This design comes from an exercise in tuning for small area and a short achievable clock period on the open sky130 flow, not from production work. Only simulation tests tie the RTL to the original design; equivalence was not proved. Not every run is shown, and edits may drop behaviour that the tests do not exercise.

==> run.sh <==
#!/bin/bash
# synth_recipe.tcl (not shown) runs the flow's synth.tcl, then flattens the netlist and writes it again
# the make line also repeats each setting of config.mk as NAME=value (left out here)
make -C /OpenROAD-flow-scripts/flow DESIGN_CONFIG=/design/flow/config.mk WORK_HOME=/design/flow/orfs CLKGATE_MAP_FILE= SYNTH_SCRIPT=/design/flow/synth_recipe.tcl finish
==> config.mk <==
export PLATFORM = sky130hd
export DESIGN_NAME = HFT_ALPHA_CORE
export DESIGN_NICKNAME = HFT_ALPHA_CORE
export VERILOG_FILES = /design/flow/design.v
export SDC_FILE = /design/flow/constraint.sdc
export NUM_CORES = 4
export LEC_CHECK = 0
export CAP_MARGIN = 20
export CORE_MARGIN = 2
export CORE_UTILIZATION = 40
export SLEW_MARGIN = 20
==> constraint.sdc <==
create_clock -name core_clock -period 6.5 [get_ports {clk}]
set_input_delay 1.3000 -clock core_clock [delete_from_list [all_inputs] [get_ports {clk}]]
set_output_delay 1.3000 -clock core_clock [all_outputs]
set_load 0.01 [all_outputs]
==> design.v <==
`timescale 1ns / 1ps
module HFT_ALPHA_CORE #(
    parameter DATA_W        = 32,
    parameter Q_SCALE       = 16, 
    parameter ALPHA_12      = 10181, 
    parameter ALPHA_26      = 4854,  
    parameter ALPHA_9       = 13107, 
    parameter STOP_LOSS_PTS = 50     
)(
    input wire clk,
    input wire reset,
    input wire valid_tick,
    input wire [DATA_W-1:0] raw_price, 
    input wire [31:0] volume,
    output reg [1:0] order_signal, 
    output reg order_valid
);
    reg signed [47:0] price_q; 
    reg first_run;
    always @(posedge clk or posedge reset) begin
        if (reset)
            price_q <= 0;
        else if (valid_tick)
            price_q <= $signed(raw_price) <<< Q_SCALE; 
    end
    reg signed [47:0] ema_12, ema_26, ema_9_sig;
    reg signed [47:0] macd_line;
    reg signed [47:0] histogram;
    reg signed [47:0] diff_12, diff_26, diff_9;
    reg signed [47:0] prod_12, prod_26, prod_9;
    always @(posedge clk or posedge reset) begin
        if (reset) begin
            ema_12    <= 0;
            ema_26    <= 0;
            diff_12   <= 0;
            diff_26   <= 0;
            prod_12   <= 0;
            prod_26   <= 0;
            first_run <= 1;
        end 
        else if (valid_tick) begin
            if (first_run) begin
                ema_12    <= $signed(raw_price) <<< Q_SCALE;
                ema_26    <= $signed(raw_price) <<< Q_SCALE;
                first_run <= 0;
            end else begin
                diff_12 <= price_q - ema_12;
                diff_26 <= price_q - ema_26;
                prod_12 <= (diff_12 * $signed(ALPHA_12)) >>> Q_SCALE;
                prod_26 <= (diff_26 * $signed(ALPHA_26)) >>> Q_SCALE;
                ema_12 <= ema_12 + prod_12;
                ema_26 <= ema_26 + prod_26;
            end
        end
    end
    always @(posedge clk or posedge reset) begin
        if (reset) begin
            macd_line <= 0;
            diff_9    <= 0;
            prod_9    <= 0;
            ema_9_sig <= 0;
            histogram <= 0;
        end
        else begin
            macd_line <= ema_12 - ema_26;
            diff_9    <= macd_line - ema_9_sig;
            prod_9    <= (diff_9 * $signed(ALPHA_9)) >>> Q_SCALE;
            ema_9_sig <= ema_9_sig + prod_9;
            histogram <= macd_line - ema_9_sig;
        end
    end
    reg [1:0] current_position; 
    reg signed [31:0] entry_price;
    wire signed [31:0] current_price_int;
    assign current_price_int = raw_price; 
    always @(posedge clk or posedge reset) begin
        if (reset) begin
            order_signal <= 0;
            order_valid <= 0;
            current_position <= 0;
            entry_price <= 0;
        end
        else if (valid_tick) begin
            order_valid <= 1'b1;
            order_signal <= 2'b00; 
            if (current_position == 1) begin 
                if ((entry_price - current_price_int) >= STOP_LOSS_PTS) begin
                    order_signal <= 2'b11; 
                    current_position <= 0;
                end
            end
            else if (current_position == 2) begin 
                if ((current_price_int - entry_price) >= STOP_LOSS_PTS) begin
                    order_signal <= 2'b11; 
                    current_position <= 0;
                end
            end
            if (order_signal == 2'b00) begin
                if (histogram > 0 && current_position == 0) begin
                    order_signal <= 2'b01; 
                    current_position <= 1;
                    entry_price <= current_price_int;
                end
                else if (histogram < 0 && current_position == 0) begin
                    order_signal <= 2'b10; 
                    current_position <= 2;
                    entry_price <= current_price_int;
                end
                else if (current_position == 1 && histogram < 0) begin
                    order_signal <= 2'b10; 
                    current_position <= 0;
                end
                else if (current_position == 2 && histogram > 0) begin
                    order_signal <= 2'b01; 
                    current_position <= 0;
                end
            end
        end
        else begin
            order_valid <= 0;
        end
    end
endmodule
run_1/layer_met1.png
Scale: 1 px per micron.
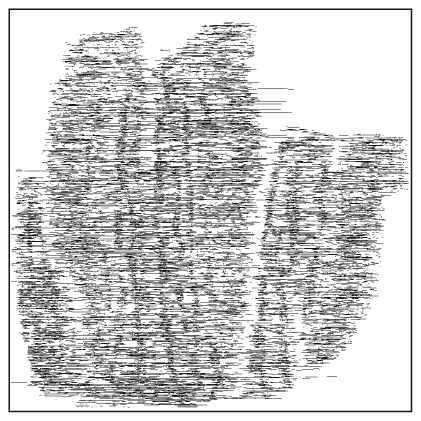
wire length on this layer: 75.1 mm
main direction: horizontal
longest straight run: 122 microns
Via Count: 47,200
Routed WL: 160,000 microns
GRT met1 Usage: 27.9%

run_1/layer_met2.png
Scale: 1.5 px per micron.
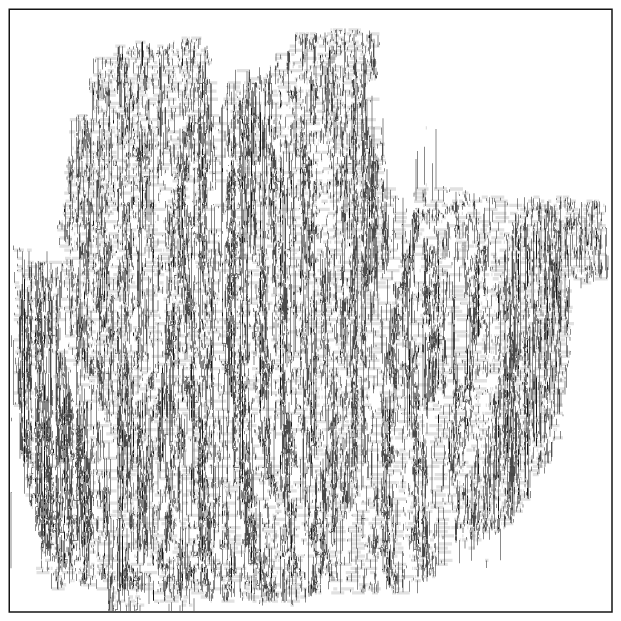
wire length on this layer: 75.7 mm
nets with wire on the layer: 7,078
longest straight run: 100 microns
share of all routed wire: 47%
main direction: vertical
routing usage on met2: 33.9%

run_1/layer_met3.png
Scale: 1.5 px per micron.
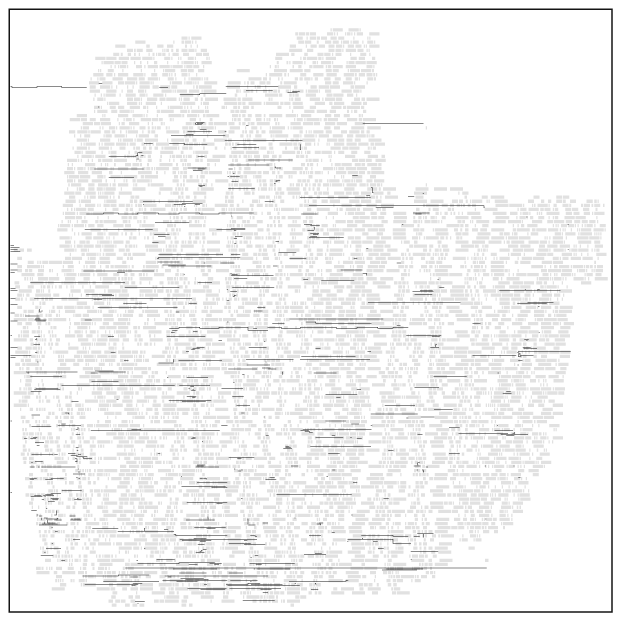
main direction: horizontal
share of all routed wire: 3.6%
routing usage on met3: 1.86%

==> run summary, run 1 <==
outcome finished clean; HP Class register to register; DR DRC count 0; fin cells 9,039; Post-synth EDFFs 0; crit end category register; most frequent cells in the layout 1,262 x inv_1, 897 x ha_1, 676 x fa_1, 483 x nand2_1, 479 x dfrtp_1; main combinational cell family by area after synthesis adder cells; Net Count, Synth 8,438; DIE AREA 0.161 sq mm; HPWL Detailed 132,000 microns; XOR/XNOR Fraction of Synth Area 6.20%; crit path launch type register; Clock Latency Late Sink 0.66 ns; share of cells above drive strength 1 6.66%; tap cells 2,058; utilization after layout 44.5%; Seq/Total Area, Yosys 19.9%; dpl cell area 0.0668 sq mm; die height 401 microns; initial antenna violation count 2; All-Layer GR Usage 20.2%; DR WL met3 5780 microns; H-tree depth 3; FF-to-FF End prod_9[31]; clk slew on worst S/H paths 0.06 ns; final instance area 0.0695 sq mm
[run 1: synthesized netlist by cell type, types with 8 or more instances]
cell | count | share of area, %
o2111ai_1 | 9 | 0.13
xnor2_1 | 296 | 4.1
a31o_2 | 9 | 0.13
a221oi_1 | 14 | 0.19
and4_1 | 22 | 0.31
and2_1 | 20 | 0.20
o22ai_1 | 35 | 0.35
a211oi_1 | 49 | 0.58
or2_2 | 9 | 0.089
a211o_1 | 14 | 0.19
o31a_1 | 10 | 0.14
a21o_1 | 197 | 2.3
nand3_1 | 82 | 0.65
o31ai_1 | 41 | 0.49
nand2_1 | 484 | 2.9
fa_1 | 684 | 22
buf_1 | 8 | 0.048
inv_1 | 1271 | 7.6
o21ai_1 | 19 | 0.15
nor3_1 | 78 | 0.62
nand4_1 | 62 | 0.62
ha_1 | 922 | 18
nor2_1 | 268 | 1.6
a21boi_0 | 15 | 0.18
clkbuf_1 | 100 | 0.60
a21oi_1 | 375 | 3.0
o21a_1 | 82 | 0.98
a311oi_1 | 8 | 0.11
o211a_1 | 10 | 0.16
or3_1 | 17 | 0.17
dfrtp_1 | 500 | 20
xor2_1 | 150 | 2.1
and3_1 | 33 | 0.33
nor4_1 | 16 | 0.16
o21ai_0 | 445 | 3.5
nand2b_1 | 49 | 0.49
a31oi_1 | 36 | 0.36
buf_2 | 9 | 0.071
o21bai_1 | 45 | 0.54
o211ai_1 | 39 | 0.46
mux2_2 | 36 | 0.64
nor2b_1 | 43 | 0.43
[run 1: critical path: stages, from the launching register on]
cell and delay (ns):
dfrtp_2 0.45, inv_1 0.11, ha_4 0.28, inv_1 0.09, fa_1 0.54, inv_1 0.04
ha_1 0.29, fa_1 0.51, fa_1 0.50, inv_1 0.05, fa_1 0.49, inv_1 0.04
ha_1 0.28, o21ai_1 0.08, o21ai_1 0.08, o211ai_1 0.21, nand3_1 0.20, a221oi_2 0.34
buf_4 0.17, nor4b_1 0.07, o21ai_1 0.20, a21oi_2 0.10, o41a_1 0.41, a221oi_2 0.28
o21bai_1 0.13, xnor2_1 0.14
[run 1: flip-flops by register name, indices dropped and copies added, names as in the netlist, 32 cells and up]
| register | count |
|---|---|
| prod_9 | 32 |
| ema_12 | 48 |
| diff_26 | 47 |
| diff_12 | 48 |
| ema_26 | 48 |
| histogram | 48 |
| entry_price | 32 |
| ema_9_sig | 48 |
| macd_line | 48 |
| prod_12 | 32 |
| price_q | 32 |
| prod_26 | 32 |
==> run 1 -> run 2 <==
==> design.v (replaced) <==
`timescale 1ns / 1ps
module HFT_ALPHA_CORE #(
    parameter DATA_W        = 32,
    parameter Q_SCALE       = 16,
    parameter ALPHA_12      = 10181,
    parameter ALPHA_26      = 4854,
    parameter ALPHA_9       = 13107,
    parameter STOP_LOSS_PTS = 50
)(
    input wire clk,
    input wire reset,
    input wire valid_tick,
    input wire [DATA_W-1:0] raw_price,
    input wire [31:0] volume,
    output reg [1:0] order_signal,
    output reg order_valid
);
    reg [31:0] price_q;
    reg        first_run;
    reg [47:0] ema_12, ema_26, ema_9;
    reg [47:0] diff_12, diff_26;
    reg [31:0] prod_12, prod_26, prod_9;
    reg [47:0] macd_line;
    reg [47:0] hist;         
    wire [47:0] m12 = (diff_12 << 13) + (diff_12 << 11) - (diff_12 << 6) + (diff_12 << 2) + diff_12;
    wire [47:0] m26 = (diff_26 << 12) + (diff_26 << 9) + (diff_26 << 8) - (diff_26 << 3) - (diff_26 << 1);
    wire [47:0] m9  = (hist << 14) - (hist << 12) + (hist << 10) - (hist << 8)
                    + (hist << 6) - (hist << 4) + (hist << 2) - hist;
    wire [31:0] add_12 = valid_tick ? prod_12 : 32'd0;
    wire [31:0] add_26 = valid_tick ? prod_26 : 32'd0;
    wire [47:0] sum_12 = ema_12 + {{16{add_12[31]}}, add_12};
    wire [47:0] sum_26 = ema_26 + {{16{add_26[31]}}, add_26};
    wire [47:0] load   = (valid_tick && first_run) ? {raw_price, 16'd0} : 48'd0;
    always @(posedge clk or posedge reset) begin
        if (reset) begin
            price_q   <= 0;
            first_run <= 1;
            ema_12    <= 0;
            ema_26    <= 0;
            diff_12   <= 0;
            diff_26   <= 0;
            prod_12   <= 0;
            prod_26   <= 0;
        end else begin
            ema_12 <= sum_12 | load;
            ema_26 <= sum_26 | load;
            if (valid_tick) begin
                first_run <= 1'b0;
                price_q   <= raw_price;
                diff_12   <= {price_q, 16'd0} - ema_12;
                diff_26   <= {price_q, 16'd0} - ema_26;
                prod_12   <= m12[47:16];
                prod_26   <= m26[47:16];
            end
        end
    end
    always @(posedge clk or posedge reset) begin
        if (reset) begin
            macd_line <= 0;
            hist      <= 0;
            prod_9    <= 0;
            ema_9     <= 0;
        end else begin
            macd_line <= ema_12 - ema_26;
            hist      <= macd_line - ema_9;
            prod_9    <= m9[47:16];
            ema_9     <= ema_9 + {{16{prod_9[31]}}, prod_9};
        end
    end
    reg [1:0] current_position;
    reg [31:0] entry_price;
    wire [31:0] d_long  = entry_price - raw_price;
    wire [31:0] d_short = raw_price - entry_price;
    wire stop_long  = $signed(d_long)  >= STOP_LOSS_PTS;
    wire stop_short = $signed(d_short) >= STOP_LOSS_PTS;
    wire h_pos = !hist[47] && (hist != 48'd0);
    wire h_neg = hist[47];
    always @(posedge clk or posedge reset) begin
        if (reset) begin
            order_signal     <= 0;
            order_valid      <= 0;
            current_position <= 0;
        end else if (valid_tick) begin
            order_valid  <= 1'b1;
            order_signal <= 2'b00;
            if (current_position == 1) begin
                if (stop_long) begin
                    order_signal     <= 2'b11;
                    current_position <= 0;
                end
            end else if (current_position == 2) begin
                if (stop_short) begin
                    order_signal     <= 2'b11;
                    current_position <= 0;
                end
            end
            if (order_signal == 2'b00) begin
                if (h_pos && current_position == 0) begin
                    order_signal     <= 2'b01;
                    current_position <= 1;
                end else if (h_neg && current_position == 0) begin
                    order_signal     <= 2'b10;
                    current_position <= 2;
                end else if (current_position == 1 && h_neg) begin
                    order_signal     <= 2'b10;
                    current_position <= 0;
                end else if (current_position == 2 && h_pos) begin
                    order_signal     <= 2'b01;
                    current_position <= 0;
                end
            end
        end else begin
            order_valid <= 1'b0;
        end
    end
    always @(posedge clk) begin
        if (valid_tick && order_signal == 2'b00 && current_position == 0 && hist != 48'd0)
            entry_price <= raw_price;
    end
endmodule
run_2/layout.png
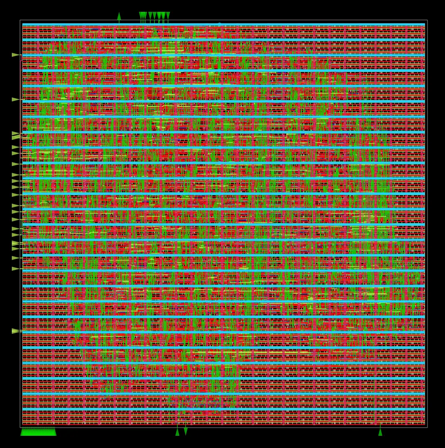
final instance area: 0.0553 sq mm
Routed WL: 130,000 microns
I/O pin cnt: 70
die height: 360 microns
utilization after layout: 44.0%

run_2/layer_met1.png
Scale: 1 px per micron.
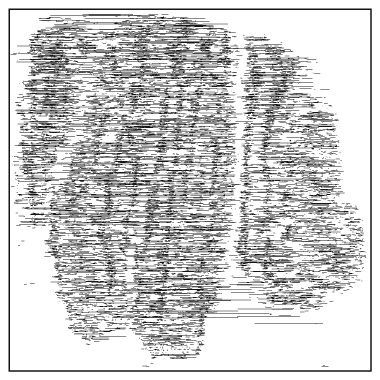
share of all routed wire: 47%
main direction: horizontal
longest straight run: 113 microns
nets with wire on the layer: 6,061
wire length on this layer: 61.3 mm
Via Count: 37,800
GRT met1 Usage: 28.1%

==> run 2 against run 1 <==
  * Final cell count decreased by 22%
  * First-iteration DRC count is 9.7% lower
  * Sequential cell count is the same
  * Clock skew down 0.0065 ns
  * Utilization is 0.44 points lower
  * Non-clock buffer count shrank 133
  * Design area down 20%
  * Synthesized cell count shrank 22%
  * Worst hold slack gained 0.0042 ns
  * Synthesized area shrank 19%
==> run summary, run 2 <==
initial antenna violation count 0 (-2); # setup viols final 0; share of cells above drive strength 1 5.45% (-1.2 points); Post-synth EDFFs 32 (+32); CP Capture Point prod_9[25]; Worst Path Buf+Inv 2 (-4); P&R area growth vs syn 9.00%; Clock Latency Late Sink 0.67 ns (about the same); dpl cell area 0.0533 sq mm (-20%); Worst path most repeated cell fa_1; Commonest cells post-synth 606 x inv_1, 562 x ha_1, 468 x dfrtp_1; CP Cell Sequence inv_1 -> fa_1 -> fa_1 -> fa_1 -> inv_1 -> ha_1 -> ha_1 -> or4_1 -> a221oi_1 -> o31ai_1 -> o21ai_1 -> nand2_1 -> a221o_1 -> a41o_1 -> o41a_1 -> a211o_1 -> a21oi_1 -> xnor2_1; Chip Width 360 microns; Max Root-Sink Buffers 3; post-synth top area share 23.1% (+1.3 points); DR DRC count 0 (unchanged); largest net degree at the start of global routing 161; routability cong. 0.909; Hold Crit Depth 1; Async S/R FF share, synth 93.6%; count leader, synth inv_1; FF-to-FF End prod_9[25]; DIE AREA 0.130 sq mm (-19%); crit path launch type register; slowest cell on the critical path fa_1; Net Count, Synth 6,359 (-25%); max-capacitance violation count 0; Area contributors post-synth dfrtp_1 23%, fa_1 18%, ha_1 14%; fin cells 7,029 (-22%); H-tree depth 2 (-1); RSZ-0062 raised after global routing false; clk slew on worst S/H paths 0.06 ns (about the same); crit-path max cell delay 0.52 ns (-0.02 ns); total CTS buffers 61; top cell type by total area after synthesis dfrtp_1; crit end category register; Seq/Total Area, Yosys 25.0% (+5.1 points); outcome finished clean; register bit total from synthesis 501; All-Layer GR Usage 20.0% (-0.17 points); cell family with most CP delay compound AO/OA/AOI/OAI gates; most frequent cells in the layout 604 x inv_1, 562 x ha_1, 468 x dfrtp_1, 455 x fa_1, 390 x a21oi_1; HP Class register to register; Stages on worst setup path 18 (-28%); HPWL Detailed 106,000 microns (-20%)
run_2/layer_met4.png
Scale: 1.5 px per micron.
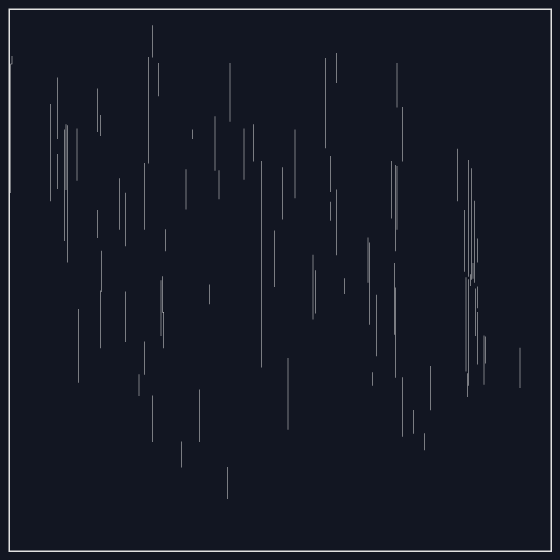
wire length on this layer: 3,040 microns
nets with wire on the layer: 54
share of all routed wire: 2.3%
longest straight run: 137 microns
main direction: vertical

run_2/layer_met2.png
Scale: 1.5 px per micron.
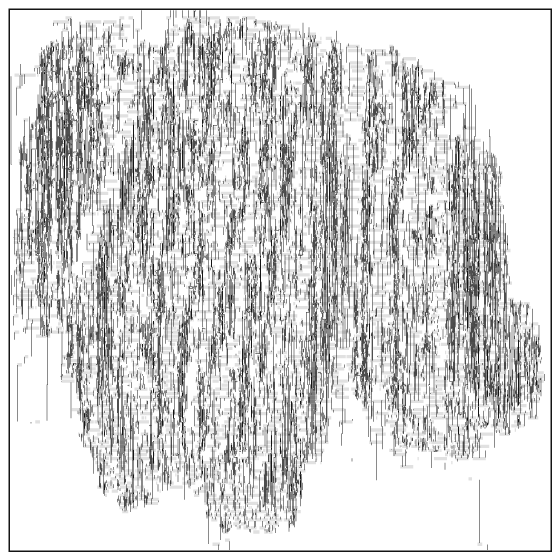
routing usage on met2: 33.0%

==> run 2: worst min-delay path by stage <==
stage             endpoint   startpoint
6_report        prod_26[5]   prod_26[5]
5_1_grt         prod_26[5]   prod_26[5]
4_1_cts         prod_26[5]   prod_26[5]
3_5_place_dp    prod_26[5]   prod_26[5]
3_3_place_gp   prod_12[17]  prod_12[17]
2_1_floorplan     ema_9[0]    prod_9[0]
==> run 2: cell type report <==
cell class / count / area (sq um)
clock inverters: 28 / 354
flip-flops and latches: 501 / 12700
clock buffers: 84 / 1700
fillers: 12000 / 70400
inverters: 607 / 2280
diodes: 1 / 2.50
multi-input cells: 4071 / 35400
well taps: 1650 / 2060
repair buffers: 87 / 801
==> run 2: routing by layer <==
layer / vias to the layer above / part of all wire, % / GRT usage [%] / wire [microns]
met3: 191 / 4.1 / 2.28 / 5270
met2: 742 / 46 / 33.0 / 60300
li1: 18300 / - / - / -
met1: 18600 / 47 / 28.1 / 61300
met5: - / 0 / 0 / 0
met4: 0 / 2.3 / 4.66 / 3040
==> run 2: worst reg2reg max path: stages, from the launching register on <==
cell and delay [ns]:
dfrtp_1 0.38, inv_1 0.28, fa_1 0.51, fa_1 0.52, fa_1 0.49, inv_1 0.04, ha_1 0.27, ha_1 0.19
or4_1 0.52, a221oi_1 0.28, o31ai_1 0.25, o21ai_1 0.18, nand2_1 0.16, a221o_1 0.41, a41o_1 0.29, o41a_1 0.37
a211o_1 0.30, a21oi_1 0.18, xnor2_1 0.14
==> run 2: kinds of logic after synthesis <==
| logic type | Yosys count | synth area share, % |
|---|---|---|
| adder cells (fa/ha/maj) | 1017 | 31.8 |
| buffers and inverters | 703 | 5.20 |
| XOR/XNOR | 426 | 7.35 |
| flip-flops | 501 | 25.0 |
| AND/OR/NAND/NOR | 1200 | 11.6 |
| multiplexers | 104 | 2.28 |
| AO/OA/AOI/OAI | 1324 | 16.7 |
## Run 3: files that changed since run 2, shown whole
removed: run.sh
==> design.v <==
`timescale 1ns / 1ps
module HFT_ALPHA_CORE #(
    parameter DATA_W        = 32,
    parameter Q_SCALE       = 16,
    parameter ALPHA_12      = 10181,
    parameter ALPHA_26      = 4854,
    parameter ALPHA_9       = 13107,
    parameter STOP_LOSS_PTS = 50
)(
    input wire clk,
    input wire reset,
    input wire valid_tick,
    input wire [DATA_W-1:0] raw_price,
    input wire [31:0] volume,
    output reg [1:0] order_signal,
    output reg order_valid
);
    function [47:0] add48;
        input [47:0] a;
        input [47:0] b;
        input        cin;
        reg   [47:0] g, p, G, P;
        integer d, i;
        begin
            p = a ^ b;
            g = a & b;
            g[0] = g[0] | (p[0] & cin);
            G = g;
            P = p;
            for (d = 1; d < 48; d = d * 2)
                for (i = 2 * d - 1; i < 48; i = i + 2 * d) begin
                    G[i] = G[i] | (P[i] & G[i - d]);
                    P[i] = P[i] & P[i - d];
                end
            for (d = 16; d >= 1; d = d / 2)
                for (i = 3 * d - 1; i < 48; i = i + 2 * d) begin
                    G[i] = G[i] | (P[i] & G[i - d]);
                    P[i] = P[i] & P[i - d];
                end
            add48 = p ^ {G[46:0], cin};
        end
    endfunction
    function [95:0] csa;
        input [47:0] x;
        input [47:0] y;
        input [47:0] z;
        begin
            csa[47:0]  = x ^ y ^ z;
            csa[95:48] = ((x & y) | (x & z) | (y & z)) << 1;
        end
    endfunction
    function [31:0] mul12;
        input [47:0] x;
        reg [95:0] r1, r2, r3;
        reg [47:0] s;
        begin
            r1 = csa((x << 13) | 48'd64, x << 11, (~x) << 6);
            r2 = csa(x << 2, x, r1[47:0]);
            r3 = csa(r1[95:48], r2[47:0], r2[95:48]);
            s  = add48(r3[47:0], r3[95:48], 1'b0);
            mul12 = s[47:16];
        end
    endfunction
    function [31:0] mul26;
        input [47:0] x;
        reg [95:0] r1, r2, r3;
        reg [47:0] s;
        begin
            r1 = csa((x << 12) | 48'd266, x << 10, (~x) << 8);
            r2 = csa((~x) << 3, (~x) << 1, r1[47:0]);
            r3 = csa(r1[95:48], r2[47:0], r2[95:48]);
            s  = add48(r3[47:0], r3[95:48], 1'b0);
            mul26 = s[47:16];
        end
    endfunction
    function [31:0] mul9;
        input [47:0] x;
        reg [95:0] r1, r2, r3, r4;
        reg [47:0] s;
        begin
            r1 = csa(x, x << 1, x << 4);
            r2 = csa(r1[47:0], r1[95:48], x << 5);
            r3 = csa(r2[47:0], r2[95:48], r2[47:0] << 8);
            r4 = csa(r3[47:0], r3[95:48], r2[95:48] << 8);
            s  = add48(r4[47:0], r4[95:48], 1'b0);
            mul9 = s[47:16];
        end
    endfunction
    reg [31:0] price_q;      
    reg        first_run;
    reg [47:0] ema_12, ema_26;
    reg [47:0] diff_12, diff_26;
    reg [31:0] prod_12, prod_26;
    wire [31:0] add_12 = valid_tick ? prod_12 : 32'd0;
    wire [31:0] add_26 = valid_tick ? prod_26 : 32'd0;
    wire [47:0] load   = (valid_tick && first_run) ? {raw_price, 16'd0} : 48'd0;
    always @(posedge clk or posedge reset) begin
        if (reset) begin
            price_q   <= 0;
            first_run <= 1;
            ema_12    <= 0;
            ema_26    <= 0;
            diff_12   <= 0;
            diff_26   <= 0;
            prod_12   <= 0;
            prod_26   <= 0;
        end else begin
            ema_12 <= add48(ema_12, {{16{add_12[31]}}, add_12}, 1'b0) | load;
            ema_26 <= add48(ema_26, {{16{add_26[31]}}, add_26}, 1'b0) | load;
            if (valid_tick) begin
                first_run <= 1'b0;
                price_q   <= raw_price;
                diff_12   <= add48({price_q, 16'd0}, ~ema_12, 1'b1);
                diff_26   <= add48({price_q, 16'd0}, ~ema_26, 1'b1);
                prod_12   <= mul12(diff_12);
                prod_26   <= mul26(diff_26);
            end
        end
    end
    reg [47:0] macd_line, ema_9;
    reg [47:0] hist;         
    reg [31:0] prod_9;
    always @(posedge clk or posedge reset) begin
        if (reset) begin
            macd_line <= 0;
            hist      <= 0;
            prod_9    <= 0;
            ema_9     <= 0;
        end else begin
            macd_line <= add48(ema_12, ~ema_26, 1'b1);
            hist      <= add48(macd_line, ~ema_9, 1'b1);
            prod_9    <= mul9(hist);
            ema_9     <= add48(ema_9, {{16{prod_9[31]}}, prod_9}, 1'b0);
        end
    end
    reg [1:0]  current_position;
    reg [31:0] entry_price;
    wire [31:0] d_long  = entry_price - raw_price;
    wire [31:0] d_short = raw_price - entry_price;
    wire stop_long  = $signed(d_long)  >= STOP_LOSS_PTS;
    wire stop_short = $signed(d_short) >= STOP_LOSS_PTS;
    wire h_pos = !hist[47] && (hist != 48'd0);
    wire h_neg = hist[47];
    always @(posedge clk or posedge reset) begin
        if (reset) begin
            order_signal     <= 0;
            order_valid      <= 0;
            current_position <= 0;
        end else if (valid_tick) begin
            order_valid  <= 1'b1;
            order_signal <= 2'b00;
            if (current_position == 1) begin
                if (stop_long) begin
                    order_signal     <= 2'b11;
                    current_position <= 0;
                end
            end else if (current_position == 2) begin
                if (stop_short) begin
                    order_signal     <= 2'b11;
                    current_position <= 0;
                end
            end
            if (order_signal == 2'b00) begin
                if (h_pos && current_position == 0) begin
                    order_signal     <= 2'b01;
                    current_position <= 1;
                end else if (h_neg && current_position == 0) begin
                    order_signal     <= 2'b10;
                    current_position <= 2;
                end else if (current_position == 1 && h_neg) begin
                    order_signal     <= 2'b10;
                    current_position <= 0;
                end else if (current_position == 2 && h_pos) begin
                    order_signal     <= 2'b01;
                    current_position <= 0;
                end
            end
        end else begin
            order_valid <= 1'b0;
        end
    end
    always @(posedge clk) begin
        if (valid_tick && order_signal == 2'b00 && current_position == 0 && hist != 48'd0)
            entry_price <= raw_price;
    end
endmodule
==> flow/run.sh <==
#!/bin/bash
# Standard ORFS flow, except that after the standard synthesis the combinational
# logic is mapped again by ABC without the full-adder extraction (see reopt.ys).
set -euo pipefail
HERE=$(pwd)
FL=$HERE/flow
R=$HERE/orfs/results/$FLOW_PLATFORM/HFT_ALPHA_CORE/base
bash standard.sh synth > 1_synth_standard.log 2>&1
mkdir -p reopt
cp $R/1_2_yosys.v reopt/std.v
cp $FLOW_HOME/platforms/$FLOW_PLATFORM/lib/sky130_fd_sc_hd__tt_025C_1v80.lib reopt/lib.lib
cp $FL/reopt.ys $FL/keep_seq.tcl $FL/abc_run.tcl reopt/
export DONT_USE_LIST="$(grep -oE 'sky130_fd_sc_hd__(probe|lpflow)[a-z0-9_]+' $FLOW_HOME/platforms/$FLOW_PLATFORM/config.mk | sort -u | tr '\n' ' ')"
export ABC_SCRIPT=$FL/map.abc
(cd reopt && yosys -s reopt.ys) > 1_reopt_yosys.log 2>&1
rm -f reopt/lib.lib
cp reopt/reopt.v $R/1_2_yosys.v
bash standard.sh do-1_synth > 1_synth_odb.log 2>&1
bash standard.sh finish > 2_finish.log 2>&1
==> flow/abc_run.tcl <==
yosys -import
set du {}
foreach c $::env(DONT_USE_LIST) { lappend du -dont_use $c }
abc -script $::env(ABC_SCRIPT) -liberty lib.lib {*}$du
==> flow/keep_seq.tcl <==
yosys -import
set f [open std.v r]; set t [read $f]; close $f
foreach c [lsort -unique [regexp -all -inline {sky130_fd_sc_hd__(?:df|edf|sdf|dl)[a-z0-9_]+} $t]] {
  setattr -mod -set keep_hierarchy 1 $c
}
==> flow/map.abc <==
strash
dch
map -B 0.9
topo
stime -c
buffer -c
upsize -c
dnsize -c
==> flow/reopt.ys <==
# Re-map the combinational logic of the standard synthesis netlist.
# Sequential cells are kept as they are (same instances, names and cell types);
# every combinational cell is dissolved into its logic function and ABC maps it again.
read_liberty -ignore_miss_func lib.lib
read_verilog -sv std.v
hierarchy -top HFT_ALPHA_CORE
tcl keep_seq.tcl
flatten
opt_clean -purge
techmap
opt -fast
tcl abc_run.tcl
hilomap -singleton -hicell sky130_fd_sc_hd__conb_1 HI -locell sky130_fd_sc_hd__conb_1 LO
splitnets
opt_clean -purge
select HFT_ALPHA_CORE
write_verilog -noattr -selected reopt.v
==> standard.sh <==
#!/bin/bash
# synth_recipe.tcl (not shown) runs the flow's synth.tcl, then flattens the netlist and writes it again
# the make line also repeats each setting of config.mk as NAME=value (left out here)
make -C /OpenROAD-flow-scripts/flow DESIGN_CONFIG=/design/flow/config.mk WORK_HOME=/design/flow/orfs CLKGATE_MAP_FILE= SYNTH_SCRIPT=/design/flow/synth_recipe.tcl "${@:-finish}"
run_3/layer_met2.png
Scale: 1.5 px per micron.
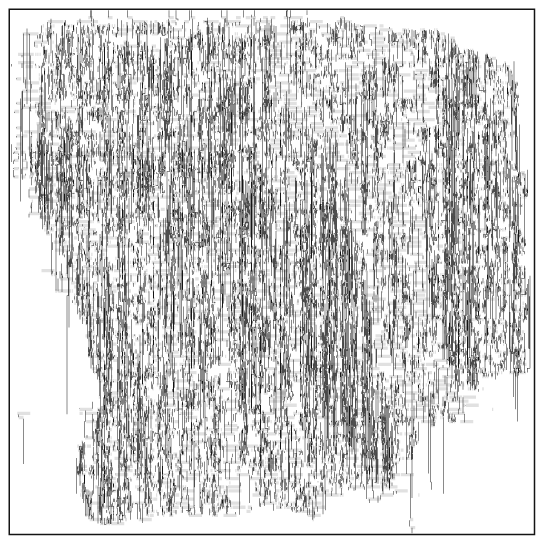
nets with wire on the layer: 6,410
share of all routed wire: 45%
routing usage on met2: 40.0%
Via Count: 47,800
Routed WL: 148,000 microns

run_3/layer_met1.png
Scale: 1.5 px per micron.
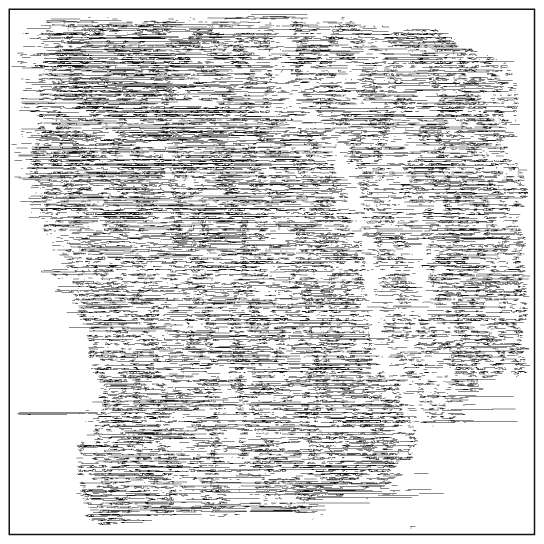
wire length on this layer: 70.7 mm
main direction: horizontal
longest straight run: 117 microns
GRT met1 Usage: 33.6%

==> run 3 against run 2 <==
  * Still clean
  * Setup slack improved by 0.70 ns
  * Fmax is 14% higher
  * Sequential share of layout area rose by 1.3 points
  * First-iteration DRC count increased by 57%
  * Clock skew increased by 0.0035 ns
  * Global-route usage increased by 4.1 points
  * Final cell count increased by 37%
  * Critical path depth up 6
  * Non-clock buffer count fell by 21
==> run summary, run 3 <==
outcome finished clean; cts hold-fix bufs 0; Worst Path Max Fanout 4; CP arrival 5.65 ns; dpl cell area 0.0501 sq mm (-6.0%); slowest cell on the critical path clkdlybuf4s50_1; crit-path max cell delay 0.82 ns (+0.30 ns); largest net degree at the start of global routing 160 (-0.62%); fillers 12,400 (+3.3%); crit path launch type input port; H-tree depth 3 (+1); final instance area 0.0523 sq mm (-5.5%); fin nets 8,089; cell family with most CP delay simple AND/OR/NAND/NOR gates; Chip Width 349 microns (-3.1%); first-pass GRT wire length 235,000 microns; P&R area growth vs syn 9.77%; CP Data Required Time 7.04 ns; commonest non-fill, non-tap cell in the layout nand2_1; HPWL Detailed 120,000 microns (+14%); I/O pin cnt 70 (unchanged); total CTS buffers 66 (+8.2%); clk slew on worst S/H paths 0.06 ns (about the same); total gr overflow 0; die height 349 microns (-3.1%); crit end category register; Net Count, Synth 7,986 (+26%); All-Layer GR Usage 24.1% (+4.1 points); RSZ-0062 raised after global routing false; HP Class register to register; initial antenna violation count 12 (+12); DIE AREA 0.122 sq mm (-6.1%); most frequent cells in the layout 2,333 x nand2_1, 1,348 x inv_1, 1,095 x nor2_1, 545 x o21ai_0, 517 x xor2_1; Worst Path Buf+Inv 5 (+3); Max Root-Sink Buffers 3 (unchanged); Final WS setup 1.39 ns; Clock Latency Late Sink 0.65 ns (-0.02 ns); share of cells above drive strength 1 3.78% (-1.7 points); # setup viols final 0 (unchanged); dpl cells 9,490; utilization after layout 44.3% (+0.30 points); Root Driver clkbuf_16; Worst path most repeated cell nand2_1; CP Cell Sequence clkdlybuf4s50_1 -> inv_1 -> nor2_1 -> inv_1 -> nand2_1 -> o21bai_1 -> nand2_1 -> nor2_1 -> o21ai_0 -> o21ai_1 -> o31ai_1 -> buf_4 -> o21ai_0 -> inv_1 -> nand2_1 -> nand2_1 -> o21ai_0 -> nand4_1 -> nor3_1 -> nand4_1 -> nand2_1 -> nand2_1 -> nand2_1 -> nand2_1; period utilisation layout 78.7%; max-capacitance violation count 0 (unchanged); routability cong. 0.934 (+2.8%); DR DRC count 0 (unchanged); fin cells 9,607 (+37%)
run_3/layer_met3.png
Scale: 1.5 px per micron.
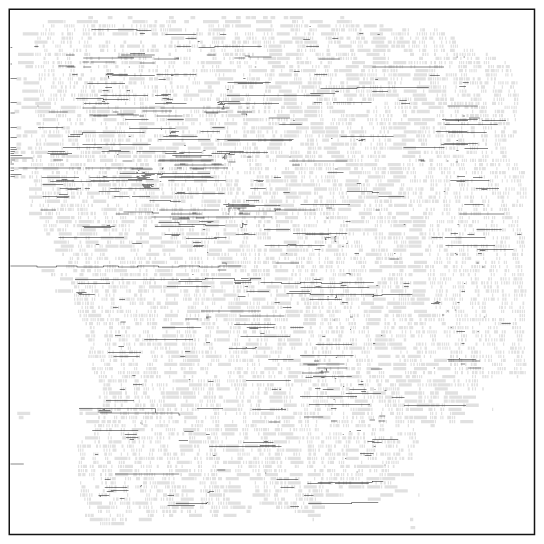
wire length on this layer: 6,530 microns
nets with wire on the layer: 380
main direction: horizontal
routing usage on met3: 2.00%

run_3/layer_met4.png
Scale: 1.5 px per micron.
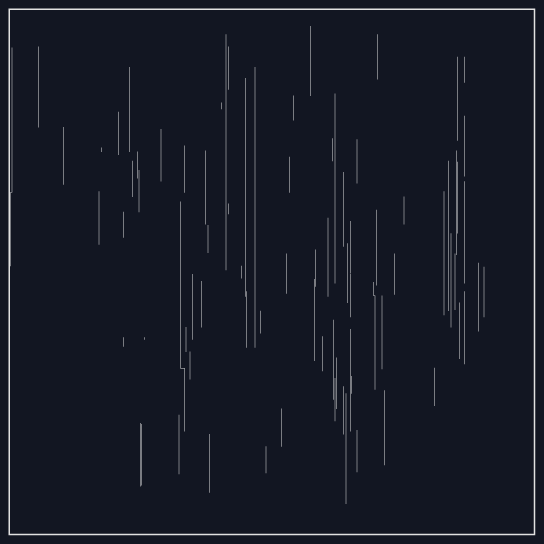
main direction: vertical
wire length on this layer: 3,630 microns
share of all routed wire: 2.5%
nets with wire on the layer: 54
longest straight run: 187 microns

## run 3: cell count changes in the layout (fill, tap and decap cells not counted), sizes merged, moves of 64 or more
cell | before | now
xor2 | 131 | 520
ha | 562 | 0
mux2 | 91 | 0
nand2b | 81 | 1
o21ai | 276 | 586
nor2b | 64 | 0
nand3 | 85 | 437
inv | 608 | 1373
a21oi | 391 | 321
nor2 | 245 | 1115
a21o | 250 | 8
nand2 | 350 | 2360
fa | 455 | 0
xnor2 | 295 | 195
## run 3: worst register-to-register path: cells and delay by family, from the launching register on
| family | cells | cell delay (ns) |
|---|---|---|
| flops | 1 | 0.53 |
| simple gates | 19 | 2.30 |
| buf+inv | 3 | 0.31 |
| compound gates | 7 | 1.17 |
## run 3: final cells by class
class / count / area, sq um / share of cell area, %
Timing Repair Buffer: 66 / 631 / 1.21
Clock inverter: 26 / 370 / 0.708
Sequential cell: 501 / 12700 / 24.3
Clock buffer: 90 / 1830 / 3.50
Tap cell: 1536 / 1920 / 3.67
Antenna cell: 1 / 2.50 / 0.00478
Inverter: 1373 / 5170 / 9.89
Multi-Input combinational cell: 6014 / 29700 / 56.7
## run 3: metal layers
metal | GRT usage (%) | up-vias | routed length, microns
met5 | 0 | - | 27
met4 | 6.51 | 4 | 3630
met3 | 2.00 | 183 | 6530
met2 | 40.0 | 977 | 67000
met1 | 33.6 | 21700 | 70700
li1 | - | 24900 | -
## run 3: final timing paths
kind / from / end / slack [ns] / cells after the start
worst min-delay path: prod_9[0] / ema_9[0] / 0.47 / 1
worst max register to register: ema_12[0] / macd_line[47] / 2.07 / 29
worst max-delay path: raw_price[3] / order_signal[0] / 1.39 / 24
worst min register to register: prod_9[0] / ema_9[0] / 0.47 / 1
max in group asynchronous: reset / diff_12[40] / 4.04 / 3
min in group asynchronous: reset / diff_12[4] / 1.15 / 2
==> run 3 -> run 4 <==
--- a/design.v
+++ b/design.v
@@ -91,9 +91,7 @@
     reg [47:0] ema_12, ema_26;
     reg [47:0] diff_12, diff_26;
     reg [31:0] prod_12, prod_26;
-    wire [31:0] add_12 = valid_tick ? prod_12 : 32'd0;
-    wire [31:0] add_26 = valid_tick ? prod_26 : 32'd0;
-    wire [47:0] load   = (valid_tick && first_run) ? {raw_price, 16'd0} : 48'd0;
+    wire [47:0] load   = first_run ? {raw_price, 16'd0} : 48'd0;
     always @(posedge clk or posedge reset) begin
         if (reset) begin
             price_q   <= 0;
@@ -105,9 +103,9 @@
             prod_12   <= 0;
             prod_26   <= 0;
         end else begin
-            ema_12 <= add48(ema_12, {{16{add_12[31]}}, add_12}, 1'b0) | load;
-            ema_26 <= add48(ema_26, {{16{add_26[31]}}, add_26}, 1'b0) | load;
             if (valid_tick) begin
+                ema_12    <= add48(ema_12, {{16{prod_12[31]}}, prod_12}, 1'b0) | load;
+                ema_26    <= add48(ema_26, {{16{prod_26[31]}}, prod_26}, 1'b0) | load;
                 first_run <= 1'b0;
                 price_q   <= raw_price;
                 diff_12   <= add48({price_q, 16'd0}, ~ema_12, 1'b1);
@@ -135,10 +133,42 @@
     end
     reg [1:0]  current_position;
     reg [31:0] entry_price;
-    wire [31:0] d_long  = entry_price - raw_price;
-    wire [31:0] d_short = raw_price - entry_price;
-    wire stop_long  = $signed(d_long)  >= STOP_LOSS_PTS;
-    wire stop_short = $signed(d_short) >= STOP_LOSS_PTS;
+    function cout32;
+        input [31:0] a;
+        input [31:0] b;
+        input        cin;
+        reg   [31:0] G, P;
+        integer d, i;
+        begin
+            G = a & b;
+            P = a ^ b;
+            G[0] = G[0] | (P[0] & cin);
+            for (d = 1; d < 32; d = d * 2)
+                for (i = 2 * d - 1; i < 32; i = i + 2 * d) begin
+                    G[i] = G[i] | (P[i] & G[i - d]);
+                    P[i] = P[i] & P[i - d];
+                end
+            cout32 = G[31];
+        end
+    endfunction
+    function [1:0] top3;
+        input [31:0] x;
+        input [31:0] y;
+        input [31:0] k;
+        reg   [31:0] s;
+        reg   [32:0] c;
+        begin
+            s = x ^ y ^ k;
+            c = {(x & y) | (x & k) | (y & k), 1'b0};
+            top3 = {1'b0, c[32]} + {1'b0, cout32(s, c[31:0], 1'b0)};
+        end
+    endfunction
+    wire cl = cout32(entry_price, ~raw_price, 1'b1);
+    wire cs = cout32(raw_price, ~entry_price, 1'b1);
+    wire stop_long  = (top3(entry_price, ~raw_price, 32'hFFFFFFCF) == {1'b0, cl} + 2'd1)
+                   && (top3(entry_price, ~raw_price, 32'h80000001) == {1'b0, cl});
+    wire stop_short = (top3(raw_price, ~entry_price, 32'hFFFFFFCF) == {1'b0, cs} + 2'd1)
+                   && (top3(raw_price, ~entry_price, 32'h80000001) == {1'b0, cs});
     wire h_pos = !hist[47] && (hist != 48'd0);
     wire h_neg = hist[47];
     always @(posedge clk or posedge reset) begin
--- a/config.mk
+++ b/config.mk
@@ -7,5 +7,7 @@
 export LEC_CHECK = 0
 export CAP_MARGIN = 20
 export CORE_MARGIN = 2
-export CORE_UTILIZATION = 40
+export CORE_UTILIZATION = 55
+export SETUP_SLACK_MARGIN = 2.5
 export SLEW_MARGIN = 20
+export TNS_END_PERCENT = 100
run_4/layer_met1.png
Scale: 1.5 px per micron.
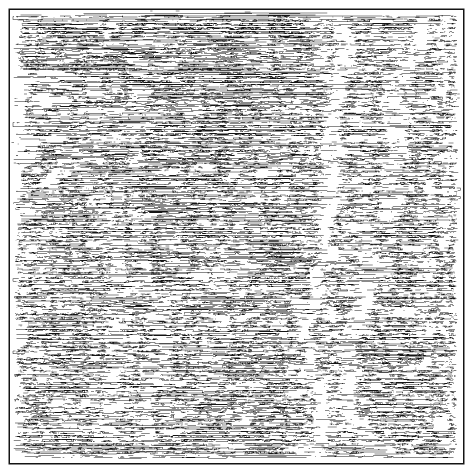
Via Count: 50,600
Routed WL: 145,000 microns
GRT met1 Usage: 43.8%

run_4/layer_met2.png
Scale: 2 px per micron.
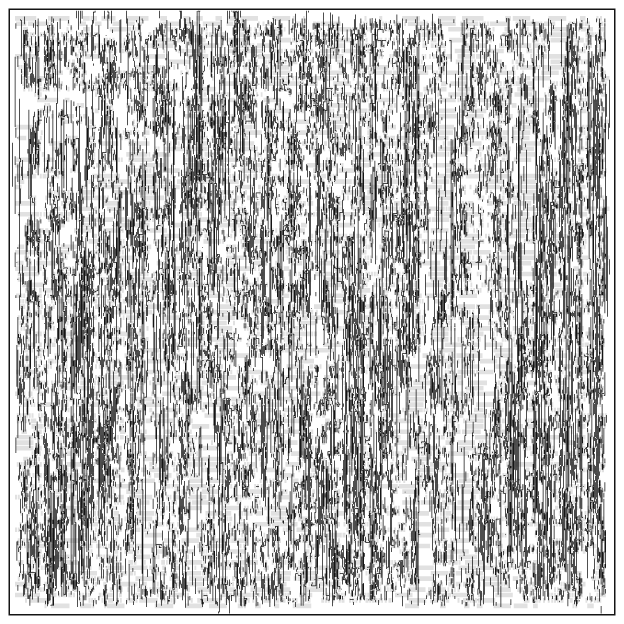
wire length on this layer: 65.8 mm
longest straight run: 90.0 microns
main direction: vertical
share of all routed wire: 45%
nets with wire on the layer: 6,773
routing usage on met2: 51.6%

==> run 4 against run 3 <==
  * Still clean on timing, DRC and antenna
  * Clock skew grew 0.0073 ns
  * Sequential cell count stayed put
  * Synthesized cell count is 4.7% higher
  * Worst hold slack gained 0.017 ns
  * Global-route usage grew 7.3 points
  * Routed wire length decreased by 1.6%
  * Utilization grew 16 points
  * Clock-buffer cell count shrank 5
  * Final cell count increased by 0.17%
  * Setup slack improved by 1.4 ns
  * Design area up 2.2%
  * Sequential share of layout area is 0.42 points lower
==> run summary, run 4 <==
Final WS setup 2.75 ns (+1.37 ns); Net Count, Synth 8,360 (+4.7%); register area 0.0127 sq mm (+0.36%); first-pass GRT wire length 230,000 microns (-2.2%); slowest cell on the critical path dfrtp_1; Root Driver clkbuf_16; P&R area growth vs syn 9.40%; fillers 8,745 (-30%); I/O pin cnt 70 (unchanged); All-Layer GR Usage 31.4% (+7.3 points); CP Data Required Time 7.03 ns (about the same); initial antenna violation count 6 (-6); CP Cell Sequence inv_1 -> nand2_1 -> nand2_1 -> xor2_2 -> inv_1 -> nand2_1 -> nand2_1 -> xor2_2 -> xnor2_2 -> xor2_2 -> nand4_1 -> nor2_2 -> nand3_2 -> nand2_2 -> nand2_2 -> nand3_2 -> nand2_2 -> nand2_2 -> nand2_2 -> nand3b_1 -> nand2_1 -> nand2_1 -> nand2_1; Max Root-Sink Buffers 3 (unchanged); HP Class register to register; most frequent cells in the layout 2,690 x nand2_1, 1,335 x inv_1, 1,060 x nor2_1, 564 x nand3_1, 493 x o21ai_0; H-tree depth 2 (-1); clk slew on worst S/H paths 0.07 ns (about the same); crit-path max cell delay 0.50 ns (-0.32 ns); Worst Path Max Fanout 9 (+5); commonest non-fill, non-tap cell in the layout nand2_1; dpl cells 9,481 (-0.095%); fin nets 8,472 (+4.7%); area of the multi-input gates 0.0312 sq mm (+5.1%); outcome finished clean; cts hold-fix bufs 0 (unchanged); max-capacitance violation count 0 (unchanged); worst hold start price_q[31]; die height 302 microns (-14%); fin cells 9,623 (+0.17%); CP arrival 4.27 ns (-1.38 ns); DIE AREA 0.0912 sq mm (-25%); Worst path most repeated cell nand2_1; HPWL Detailed 116,000 microns (-3.7%); crit end category register; Crit. Startpoint hist[19]; period utilisation layout 57.6% (-21 points); Clock Latency Late Sink 0.68 ns (+0.03 ns); largest net degree at the start of global routing 143 (-11%); RSZ-0062 raised after global routing true; Chip Width 302 microns (-14%)
run_4/layer_met3.png
Scale: 2 px per micron.
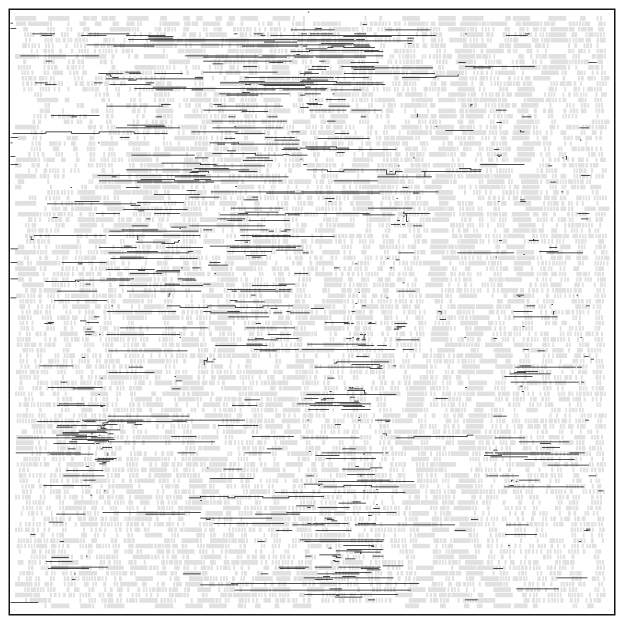
main direction: horizontal
longest straight run: 133 microns
wire length on this layer: 9,250 microns
nets with wire on the layer: 501
routing usage on met3: 3.95%

run_4/layer_met4.png
Scale: 2 px per micron.
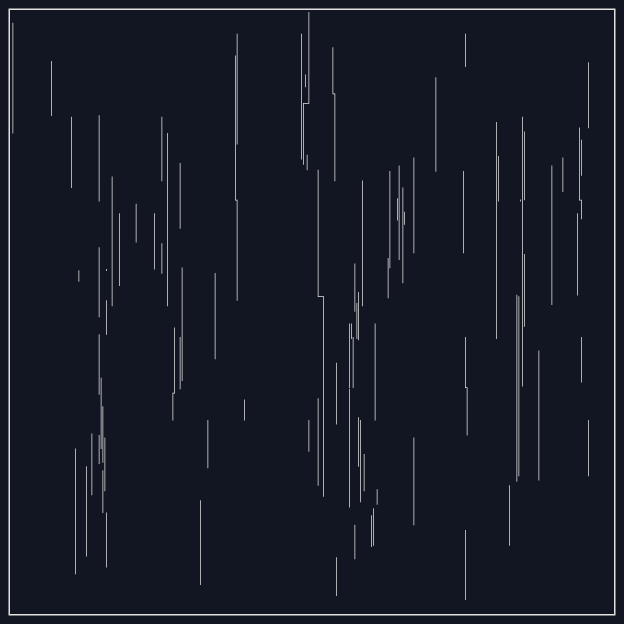
main direction: vertical
share of all routed wire: 2.5%
wire length on this layer: 3,570 microns

-- run 4: final timing paths --
check                               to  slack [ns]  depth (start not counted)
setup / recovery            prod_9[29]        2.75                         23
hold / removal             price_q[31]        0.49                          2
setup reg to reg            prod_9[29]        2.75                         23
hold reg to reg            price_q[31]        0.49                          2
max in group asynchronous  price_q[28]        4.18                          4
min in group asynchronous   prod_26[0]        1.05                          2
-- run 4: critical path: cells and delay by family (launching register included) --
kind | cells | cell delay [ns]
and+or+nand+nor | 17 | 1.87
buffers and inverters | 2 | 0.31
xor gates and xnor gates | 4 | 0.94
DFF | 1 | 0.50
-- run 4: timing repair --
item,4_1_cts,5_1_grt
endpoints found under the setup margin,8,71
pin swaps,0,8
gates cloned,0,1
resized for setup,2,124
setup buffers,0,26
endpoints found under the hold margin,0,0
-- run 4: metrics by stage --
step / cell area (sq um) / util, %
finish: 53400 / 60.6
global route: 53400 / 60.6
CTS: 52800 / 59.9
detailed placement: 50700 / 57.5
global placement: 50700 / 57.5
floorplan: 48900 / -
-- run 4: metal layers --
layer,share of wire [%],vias up,global-route usage [%]
li1,-,26200,-
met3,6.4,208,3.95
met2,45,1265,51.6
met4,2.5,2,7.91
met1,46,23000,43.8
met5,0.0089,-,0
-- run 4: cell type report --
| type | instances | area share (%) |
|---|---|---|
| Antenna cell | 3 | 0.0140 |
| Clock buffer | 85 | 3.23 |
| Clock inverter | 27 | 0.674 |
| Inverter | 1370 | 9.68 |
| Multi-Input combinational cell | 6393 | 58.4 |
| Sequential cell | 501 | 23.8 |
| Tap cell | 1165 | 2.73 |
| Timing Repair Buffer | 78 | 1.41 |
| Timing Repair inverter | 1 | 0.00937 |
==> run 4 -> run 5 <==
--- a/config.mk
+++ b/config.mk
@@ -8,6 +8,6 @@
 export CAP_MARGIN = 20
 export CORE_MARGIN = 2
 export CORE_UTILIZATION = 55
-export SETUP_SLACK_MARGIN = 2.5
+export SETUP_SLACK_MARGIN = 3.5
 export SLEW_MARGIN = 20
 export TNS_END_PERCENT = 100
run_5/layer_met3.png
Scale: 2 px per micron.
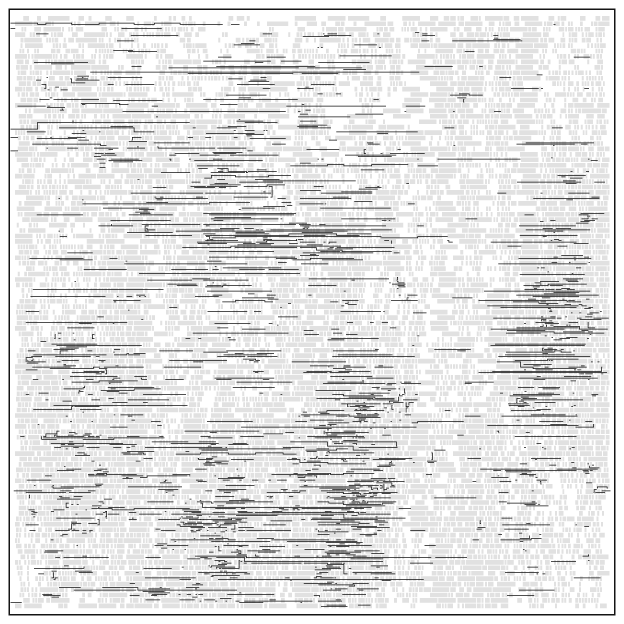
main direction: horizontal
share of all routed wire: 8.2%
wire length on this layer: 15,100 microns
nets with wire on the layer: 1,012
longest straight run: 164 microns
routing usage on met3: 4.63%
Via Count: 58,000
Routed WL: 184,000 microns

run_5/layer_met4.png
Scale: 2 px per micron.
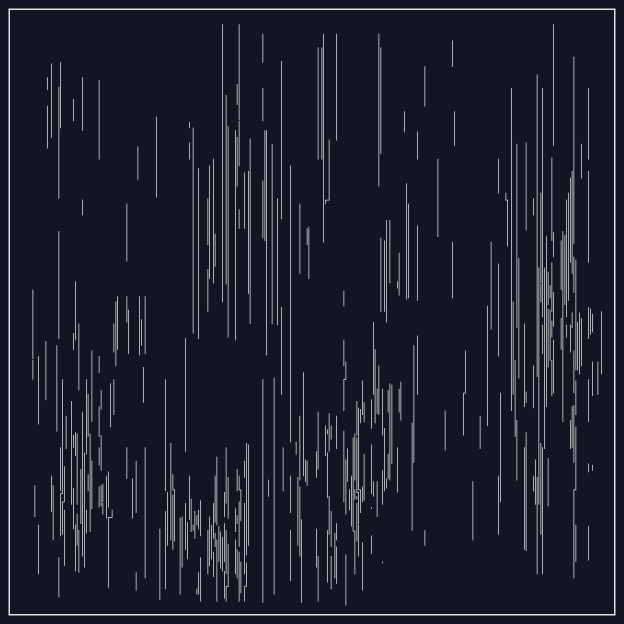
share of all routed wire: 6.0%
longest straight run: 161 microns
main direction: vertical

==> run 5 against run 4 <==
  * Routed wire length increased by 27%
  * Critical endpoint unchanged
  * Still clean on timing, DRC and antenna
  * Critical path type unchanged
  * Sequential share of layout area down 5.2 points
  * Highest routed layer unchanged
  * Largest cell class unchanged
  * Critical path depth up 3
==> run summary, run 5 <==
outcome finished clean; Net Count, Synth 8,360 (unchanged); HPWL Detailed 118,000 microns (+1.3%); post-synthesis instance total 8,293; vias in the first global route 50,800; H-tree depth 2 (unchanged); Final WS setup 2.61 ns (-0.145 ns); slowest cell on the critical path dfrtp_2; clk slew on worst S/H paths 0.06 ns (about the same); Clock Latency Late Sink 0.68 ns (about the same); All-Layer GR Usage 35.0% (+3.6 points); commonest non-fill, non-tap cell in the layout nand2_1; I/O pin cnt 70 (unchanged); largest net degree at the start of global routing 151 (+5.6%); crit-path max cell delay 0.47 ns (-0.03 ns); Root Driver clkbuf_16; max-capacitance violation count 0 (unchanged); initial antenna violation count 6 (unchanged); final instance area 0.0688 sq mm (+29%); RSZ-0062 raised after global routing true; period utilisation layout 59.9% (+2.2 points); CP arrival 4.44 ns (+0.17 ns); CP Data Required Time 7.05 ns (+0.02 ns); Max-slew headroom 18.9%; first-pass GRT wire length 256,000 microns (+11%); HP Class register to register; fin nets 9,219 (+8.8%); Max Root-Sink Buffers 3 (unchanged); cts hold-fix bufs 0 (unchanged); most frequent cells in the layout 2,000 x nand2_1, 1,157 x inv_1, 868 x nor2_1, 607 x buf_4, 556 x nand2_2; dpl cell area 0.0509 sq mm (+0.24%); utilization after layout 78.0% (+17 points); Worst Path Max Fanout 6 (-3)
run_5/layer_met1.png
Scale: 1.5 px per micron.
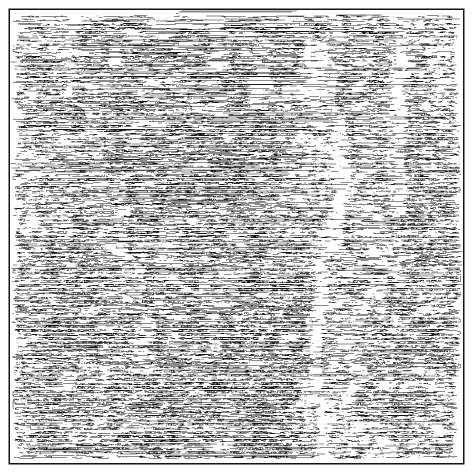
wire length on this layer: 72.4 mm
share of all routed wire: 39%
main direction: horizontal
nets with wire on the layer: 8,855
longest straight run: 116 microns
GRT met1 Usage: 45.7%

run_5/layout.png
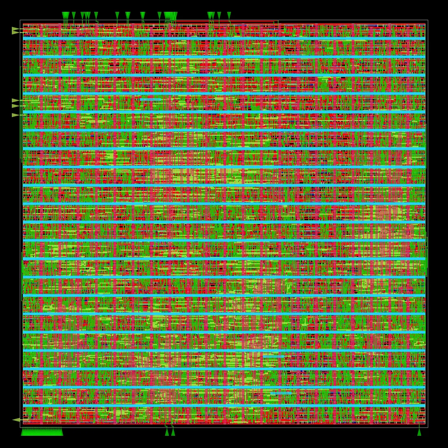
Chip Width: 302 microns
DIE AREA: 0.0912 sq mm

[run 5: cell count changes in the layout (fill, tap and decap cells not counted), moves of 119 or more]
| cell | change |
|---|---|
| xor2_1 | -119 |
| inv_2 | +128 |
| nand2_4 | +167 |
| inv_1 | -178 |
| nand3_2 | +157 |
| nor2_1 | -192 |
| nand2_2 | +511 |
| nand2_1 | -690 |
| o21ai_0 | -176 |
| nand3_1 | -208 |
| buf_6 | +167 |
| buf_4 | +571 |
[run 5: routing by layer]
metal / wire length (microns) / track usage, %
met2: 85800 / 58.6
met4: 11100 / 14.1
met5: 41 / 0
met3: 15100 / 4.63
met1: 72400 / 45.7
[run 5: worst paths after layout]
| kind | startpoint | end | slack (ns) | cells past startpoint |
|---|---|---|---|---|
| worst max register to register | hist[28] | prod_9[29] | 2.61 | 26 |
| min in group asynchronous | reset | ema_9[0] | 1.19 | 2 |
| worst min register to register | prod_9[0] | ema_9[0] | 0.48 | 1 |
| max in group asynchronous | reset | diff_26[0] | 3.94 | 4 |
| worst min-delay path | prod_9[0] | ema_9[0] | 0.48 | 1 |
| worst max-delay path | hist[28] | prod_9[29] | 2.61 | 26 |
[run 5: worst max-delay path: cells and delay by family, from the launching register on]
kind                   cells  cell delay [ns]
flip-flops                 1             0.47
XOR/XNOR                   2             0.66
buffers and inverters      2             0.22
AND/OR/NAND/NOR           22             2.41
[run 5: metrics by stage]
stage / std cells
after floorplan: 8293
after global placement: 9481
after detailed placement: 9481
after CTS: 10100
after global routing: 10400
final: 10400
[run 5: repair_timing]
action	in CTS	in global routing
pin swaps	436	634
setup endpoints to repair	284	281
setup buffers	498	277
gates resized for setup	1581	1327
cloned	0	1
[run 5: layout make-up]
class                           count  area, sq um
Antenna cell                        1         2.50
Clock buffer                       79         1710
Clock inverter                     31          327
Fill cell                        6273        19400
Inverter                         1370         5320
Multi-Input combinational cell   6393        40000
Sequential cell                   501        12800
Tap cell                         1165         1460
Timing Repair Buffer              828         7110
==> run 5 -> run 6 <==
--- a/config.mk
+++ b/config.mk
@@ -8,6 +8,6 @@
 export CAP_MARGIN = 20
 export CORE_MARGIN = 2
 export CORE_UTILIZATION = 55
-export SETUP_SLACK_MARGIN = 3.5
+export SETUP_SLACK_MARGIN = 3.0
 export SLEW_MARGIN = 20
 export TNS_END_PERCENT = 100
run_6/layer_met4.png
Scale: 2 px per micron.
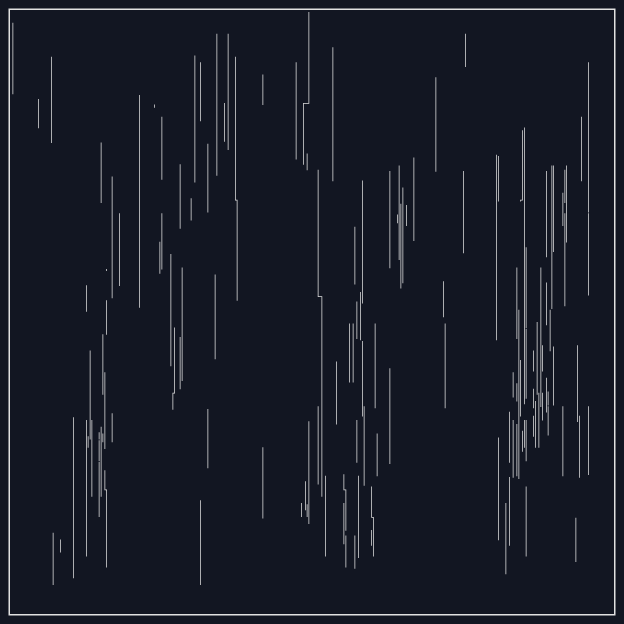
Routed WL: 154,000 microns
Via Count: 52,800

run_6/layer_met3.png
Scale: 2 px per micron.
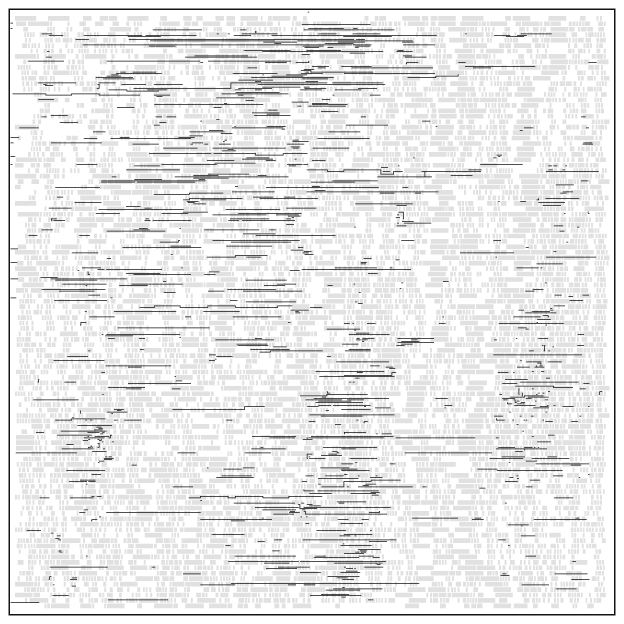
main direction: horizontal
longest straight run: 134 microns
routing usage on met3: 3.84%

==> run 6 against run 5 <==
  * Final cell count is 4.9% lower
  * Design area decreased by 14%
  * Sequential cell count did not move
  * Worst hold slack improved by 0.0068 ns
  * Synthesized cell count stayed put
  * Utilization shrank 11 points
  * Critical endpoint unchanged
==> run summary, run 6 <==
Chip Width 302 microns (unchanged); fin nets 8,715 (-5.5%); HPWL Detailed 116,000 microns (-1.3%); initial antenna violation count 7 (+1); commonest non-fill, non-tap cell in the layout nand2_1; Max Root-Sink Buffers 3 (unchanged); reg2reg path depth 28 (+7.7%); outcome finished clean; RSZ-0062 raised after global routing true; Worst Path Buf+Inv 4 (+2); Worst Path Max Fanout 5 (-1); HP Class register to register; Worst Hold Path EP price_q[31]; first-pass GRT wire length 232,000 microns (-9.3%); CP arrival 4.11 ns (-0.33 ns); Net Count, Synth 8,360 (unchanged); CP Data Required Time 7.04 ns (about the same); period utilisation layout 54.9% (-4.9 points); cts hold-fix bufs 0 (unchanged); crit-path max cell delay 0.44 ns (-0.03 ns); vias in the first global route 45,600 (-10%); Max-slew headroom 28.1% (+9.2 points); worst hold start price_q[31]; Worst R2R Setup Slack 2.93 ns (+0.32 ns); dpl cells 9,481 (unchanged); Clock Latency Late Sink 0.68 ns (about the same); FF-to-FF End prod_9[29]; DIE AREA 0.0912 sq mm (unchanged); post-synthesis instance total 8,293 (unchanged); slowest cell on the critical path dfrtp_1; All-Layer GR Usage 31.7% (-3.3 points); Root Driver clkbuf_16
run_6/layout.png
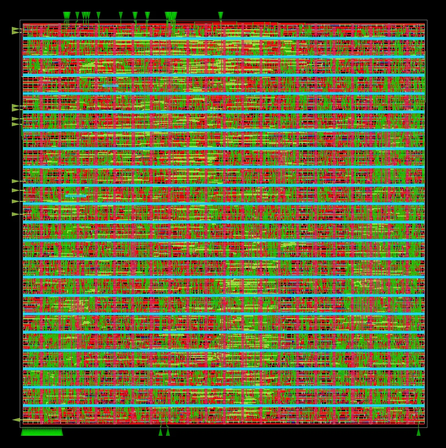
std cell rows: 109
fin cells: 9,864
die height: 302 microns
utilization after layout: 67.0%
final instance area: 0.0592 sq mm

run_6/layer_met2.png
Scale: 2 px per micron.
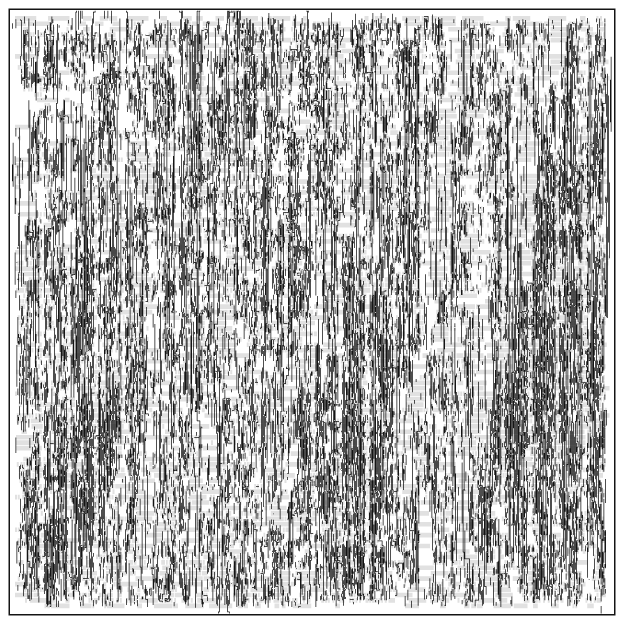
routing usage on met2: 52.5%

-- run 6: timing repair --
item | in CTS | in global routing
gates resized for setup | 252 | 1046
endpoints found under the hold margin | 0 | 0
setup buffers | 41 | 229
pin swaps | 29 | 283
endpoints found under the setup margin | 100 | 166
-- run 6: worst max-delay path by stage --
stage	slack, ns	to	from	depth (start not counted)
final	2.93	prod_9[29]	hist[20]	28
after global routing	2.66	prod_9[31]	hist[33]	25
after CTS	2.98	prod_9[31]	hist[9]	27
after detailed placement	1.75	order_signal[1]	raw_price[11]	20
after global placement	1.77	order_signal[1]	raw_price[11]	20
after floorplan	-1.15	current_position[0]	reset	1
-- run 6: tightest hold or removal path: stages, from the launching register on --
cell	delay (ns)
dfrtp_1	0.36
nand2_1	0.06
nand2_1	0.05
-- run 6: routing by layer --
metal | track usage [%] | vias up | share of wire, %
li1 | - | 26600 | -
met1 | 44.1 | 24300 | 45
met2 | 52.5 | 1530 | 46
met3 | 3.84 | 313 | 6.1
met4 | 7.61 | 4 | 3.2
met5 | 0 | - | 0.015
-- run 6: area by class of cell --
type,count,area (sq um),area share (%)
diodes,1,2.50,0.00423
clock buffers,85,1730,2.92
clock inverters,27,360,0.609
inverters,1370,5250,8.88
multi-input cells,6393,34900,59.0
flip-flops and latches,501,12800,21.7
well taps,1165,1460,2.46
repair buffers,322,2650,4.49
-- run 6: stage by stage --
stage | hold WS (ns) | instance area [sq um]
after floorplan | 0.438 | 48900
after global placement | 0.469 | 50700
after detailed placement | 0.466 | 50700
after CTS | 0.495 | 53900
after global routing | 0.517 | 59200
final | 0.492 | 59200
==> run 6 -> run 7 <==
--- a/config.mk
+++ b/config.mk
@@ -8,6 +8,6 @@
 export CAP_MARGIN = 20
 export CORE_MARGIN = 2
 export CORE_UTILIZATION = 55
-export SETUP_SLACK_MARGIN = 3.0
+export SETUP_SLACK_MARGIN = 2.2
 export SLEW_MARGIN = 20
 export TNS_END_PERCENT = 100
run_7/layer_met3.png
Scale: 2 px per micron.
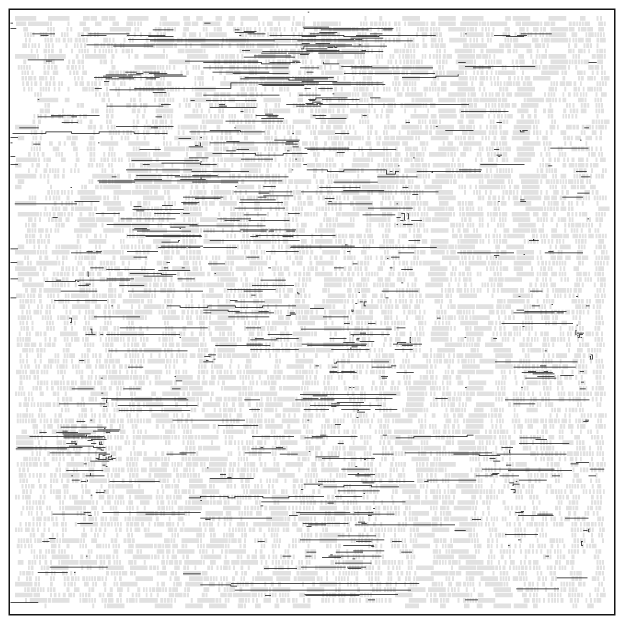
main direction: horizontal
longest straight run: 133 microns
nets with wire on the layer: 508
wire length on this layer: 8,960 microns
Via Count: 50,600
Routed WL: 145,000 microns
routing usage on met3: 3.89%

run_7/layer_met1.png
Scale: 1.5 px per micron.
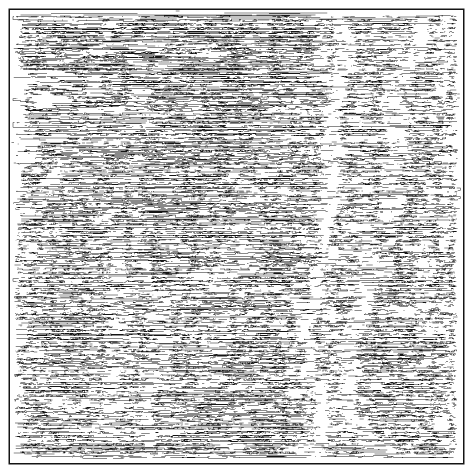
share of all routed wire: 46%
main direction: horizontal
wire length on this layer: 66.9 mm
longest straight run: 112 microns
GRT met1 Usage: 43.8%

==> run 7 against run 6 <==
  * Still clean on timing, DRC and antenna
  * Clock skew hardly changed
  * Final cell count shrank 2.7%
  * Utilization fell by 7.1 points
  * Sequential cell count unchanged
  * Clock-buffer cell count unchanged
  * Fmax fell by 10%
  * Worst hold slack improved by 0.0032 ns
  * Register-to-register slack worse by 0.40 ns
==> run summary, run 7 <==
outcome finished clean; FF-to-FF End prod_9[29]; Max-slew headroom 29.7% (+1.6 points); Worst Path Max Fanout 8 (+3); std cell rows 109 (unchanged); reg2reg path depth 24 (-14%); DIE AREA 0.0912 sq mm (unchanged); HPWL Detailed 116,000 microns (unchanged); Clock Latency Late Sink 0.68 ns (about the same); period utilisation layout 61.1% (+6.2 points); Mapped Area 0.0488 sq mm; register area 0.0127 sq mm (-0.88%); initial antenna violation count 6 (-1); Chip Width 302 microns (unchanged); first-pass GRT wire length 230,000 microns (-0.94%); fin nets 8,447 (-3.1%); dpl cells 9,481 (unchanged); CP arrival 4.50 ns (+0.39 ns); post-synthesis instance total 8,293 (unchanged); worst hold margin 0.495 ns (+0.00317 ns); Final WS setup 2.53 ns; commonest non-fill, non-tap cell in the layout nand2_1; Worst R2R Setup Slack 2.53 ns (-0.40 ns); area of the multi-input gates 0.0309 sq mm (-11%); CP Capture Point prod_9[29]; worst clock skew 0.0382 ns; CP Data Required Time 7.03 ns (about the same); clk slew on worst S/H paths 0.07 ns; Net Count, Synth 8,360 (unchanged); HP Class register to register; cts hold-fix bufs 0 (unchanged); die height 302 microns (unchanged); largest net degree at the start of global routing 143; dpl cell area 0.0507 sq mm (unchanged); drt wl/cell 15.1 microns; vias in the first global route 45,200 (-1.0%); RSZ-0062 raised after global routing true; Crit. Startpoint hist[23]; Root Driver clkbuf_16; All-Layer GR Usage 31.4% (-0.28 points); Max Root-Sink Buffers 3 (unchanged)
run_7/layout.png
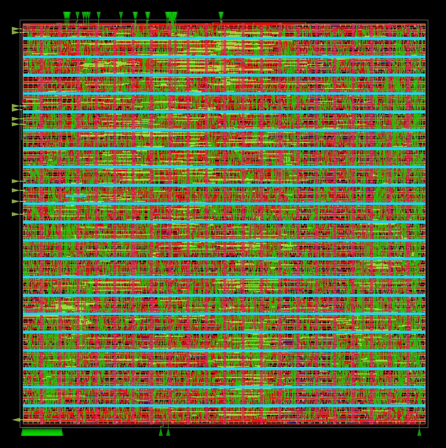
final instance area: 0.0529 sq mm
utilization after layout: 59.9%
fin cells: 9,598

run_7/layer_met2.png
Scale: 2 px per micron.
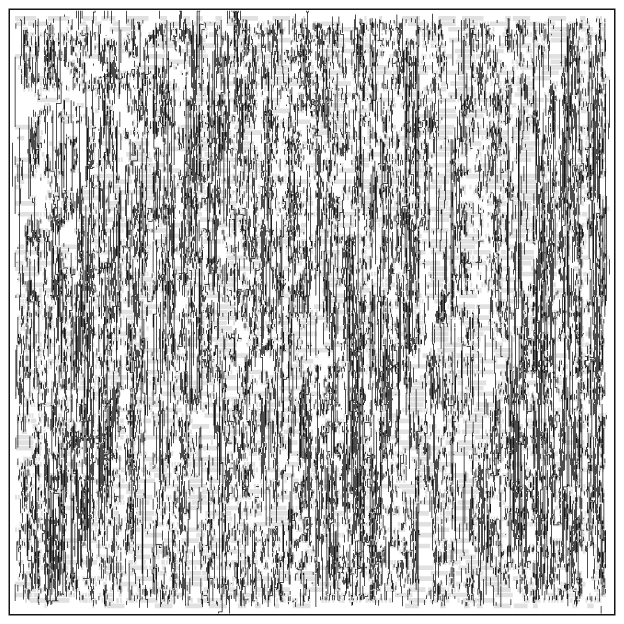
main direction: vertical
longest straight run: 95.7 microns
routing usage on met2: 51.5%

-- run 7: worst min path at each step --
| stage | startpoint | endpoint | slack, ns | cells past startpoint |
|---|---|---|---|---|
| finish | price_q[31] | price_q[31] | 0.49 | 2 |
| global route | prod_9[0] | ema_9[0] | 0.52 | 1 |
| CTS | price_q[31] | price_q[31] | 0.49 | 2 |
| detailed placement | prod_9[0] | ema_9[0] | 0.47 | 1 |
| global placement | prod_9[0] | ema_9[0] | 0.47 | 1 |
| floorplan | macd_line[0] | hist[0] | 0.44 | 1 |
-- run 7: cell type report --
class,instances,area share (%)
clock buffers,85,3.26
flip-flops and latches,501,24.0
inverters,1370,9.75
clock inverters,27,0.682
diodes,3,0.0142
repair buffers,54,1.05
multi-input cells,6393,58.5
well taps,1165,2.76
-- run 7: worst max-delay path, stage by stage, from the launching register on --
cell and delay [ns]:
dfrtp_1 0.49, inv_1 0.15, nand2_1 0.15, nand2_1 0.13, o21ai_0 0.54, nand2_1 0.16, nand3_1 0.12, nand2_1 0.10
xor2_1 0.17, nand3_1 0.15, nand2_1 0.12, nor2_1 0.15, nand3_1 0.09, nor2_1 0.20, nand3_1 0.24, nand2_2 0.19
nand2_2 0.08, nand3_2 0.10, nand2_2 0.07, nand2_2 0.10, nand2_2 0.06, nand3b_1 0.10, nand2_1 0.06, nand2_1 0.05
nand2_1 0.09
-- run 7: repair_timing --
item                       4_1_cts  5_1_grt
setup endpoints to repair        0       10
buffers inserted                 0        2
resized for setup                0        8
-- run 7: routing by layer --
| metal | track usage (%) | vias up | routed length [microns] |
|---|---|---|---|
| met3 | 3.89 | 214 | 8960 |
| met1 | 43.8 | 22900 | 66900 |
| met5 | 0 | - | 13 |
| li1 | - | 26200 | - |
| met2 | 51.5 | 1301 | 65200 |
| met4 | 7.96 | 2 | 3680 |
==> run 7 -> run 8 <==
--- a/config.mk
+++ b/config.mk
@@ -7,7 +7,8 @@
 export LEC_CHECK = 0
 export CAP_MARGIN = 20
 export CORE_MARGIN = 2
-export CORE_UTILIZATION = 55
-export SETUP_SLACK_MARGIN = 2.2
+export CORE_UTILIZATION = 75
+export PLACE_DENSITY = 0.84
+export SETUP_SLACK_MARGIN = 2.7
 export SLEW_MARGIN = 20
 export TNS_END_PERCENT = 100
run_8/layout.png
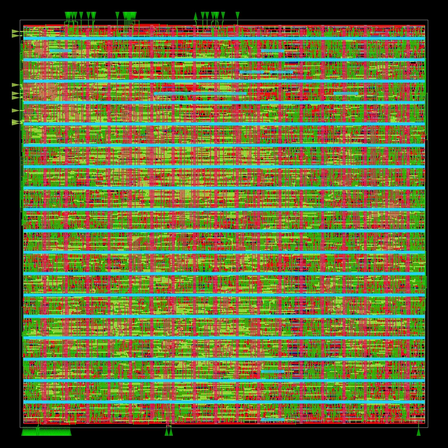
Chip Width: 259 microns
final instance area: 0.0544 sq mm
fin cells: 9,374

run_8/layer_met3.png
Scale: 2 px per micron.
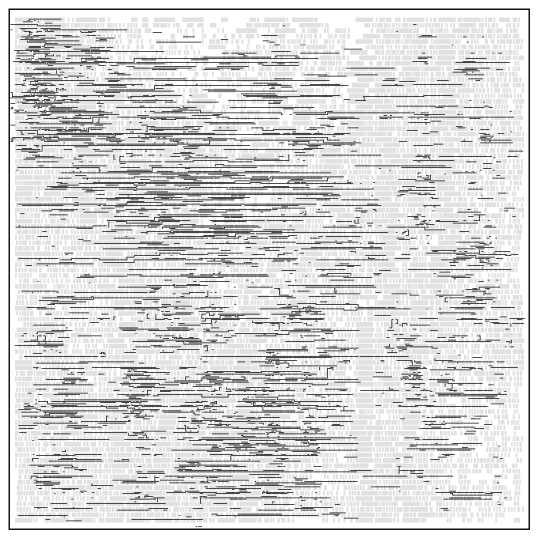
routing usage on met3: 9.53%
Via Count: 56,100
Routed WL: 160,000 microns

==> run 8 against run 7 <==
  * Still clean on timing, DRC and antenna
  * Via count is 11% higher
  * Die area is 26% lower
  * First-iteration DRC count is 72% higher
  * Final cell count is 2.3% lower
  * Register-to-register slack better by 0.09 ns
  * Highest routed layer unchanged
==> run summary, run 8 <==
reg2reg path depth 34 (+42%); crit-path max cell delay 0.43 ns (-0.11 ns); met2 routed WL 72,400 microns (+11%); Max Used Layer met5; Net Count, Synth 8,360 (unchanged); commonest non-fill, non-tap cell in the layout nand2_1; Worst Path Buf+Inv 1 (unchanged); Final WS setup 2.62 ns (+0.0881 ns); cell family with most CP delay simple AND/OR/NAND/NOR gates; clk slew on worst S/H paths 0.07 ns (about the same); outcome finished clean; Max-slew headroom 27.4% (-2.3 points); FF-to-FF End diff_12[47]; initial antenna violation count 14 (+8); Worst Path Max Fanout 3 (-5); Max Root-Sink Buffers 3 (unchanged); drt wl/cell 17.1 microns (+13%); Root Driver clkbuf_16; DR WL met3 18,700 microns (+110%); slowest cell on the critical path dfrtp_2; worst hold start prod_9[0]; period utilisation layout 59.8% (-1.4 points); CP arrival 4.49 ns (about the same); dpl cell area 0.0503 sq mm (-0.81%)
run_8/layer_met1.png
Scale: 2 px per micron.
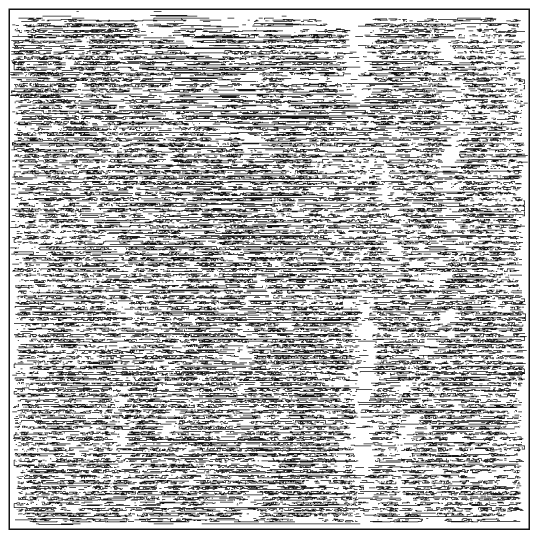
nets with wire on the layer: 8,225
share of all routed wire: 36%
main direction: horizontal
GRT met1 Usage: 52.8%

run_8/layer_met4.png
Scale: 2 px per micron.
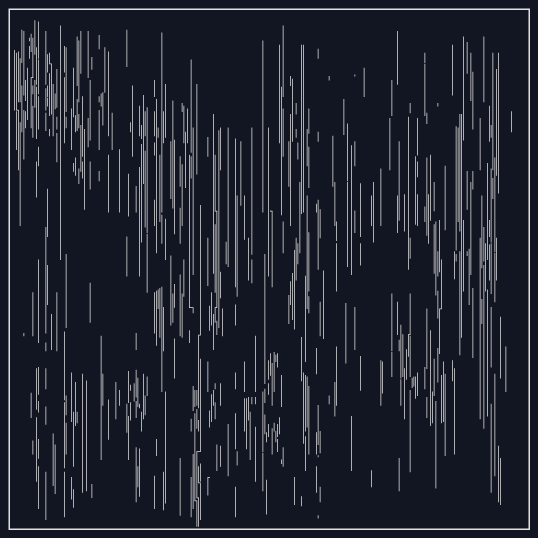
nets with wire on the layer: 407
main direction: vertical
wire length on this layer: 11,200 microns
share of all routed wire: 7.0%
longest straight run: 117 microns

==> run 8: layout make-up <==
class | instances | area [sq um]
diodes | 5 | 12.5
repair buffers | 147 | 1290
multi-input cells | 6393 | 32200
fillers | 4154 | 10000
clock inverters | 28 | 302
clock buffers | 75 | 1600
inverters | 1370 | 5180
well taps | 855 | 1070
flip-flops and latches | 501 | 12800
==> run 8: timing repair <==
action / CTS / global route
pin swaps: 1 / 83
resized for setup: 24 / 422
buffers inserted: 4 / 92
cloned: 0 / 0
hold endpoints to repair: 0 / 0
setup endpoints to repair: 19 / 117
==> run 8: per-layer routing <==
metal  vias to the layer above  track usage (%)
li1                      26300                -
met1                     25200             52.8
met2                      3573             72.3
met3                      1009             9.53
met4                        16             23.4
met5                         -                0
==> run 8: worst max-delay path by stage <==
stage	from	to	slack [ns]	cells after the start
finish	ema_12[0]	diff_12[47]	2.62	34
global route	hist[26]	prod_9[18]	2.39	24
CTS	ema_26[0]	macd_line[45]	2.69	23
detailed placement	raw_price[10]	order_signal[1]	1.83	22
global placement	raw_price[10]	order_signal[1]	1.90	22
floorplan	reset	current_position[0]	-1.15	1
==> run 8: worst reg2reg max path: cells and delay by family (launching register included) <==
kind                   cells  cell delay, ns
AND/OR/NAND/NOR           33            3.24
flip-flops                 1            0.43
buffers and inverters      1            0.14
==> run 8 -> run 9 <==
==> flow/map.abc (replaced) <==
strash
dch
map -B 0.9
strash
dch
map -B 0.9
topo
stime -c
buffer -c
upsize -c
dnsize -c
--- a/config.mk
+++ b/config.mk
@@ -7,8 +7,8 @@
 export LEC_CHECK = 0
 export CAP_MARGIN = 20
 export CORE_MARGIN = 2
-export CORE_UTILIZATION = 75
-export PLACE_DENSITY = 0.84
+export CORE_UTILIZATION = 65
+export PLACE_DENSITY = 0.72
 export SETUP_SLACK_MARGIN = 2.7
 export SLEW_MARGIN = 20
 export TNS_END_PERCENT = 100
run_9/layer_met1.png
Scale: 1.5 px per micron.
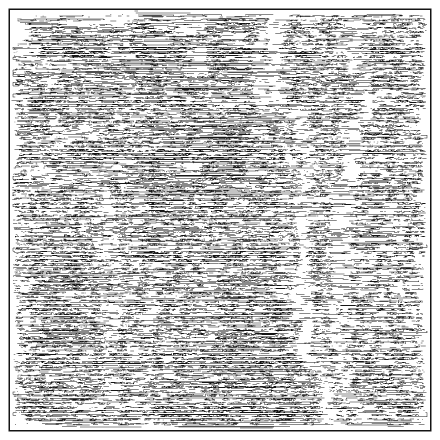
share of all routed wire: 43%
nets with wire on the layer: 8,039
wire length on this layer: 62.1 mm
longest straight run: 113 microns
GRT met1 Usage: 47.5%
Routed WL: 144,000 microns

run_9/layer_met3.png
Scale: 2 px per micron.
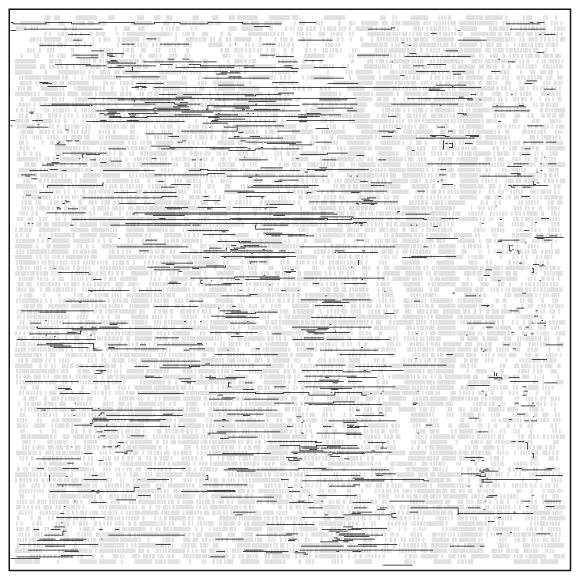
nets with wire on the layer: 646
share of all routed wire: 6.9%
Via Count: 51,400
routing usage on met3: 4.53%

==> run 9 against run 8 <==
  * Still clean on timing, DRC and antenna
  * Design area shrank 1.6%
  * Non-clock buffer count shrank 85
  * First-iteration DRC count is 42% lower
  * Synthesized cell count down 1.2%
  * Critical path depth fell by 12
  * Routed wire length decreased by 9.9%
  * Final cell count is 0.66% lower
  * Worst hold slack worse by 0.029 ns
  * Die area is 17% higher
  * Critical path type unchanged
  * Critical endpoint is now prod_9[15]
  * Largest cell class unchanged
==> run summary, run 9 <==
clk slew on worst S/H paths 0.06 ns (about the same); DP Worst Slack 2.07 ns; commonest non-fill, non-tap cell in the layout nand2_1; CP Cell Sequence nand2_4 -> inv_2 -> nor2_4 -> xor2_1 -> nand2_1 -> nand2_1 -> xor2_2 -> or2_1 -> nand2_1 -> nand2_1 -> nand2_1 -> nor2_4 -> nand3_2 -> nor2_4 -> nand3_4 -> nand2_4 -> nand3_2 -> nand3_1 -> nand2_1 -> o21ai_1 -> o21ai_1 -> xor2_2; cell family with most CP delay simple AND/OR/NAND/NOR gates; Max-slew headroom 27.9% (+0.53 points); worst hold start macd_line[0]; crit-path max cell delay 0.57 ns (+0.14 ns); HP Class register to register; fin cells 9,312 (-0.66%); Worst Path Buf+Inv 1 (unchanged); fin nets 8,354; HPWL Detailed 114,000 microns; Critical R2R Launch hist[20]; busiest grt layer met2; outcome finished clean; vias in the first global route 46,400; Net Count, Synth 8,262 (-1.2%); Final WS setup 2.85 ns (+0.230 ns); Root Driver clkbuf_16; drt wl/cell 15.5 microns (-9.3%); FF-to-FF End prod_9[15]; routability cong. 0.990; initial antenna violation count 8 (-6); period utilisation layout 56.2% (-3.5 points); Iter 0 DRT Violations 4,024; slowest cell on the critical path dfrtp_4; reg2reg path depth 22 (-35%); Max Root-Sink Buffers 3 (unchanged)
run_9/layout.png
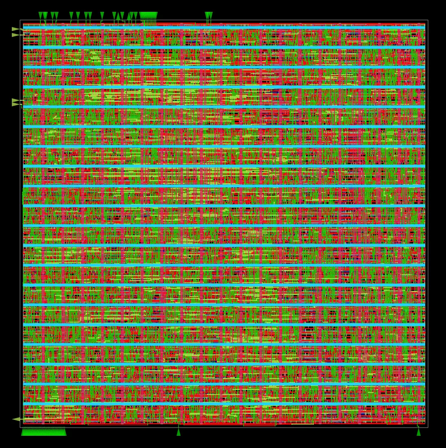
DIE AREA: 0.0784 sq mm
Chip Width: 280 microns
die height: 280 microns

run_9/layer_met2.png
Scale: 2 px per micron.
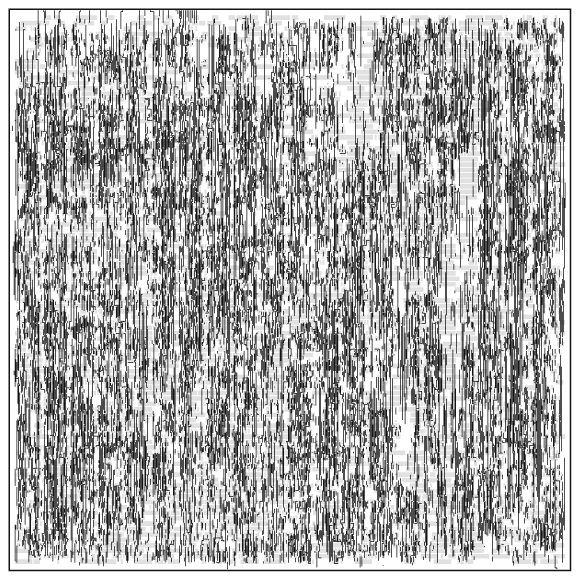
routing usage on met2: 59.5%

[run 9: metrics by stage]
step / setup TNS (ns) / area [sq um]
5_1_grt: 0 / 53600
3_5_place_dp: 0 / 51100
6_report: 0 / 53600
4_1_cts: 0 / 53100
2_1_floorplan: -538.23 / 49500
3_3_place_gp: 0 / 51100
[run 9: layer usage]
layer	share of wire, %	wire length [microns]
met1	43	62100
met2	46	65700
met3	6.9	9900
met4	4.5	6530
met5	0	0
[run 9: worst max path at each step]
| stage | startpoint | to | slack, ns | cells after the start |
|---|---|---|---|---|
| floorplan | reset | current_position[0] | -1.15 | 1 |
| global placement | raw_price[9] | current_position[1] | 2.06 | 16 |
| detailed placement | raw_price[11] | order_signal[0] | 2.07 | 17 |
| CTS | hist[23] | prod_9[15] | 2.70 | 24 |
| global route | raw_price[15] | order_signal[0] | 2.65 | 18 |
| finish | hist[20] | prod_9[15] | 2.85 | 22 |
[run 9: area by class of cell]
type | count | area [sq um]
sequential | 501 | 12700
multi-input combinational | 6412 | 32100
antenna | 1 | 2.50
timing repair buffer | 62 | 658
clock buffer | 77 | 1680
tap | 978 | 1220
fill | 6714 | 22100
clock inverter | 29 | 334
inverter | 1252 | 4860
[run 9: worst register-to-register path, stage by stage (launching register included)]
cell     delay [ns]
dfrtp_4        0.57
nand2_4        0.11
inv_2          0.05
nor2_4         0.10
xor2_1         0.37
nand2_1        0.16
nand2_1        0.13
xor2_2         0.21
or2_1          0.15
nand2_1        0.05
nand2_1        0.09
nand2_1        0.12
nor2_4         0.12
nand3_2        0.10
nor2_4         0.19
nand3_4        0.14
nand2_4        0.11
nand3_2        0.09
nand3_1        0.08
nand2_1        0.08
o21ai_1        0.11
o21ai_1        0.13
xor2_2         0.28
[run 9: what timing repair did]
item	4_1_cts	5_1_grt
hold buffers	0	0
gates resized for setup	3	89
endpoints found under the setup margin	3	69
setup buffers	0	13
pin swaps	0	5
==> run 9 -> run 10 <==
==> flow/map.abc (replaced) <==
strash
dch
map -B 0.9
topo
stime -c
buffer -c
upsize -c
dnsize -c
run_10/layer_met2.png
Scale: 2 px per micron.
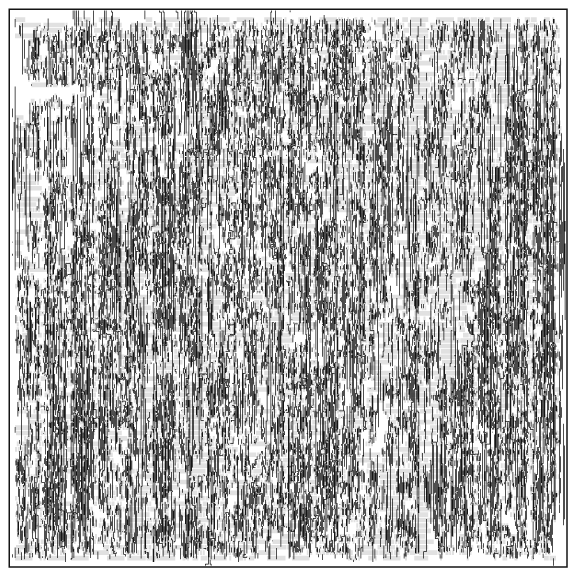
main direction: vertical
share of all routed wire: 46%
wire length on this layer: 66.3 mm
longest straight run: 86.0 microns
nets with wire on the layer: 6,950
routing usage on met2: 59.7%
Via Count: 52,200
Routed WL: 145,000 microns

run_10/layout.png
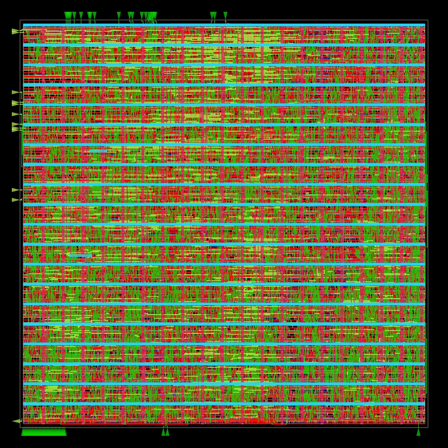
utilization after layout: 72.8%
die height: 278 microns
fin cells: 9,459
final instance area: 0.0542 sq mm
DIE AREA: 0.0774 sq mm

==> run 10 against run 9 <==
  * Clock skew decreased by 0.00077 ns
  * Critical endpoint is now diff_12[47]
  * Die area fell by 1.3%
  * Utilization up 2.1 points
  * Worst hold slack better by 0.0090 ns
  * Still clean on timing, DRC and antenna
==> run summary, run 10 <==
Net Count, Synth 8,360 (+1.2%); cts hold-fix bufs 0 (unchanged); fillers 6,492 (-3.3%); FF-to-FF End diff_12[47]; initial antenna violation count 4 (-4); commonest non-fill, non-tap cell in the layout nand2_1; HPWL Detailed 113,000 microns (-1.1%); vias in the first global route 46,300 (-0.069%); Iter 0 DRT Violations 4,539 (+13%); Critical R2R Launch ema_12[0]; slowest cell on the critical path dfrtp_2; dpl cell area 0.0505 sq mm (-1.2%); reg2reg path depth 34 (+55%); Fin Setup TNS 0 ns (unchanged); crit-path max cell delay 0.45 ns (-0.12 ns); outcome finished clean; Max-slew headroom 32.5% (+4.6 points); clk slew on worst S/H paths 0.06 ns (about the same); drt wl/cell 15.3 microns (-1.1%); Chip Width 278 microns (-0.64%); Max Root-Sink Buffers 3 (unchanged); HP Class register to register; fin nets 8,508 (+1.8%); routability cong. 0.982 (-0.81%); worst hold start macd_line[0]
run_10/layer_met3.png
Scale: 2 px per micron.
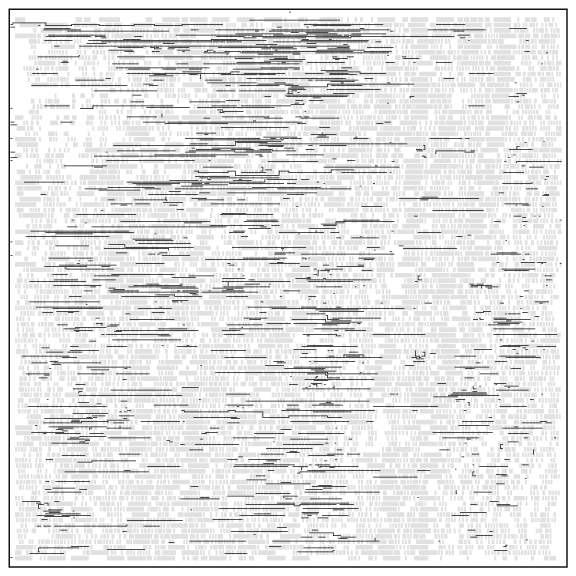
longest straight run: 93.8 microns
wire length on this layer: 11,700 microns
share of all routed wire: 8.1%
nets with wire on the layer: 699
routing usage on met3: 5.10%

run_10/layer_met1.png
Scale: 1.5 px per micron.
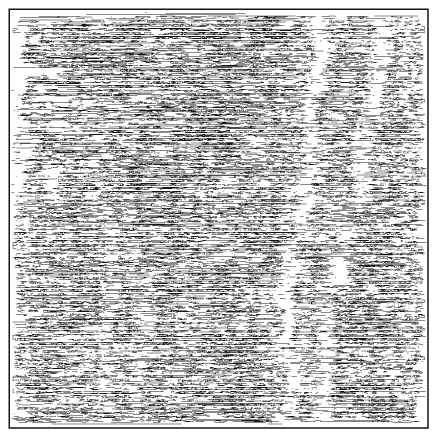
share of all routed wire: 43%
main direction: horizontal
nets with wire on the layer: 8,205
longest straight run: 99.4 microns
GRT met1 Usage: 48.4%

-- run 10: layer usage --
layer | vias up | share of wire [%] | track usage (%)
met5 | - | 0.016 | 0
li1 | 26200 | - | -
met4 | 4 | 3.3 | 11.2
met2 | 1873 | 46 | 59.7
met3 | 318 | 8.1 | 5.10
met1 | 23700 | 43 | 48.4
-- run 10: timing repair --
| action | CTS | global route |
|---|---|---|
| setup endpoints to repair | 16 | 118 |
| pin swaps | 1 | 56 |
| gates resized for setup | 15 | 348 |
| hold endpoints to repair | 0 | 0 |
| buffers inserted | 1 | 65 |
-- run 10: critical path, delay by kind of cell, from the launching register on --
kind | cells | cell delay [ns]
AND/OR/NAND/NOR | 33 | 2.97
flip-flops | 1 | 0.45
buffers and inverters | 1 | 0.17
-- run 10: through the flow --
stage | worst slack, ns | instances | utilization (%) | hold slack [ns]
final | 2.85 | 9459 | 72.8 | 0.470
after global routing | 2.60 | 9458 | 72.8 | 0.503
after CTS | 2.70 | 9392 | 70.7 | 0.476
after detailed placement | 1.83 | 9284 | 67.8 | 0.472
after global placement | 1.74 | 9284 | 67.8 | 0.466
after floorplan | -1.15 | 8293 | - | 0.438
-- run 10: how the worst max path moves through the flow --
stage / slack, ns / to / cells past startpoint / startpoint
final: 2.85 / diff_12[47] / 34 / ema_12[0]
after CTS: 2.70 / prod_9[31] / 24 / hist[23]
after detailed placement: 1.83 / order_signal[1] / 20 / raw_price[11]
after global placement: 1.74 / order_signal[1] / 20 / raw_price[11]
after floorplan: -1.15 / current_position[0] / 1 / reset
after global routing: 2.60 / ema_26[44] / 27 / ema_26[0]
-- run 10: layout make-up --
class,count,area [sq um],share of cell area (%)
repair buffers,117,1070,1.97
diodes,2,5.00,0.00923
clock inverters,22,380,0.702
inverters,1370,5180,9.55
flip-flops and latches,501,12800,23.6
clock buffers,85,1720,3.18
well taps,969,1210,2.24
multi-input cells,6393,31900,58.8
==> run 10 -> run 11 <==
==> flow/map.abc (replaced) <==
strash
dch
map -B 0.9
strash
dch
map -B 0.9
topo
stime -c
buffer -c
upsize -c
dnsize -c
--- a/config.mk
+++ b/config.mk
@@ -8,6 +8,8 @@
 export CAP_MARGIN = 20
 export CORE_MARGIN = 2
 export CORE_UTILIZATION = 65
+export CTS_BUF_LIST = sky130_fd_sc_hd__clkbuf_4 sky130_fd_sc_hd__clkbuf_8
+export CTS_CLUSTER_SIZE = 24
 export PLACE_DENSITY = 0.72
 export SETUP_SLACK_MARGIN = 2.7
 export SLEW_MARGIN = 20
run_11/layer_met2.png
Scale: 2 px per micron.
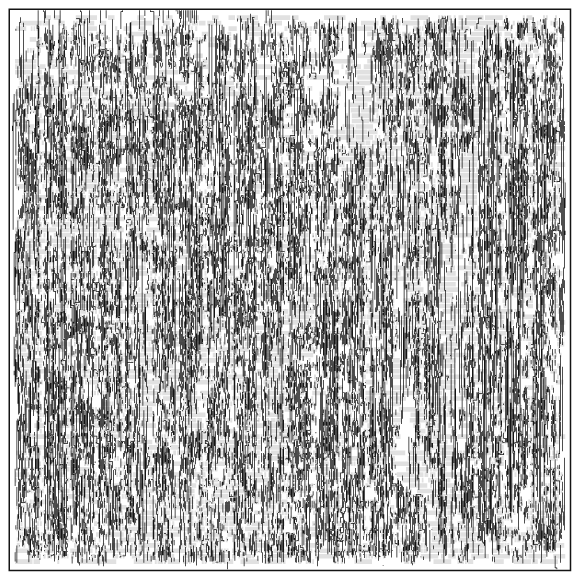
longest straight run: 108 microns
share of all routed wire: 45%
wire length on this layer: 65.2 mm
Via Count: 51,500
Routed WL: 143,000 microns

run_11/layer_met3.png
Scale: 2 px per micron.
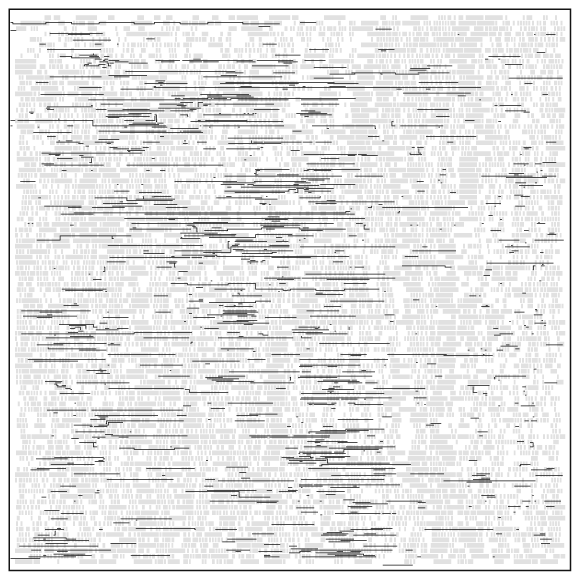
longest straight run: 163 microns
nets with wire on the layer: 633
share of all routed wire: 7.3%
main direction: horizontal
routing usage on met3: 4.57%

==> run 11 against run 10 <==
  * Critical path depth decreased by 12
  * Clock skew increased by 0.0080 ns
  * Sequential share of layout area increased by 0.25 points
  * Register-to-register slack about the same
  * Critical endpoint is now prod_9[15]
  * Still clean
  * Die area increased by 1.3%
==> run summary, run 11 <==
outcome finished clean; fin cells 9,367 (-0.97%); Net Count, Synth 8,262 (-1.2%); routability cong. 0.990 (+0.81%); DP Worst Slack 2.07 ns (+0.240 ns); worst hold start macd_line[0]; Chip Width 280 microns (+0.64%); worst hold margin 0.455 ns (-0.0142 ns); commonest non-fill, non-tap cell in the layout nand2_1; Detail Route Antenna Nets 0; Fin Setup TNS 0 ns (unchanged); HPWL Detailed 114,000 microns (+1.1%); Critical R2R Launch hist[20]; initial antenna violation count 11 (+7); utilization after layout 70.7% (-2.2 points); HP Class register to register; dpl cell area 0.0511 sq mm (+1.2%); Via density 5.50; Crit. Startpoint hist[20]; fin nets 8,389 (-1.4%); clk slew on worst S/H paths 0.06 ns (about the same); dpl cells 9,191 (-1.0%); first-pass GRT wire length 227,000 microns; cts hold-fix bufs 0 (unchanged); achievable clock frequency 275 MHz; drt wl/cell 15.3 microns (-0.17%); slowest cell on the critical path dfrtp_4; post-synthesis instance total 8,195; crit-path max cell delay 0.57 ns (+0.12 ns); Iter 0 DRT Violations 4,012 (-12%); Max-slew headroom 27.6% (-4.9 points); Max Root-Sink Buffers 3 (unchanged); Final WS setup 2.86 ns (+0.00368 ns); Ys Warns 1
run_11/layer_met4.png
Scale: 2 px per micron.
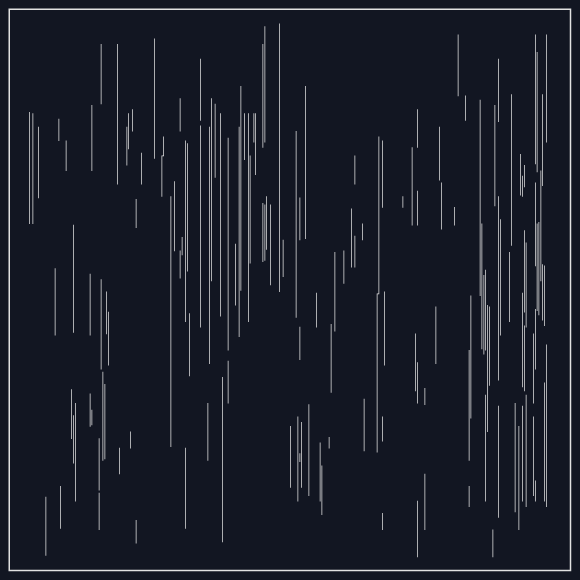
wire length on this layer: 6,260 microns
longest straight run: 134 microns

run_11/layout.png
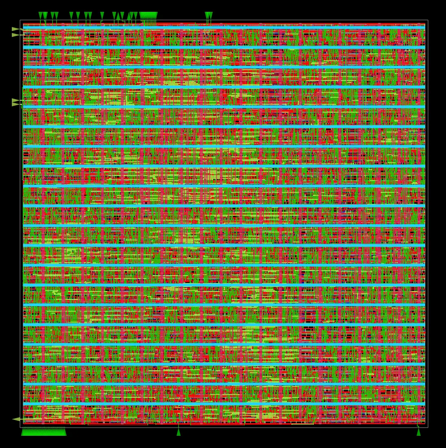
die height: 280 microns
DIE AREA: 0.0784 sq mm
final instance area: 0.0535 sq mm

run 11: cell types whose count changed in the layout (fill, tap and decap cells not counted), moves of 30 or more:
cell       before   now
clkbuf_8       15   105
nand2_2        82   150
dfrtp_2        61    31
nand3_1       554   602
inv_1        1313  1139
nand2_1      2643  2815
inv_2          43    73
xor2_1        396   352
buf_4          73    24
o21ai_0       473   399
nor2_1       1037   924
clkbuf_16      59     0
run 11: final timing paths:
kind / end / cells past startpoint
setup / recovery: prod_9[15] / 22
hold / removal: hist[0] / 1
setup reg to reg: prod_9[15] / 22
hold reg to reg: hist[0] / 1
max in group asynchronous: hist[25] / 3
min in group asynchronous: prod_9[1] / 2
run 11: area by class of cell:
type	instances	area (sq um)
Sequential cell	501	12700
Clock buffer	131	1640
Fill cell	6828	22200
Inverter	1252	4860
Antenna cell	3	7.51
Multi-Input combinational cell	6412	32100
Timing Repair Buffer	66	676
Clock inverter	24	272
Tap cell	978	1220
run 11: critical path, delay by kind of cell (launching register included):
kind / cells / cell delay (ns)
AO/OA/AOI/OAI: 2 / 0.24
buffers and inverters: 1 / 0.05
XOR/XNOR: 3 / 0.85
flip-flops: 1 / 0.57
AND/OR/NAND/NOR: 16 / 1.82
run 11: routing by layer:
layer / vias to the layer above / track usage, % / part of all wire (%)
met4: 0 / 15.8 / 4.4
met5: - / 0 / 0
met3: 334 / 4.57 / 7.3
met2: 1717 / 58.9 / 45
met1: 23500 / 47.5 / 43
li1: 26000 / - / -
run 11: what timing repair did:
item | in CTS | in global routing
pin swaps | 0 | 7
gates resized for setup | 3 | 84
endpoints found under the setup margin | 3 | 70
buffers inserted | 0 | 17
==> run 11 -> run 12 <==
==> flow/map.abc (replaced) <==
strash
dch
map -B 0.9
strash
dch -f
map -B 0.9
topo
stime -c
buffer -c
upsize -c
dnsize -c
run_12/layer_met2.png
Scale: 2 px per micron.
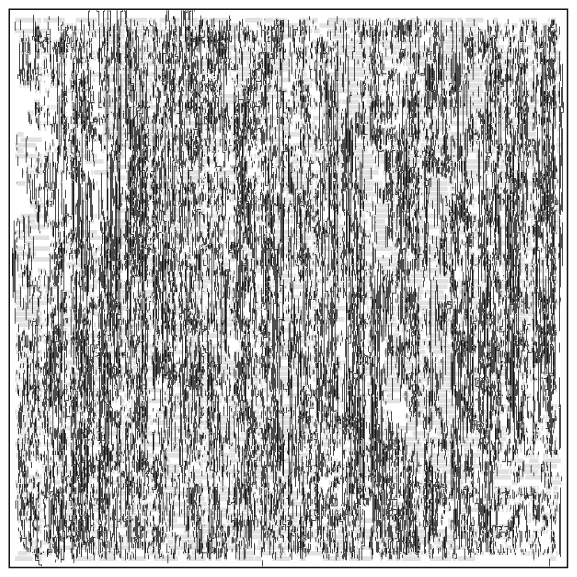
wire length on this layer: 64.4 mm
share of all routed wire: 45%
main direction: vertical
Via Count: 51,400
Routed WL: 143,000 microns

run_12/layer_met1.png
Scale: 1.5 px per micron.
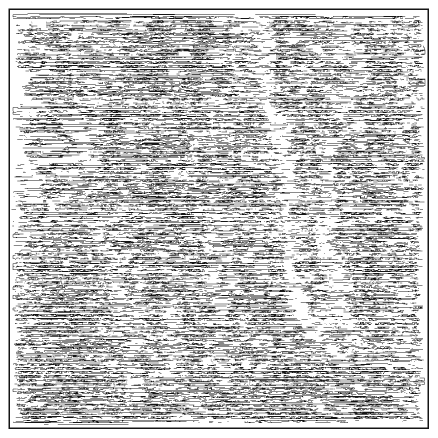
share of all routed wire: 43%
nets with wire on the layer: 8,073
GRT met1 Usage: 48.2%

==> run 12 against run 11 <==
  * Global-route usage is essentially flat
  * Sequential share of layout area grew 0.18 points
  * Critical path depth grew 1
  * Synthesized area shrank 1.1%
  * Clock-buffer cell count grew 4
  * Fmax shrank 0.20%
  * Still clean
==> run summary, run 12 <==
dpl cell area 0.0506 sq mm (-1.1%); achievable clock frequency 274 MHz (-0.20%); routability cong. 0.989 (-0.11%); largest net degree at the start of global routing 161; I/O pin cnt 70; max-capacitance violation count 0; fin nets 8,380 (-0.11%); Max Used Layer met4; post-synthesis instance total 8,179 (-0.20%); DR WL met3 12,000 microns (+15%); met2 routed WL 64,400 microns (-1.3%); Ys Warns 1 (unchanged); outcome finished clean; cts hold-fix bufs 0 (unchanged); Max-slew headroom 31.8% (+4.2 points); metal1 wirelength 61,500 microns (+0.14%); HP Class register to register; post-layout min period 3.65 ns; CP arrival 4.21 ns; Max Root-Sink Buffers 3 (unchanged); dpl cells 9,168 (-0.25%); Detail Route Antenna Nets 0 (unchanged); HPWL Detailed 113,000 microns (-0.93%); port buffer count 37; Via density 5.50 (about the same); initial antenna violation count 3 (-8); Net Count, Synth 8,246 (-0.19%); CP Class register to register; Iter 0 DRT Violations 4,888 (+22%); clk slew on worst S/H paths 0.06 ns (about the same); drt wl/cell 15.3 microns (-0.13%); commonest non-fill, non-tap cell in the layout nand2_1; first-pass GRT wire length 227,000 microns (about the same)
run_12/layer_met3.png
Scale: 2 px per micron.
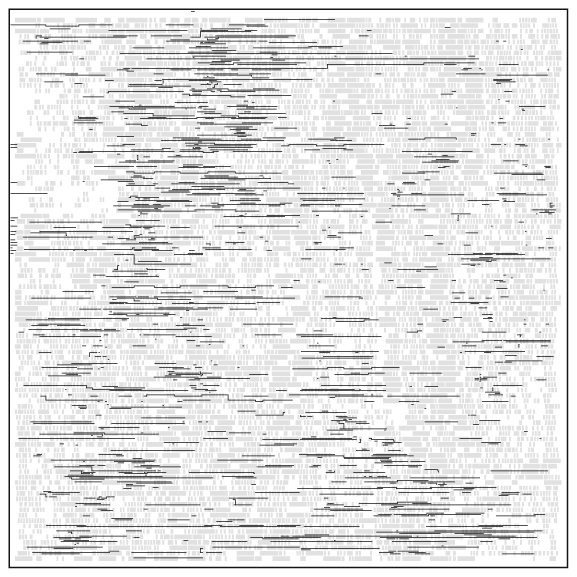
routing usage on met3: 5.71%

run_12/layout.png
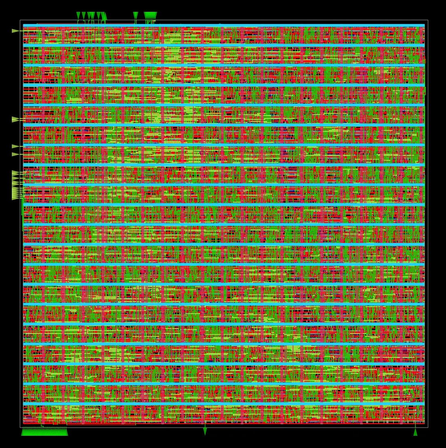
final instance area: 0.0532 sq mm
fin cells: 9,351
std cell rows: 100
Chip Width: 278 microns
DIE AREA: 0.0775 sq mm

==> run 12: changes by cell type in the layout (fill, tap and decap cells not counted), sizes merged, moves of 22 or more <==
cell	delta
nand2	-101
a21oi	+25
o21ai	+22
nand3	-22
inv	+34
nor2	+39
==> run 12: cell type report <==
class | instances | area (sq um)
clock inverter | 26 | 348
sequential | 501 | 12800
clock buffer | 135 | 1750
antenna | 3 | 7.51
fill | 6637 | 21300
inverter | 1283 | 4940
multi-input combinational | 6365 | 31500
tap | 969 | 1210
timing repair buffer | 69 | 677
==> run 12: final timing paths <==
kind	startpoint	end	slack, ns	cells past startpoint
max in group asynchronous	reset	prod_26[31]	4.20	3
worst max register to register	hist[13]	prod_9[29]	2.85	23
worst max-delay path	hist[13]	prod_9[29]	2.85	23
min in group asynchronous	reset	ema_9[3]	1.05	2
worst min register to register	macd_line[0]	hist[0]	0.47	1
worst min-delay path	macd_line[0]	hist[0]	0.47	1
==> run 12: timing repair <==
action,4_1_cts,5_1_grt
endpoints found under the setup margin,5,82
resized for setup,3,107
pin swaps,0,6
setup buffers,0,19
==> run 12: layer usage <==
metal  global-route usage, %  vias to the layer above
met5                       0                        -
met4                    12.8                        0
met3                    5.71                      313
met2                    58.7                     1887
met1                    48.2                    23300
li1                        -                    26000
==> run 12: critical path: stages (launching register included) <==
cell and delay [ns]:
dfrtp_2 0.54, inv_8 0.08, o21ai_2 0.23, xor2_1 0.42, nand2_2 0.13, nand2_2 0.10
xor2_2 0.23, nand2_1 0.12, nand4_2 0.14, nand2_1 0.11, nor2_2 0.16, nand3_2 0.09
nor2_2 0.19, nand3_4 0.15, nand2_4 0.12, nand2_2 0.08, nand3_2 0.09, nand2_4 0.08
nand2_4 0.08, nand2_2 0.07, nand3_2 0.08, nand2_1 0.05, nand2_1 0.05, nand2_1 0.10
==> run 12: stage by stage <==
stage	util (%)	hold WS, ns	setup TNS, ns	setup slack [ns]
2_1_floorplan	-	0.438	-538.23	-1.15
3_3_place_gp	67.9	0.455	0	1.91
3_5_place_dp	67.9	0.458	0	1.90
4_1_cts	70.8	0.471	0	2.71
5_1_grt	71.4	0.495	0	2.65
6_report	71.4	0.473	0	2.85
==> run 12 -> run 13 <==
--- a/config.mk
+++ b/config.mk
@@ -11,6 +11,6 @@
 export CTS_BUF_LIST = sky130_fd_sc_hd__clkbuf_4 sky130_fd_sc_hd__clkbuf_8
 export CTS_CLUSTER_SIZE = 24
 export PLACE_DENSITY = 0.72
-export SETUP_SLACK_MARGIN = 2.7
+export SETUP_SLACK_MARGIN = 2.9
 export SLEW_MARGIN = 20
 export TNS_END_PERCENT = 100
run_13/layer_met1.png
Scale: 1.5 px per micron.
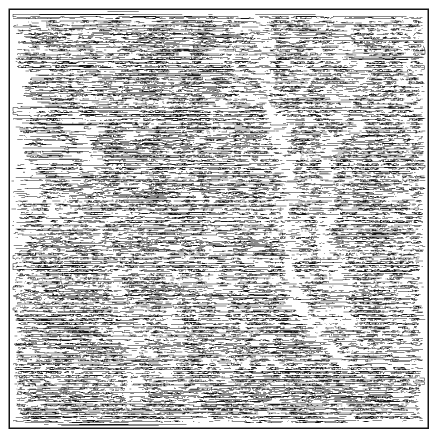
longest straight run: 74.1 microns
main direction: horizontal
nets with wire on the layer: 8,146
share of all routed wire: 42%
Routed WL: 147,000 microns
GRT met1 Usage: 48.2%
Via Count: 52,400

run_13/layer_met3.png
Scale: 2 px per micron.
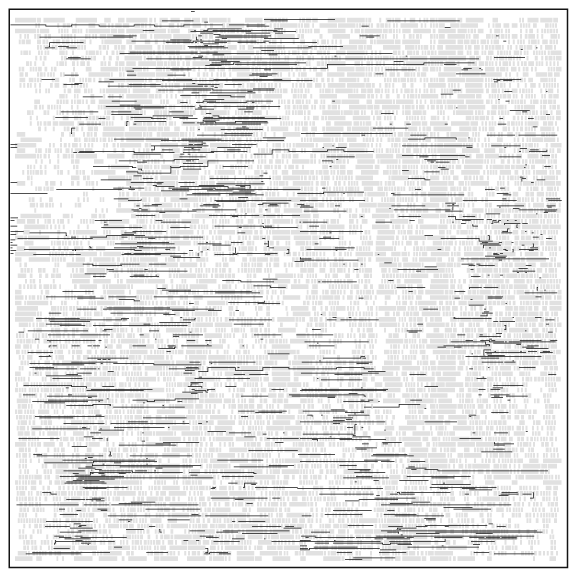
routing usage on met3: 5.79%

==> run 13 against run 12 <==
  * Final cell count rose by 0.75%
  * Critical endpoint unchanged
  * Critical path depth up 6
  * Via count grew 1.9%
  * Non-clock buffer count rose by 70
  * First-iteration DRC count grew 7.5%
  * Routed wire length is 2.6% higher
  * Fmax grew 1.1%
  * Register-to-register slack better by 0.04 ns
  * Utilization increased by 2.4 points
  * Sequential share of layout area is 0.68 points lower
  * Still clean on timing, DRC and antenna
==> run summary, run 13 <==
outcome finished clean; cts hold-fix bufs 0 (unchanged); FF-to-FF End prod_9[29]; Stages on worst setup path 29 (+26%); Critical R2R Launch hist[16]; commonest non-fill, non-tap cell in the layout nand2_1; Ys Warns 1 (unchanged); max-capacitance violation count 0 (unchanged); worst hold margin 0.473 ns (+0.000731 ns); Max-slew headroom 31.7% (-0.11 points); crit-path max cell delay 0.55 ns (about the same); port buffer count 37 (unchanged); std cell rows 100 (unchanged); largest net degree at the start of global routing 161 (unchanged); Iter 0 DRT Violations 5,255 (+7.5%); Max Root-Sink Buffers 3 (unchanged); cell family with most CP delay simple AND/OR/NAND/NOR gates; CP Class register to register; post-layout min period 3.61 ns (-0.0410 ns); CP Capture Point prod_9[29]; dpl cell area 0.0506 sq mm (unchanged); Chip Width 278 microns (unchanged); final instance area 0.0550 sq mm (+3.4%); Worst R2R Setup Slack 2.89 ns (+0.04 ns); post-synthesis instance total 8,179 (unchanged); area of the multi-input gates 0.0326 sq mm (+3.5%); clk slew on worst S/H paths 0.06 ns (about the same); register area 0.0128 sq mm (+0.43%); HPWL Detailed 113,000 microns (unchanged); slowest cell on the critical path dfrtp_2; Worst Path Buf+Inv 2 (+1); Worst path most repeated cell nand2_2; first-pass GRT wire length 228,000 microns (+0.24%); fin nets 8,450 (+0.84%); Net Count, Synth 8,246 (unchanged)
run_13/layer_met4.png
Scale: 2 px per micron.
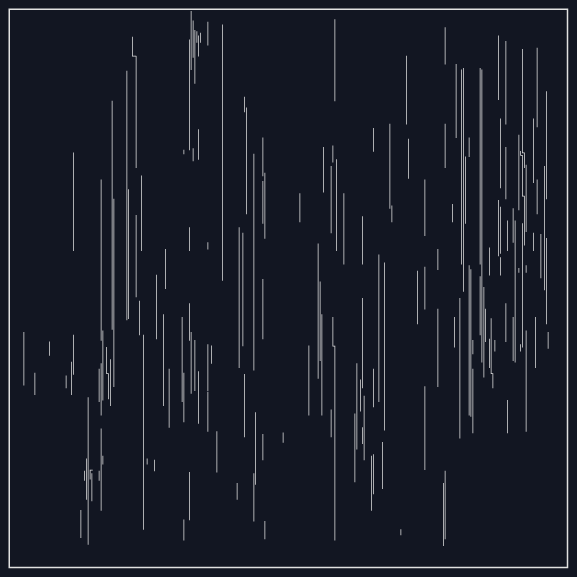
longest straight run: 146 microns
nets with wire on the layer: 142
main direction: vertical
wire length on this layer: 5,730 microns

run_13/layer_met2.png
Scale: 2 px per micron.
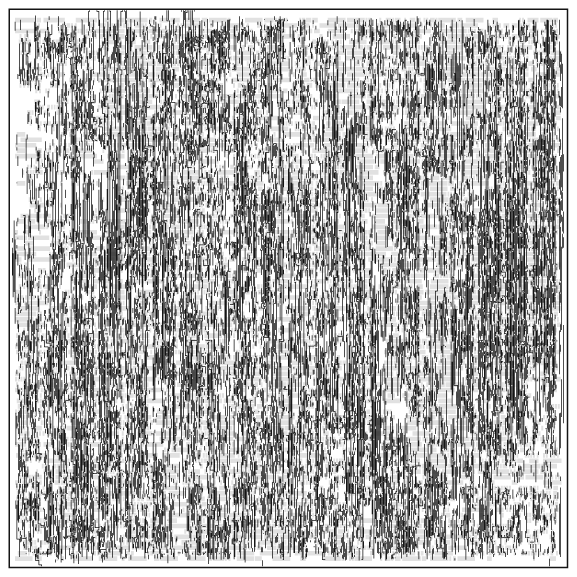
main direction: vertical
nets with wire on the layer: 6,948
routing usage on met2: 58.7%

==> run 13: how the worst min path moves through the flow <==
stage / from / end / slack [ns] / cells past startpoint
6_report: prod_9[0] / ema_9[0] / 0.47 / 1
5_1_grt: prod_9[0] / ema_9[0] / 0.49 / 1
4_1_cts: macd_line[0] / hist[0] / 0.47 / 1
3_5_place_dp: macd_line[0] / hist[0] / 0.46 / 1
3_3_place_gp: macd_line[0] / hist[0] / 0.46 / 1
2_1_floorplan: macd_line[0] / hist[0] / 0.44 / 1
==> run 13: routing by layer <==
metal	part of all wire (%)	GRT usage, %
met4	3.9	13.3
met1	42	48.2
met5	0	0
met3	8.4	5.79
met2	45	58.7
==> run 13: timing repair <==
| action | 4_1_cts | 5_1_grt |
|---|---|---|
| endpoints found under the setup margin | 44 | 115 |
| resized for setup | 36 | 415 |
| setup buffers | 1 | 88 |
| pin swaps | 2 | 82 |
| hold endpoints to repair | 0 | 0 |
==> run 13: worst register-to-register path: cells and delay by family, from the launching register on <==
kind	cells	cell delay, ns
DFF	1	0.55
buffers and inverters	2	0.19
xor gates and xnor gates	1	0.21
and+or+nand+nor	26	2.53
==> run 13: per-stage QoR <==
stage	std cells	setup slack (ns)
after global placement	9168	1.91
final	9421	2.89
after detailed placement	9168	1.90
after CTS	9330	2.88
after global routing	9421	2.75
after floorplan	8179	-1.15
==> run 13: layout make-up <==
| cell class | instances | area share, % |
|---|---|---|
| sequential | 501 | 23.3 |
| timing repair buffer | 139 | 2.34 |
| multi-input combinational | 6365 | 59.3 |
| clock inverter | 26 | 0.633 |
| clock buffer | 135 | 3.19 |
| tap | 969 | 2.21 |
| inverter | 1283 | 9.01 |
| antenna | 3 | 0.0137 |

==> layout pictures side by side <==
Met4 routing.
Plate I
Scale: 2 px per micron.
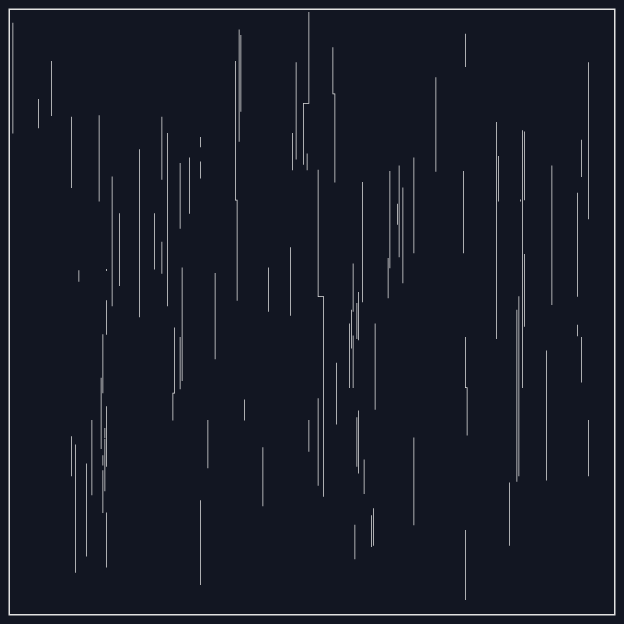
Plate II
Scale: 1.5 px per micron.
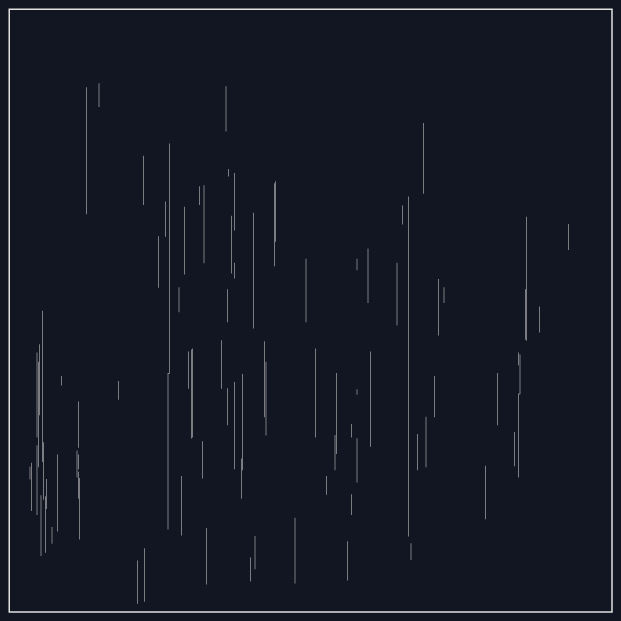
Plate III
Scale: 2 px per micron.
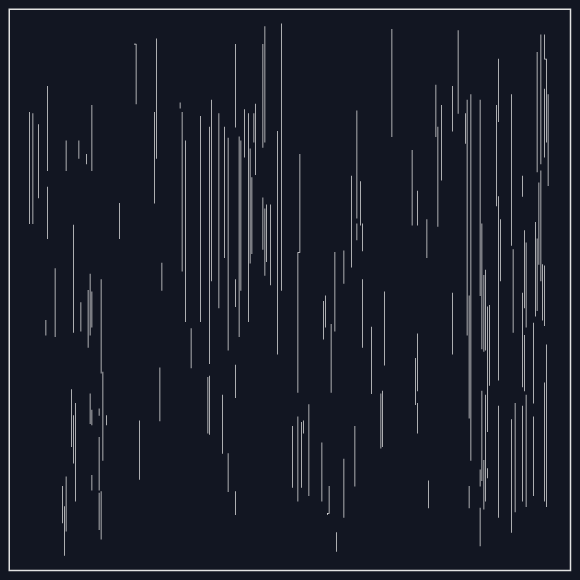
Plate IV
Scale: 2 px per micron.
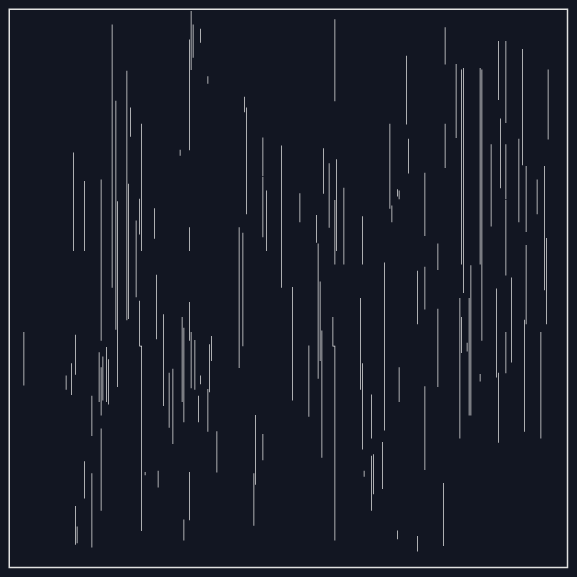
- run 9 = Plate III
- run 7 = Plate I
- run 1 = Plate II
- run 12 = Plate IV
The one with the largest die is Plate II.


## Gallery

Top view of the die.
(a)
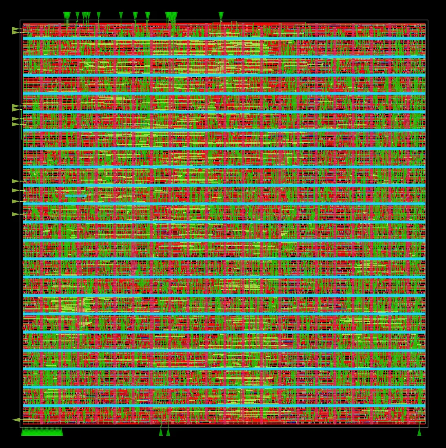
(b)
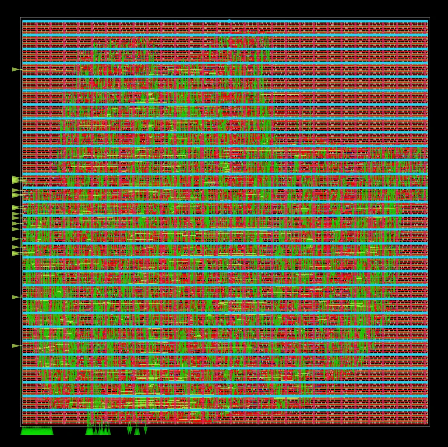
The one with the highest utilization is (a).
(a) is run 4.
(b) is run 1.

re-timing with driven ports:
No port has a modelled driver above. Below, the same layouts with a new extraction and two added sets of constraints. Step 1 (the two cells are an assumption about what drives the block):
set clk [get_ports {clk}]
set_driving_cell -lib_cell sky130_fd_sc_hd__clkbuf_16 $clk
set_driving_cell -lib_cell sky130_fd_sc_hd__buf_2 [delete_from_list [all_inputs] $clk]
Step 2, shift: input delay + t, output delay - t, t = (earliest + latest rising clock arrival at the registers) / 2. This alone moves slack from input paths to output paths. Three values: ideal ports, drivers, drivers and shift; two values: the first two.
| run | t, ns | setup slack, ns | worst setup path at the end | slew at the worst register clock pin (ns) | worst data-port slew with drivers (ns) |
|---|---|---|---|---|---|
| run 1 | 0.722 | 0.272 / 0.272 / 0.272 | register to register | 0.07 / 0.07 | 0.05 |
| run 2 | 0.728 | 0.681 / 0.681 / 0.514 | input to register | 0.06 / 0.06 | 0.07 |
| run 3 | 0.700 | 1.386 / 1.428 / 0.728 | input to register | 0.06 / 0.06 | 0.05 |
| run 4 | 0.734 | 2.754 / 2.754 / 2.083 | input to register | 0.07 / 0.07 | 0.10 |
| run 5 | 0.727 | 2.609 / 2.609 / 2.609 | register to register | 0.07 / 0.07 | 0.12 |
| run 6 | 0.736 | 2.930 / 2.930 / 2.520 | input to register | 0.07 / 0.07 | 0.10 |
| run 7 | 0.732 | 2.527 / 2.527 / 1.883 | input to register | 0.07 / 0.07 | 0.09 |
| run 8 | 0.724 | 2.616 / 2.616 / 2.123 | input to register | 0.07 / 0.07 | 0.10 |
| run 9 | 0.696 | 2.846 / 2.846 / 2.233 | input to register | 0.07 / 0.07 | 0.05 |
| run 10 | 0.715 | 2.854 / 2.855 / 2.205 | input to register | 0.07 / 0.07 | 0.12 |
| run 11 | 0.764 | 2.858 / 2.858 / 2.204 | input to register | 0.08 / 0.08 | 0.05 |
| run 12 | 0.775 | 2.851 / 2.851 / 2.218 | input to register | 0.07 / 0.07 | 0.10 |
| run 13 | 0.776 | 2.892 / 2.892 / 2.329 | input to register | 0.07 / 0.07 | 0.09 |
After both steps setup and hold are still met in every run listed. For run 4, which loses most, drivers alone change the setup slack by 0.000 ns; drivers and shift together by -0.671 ns.
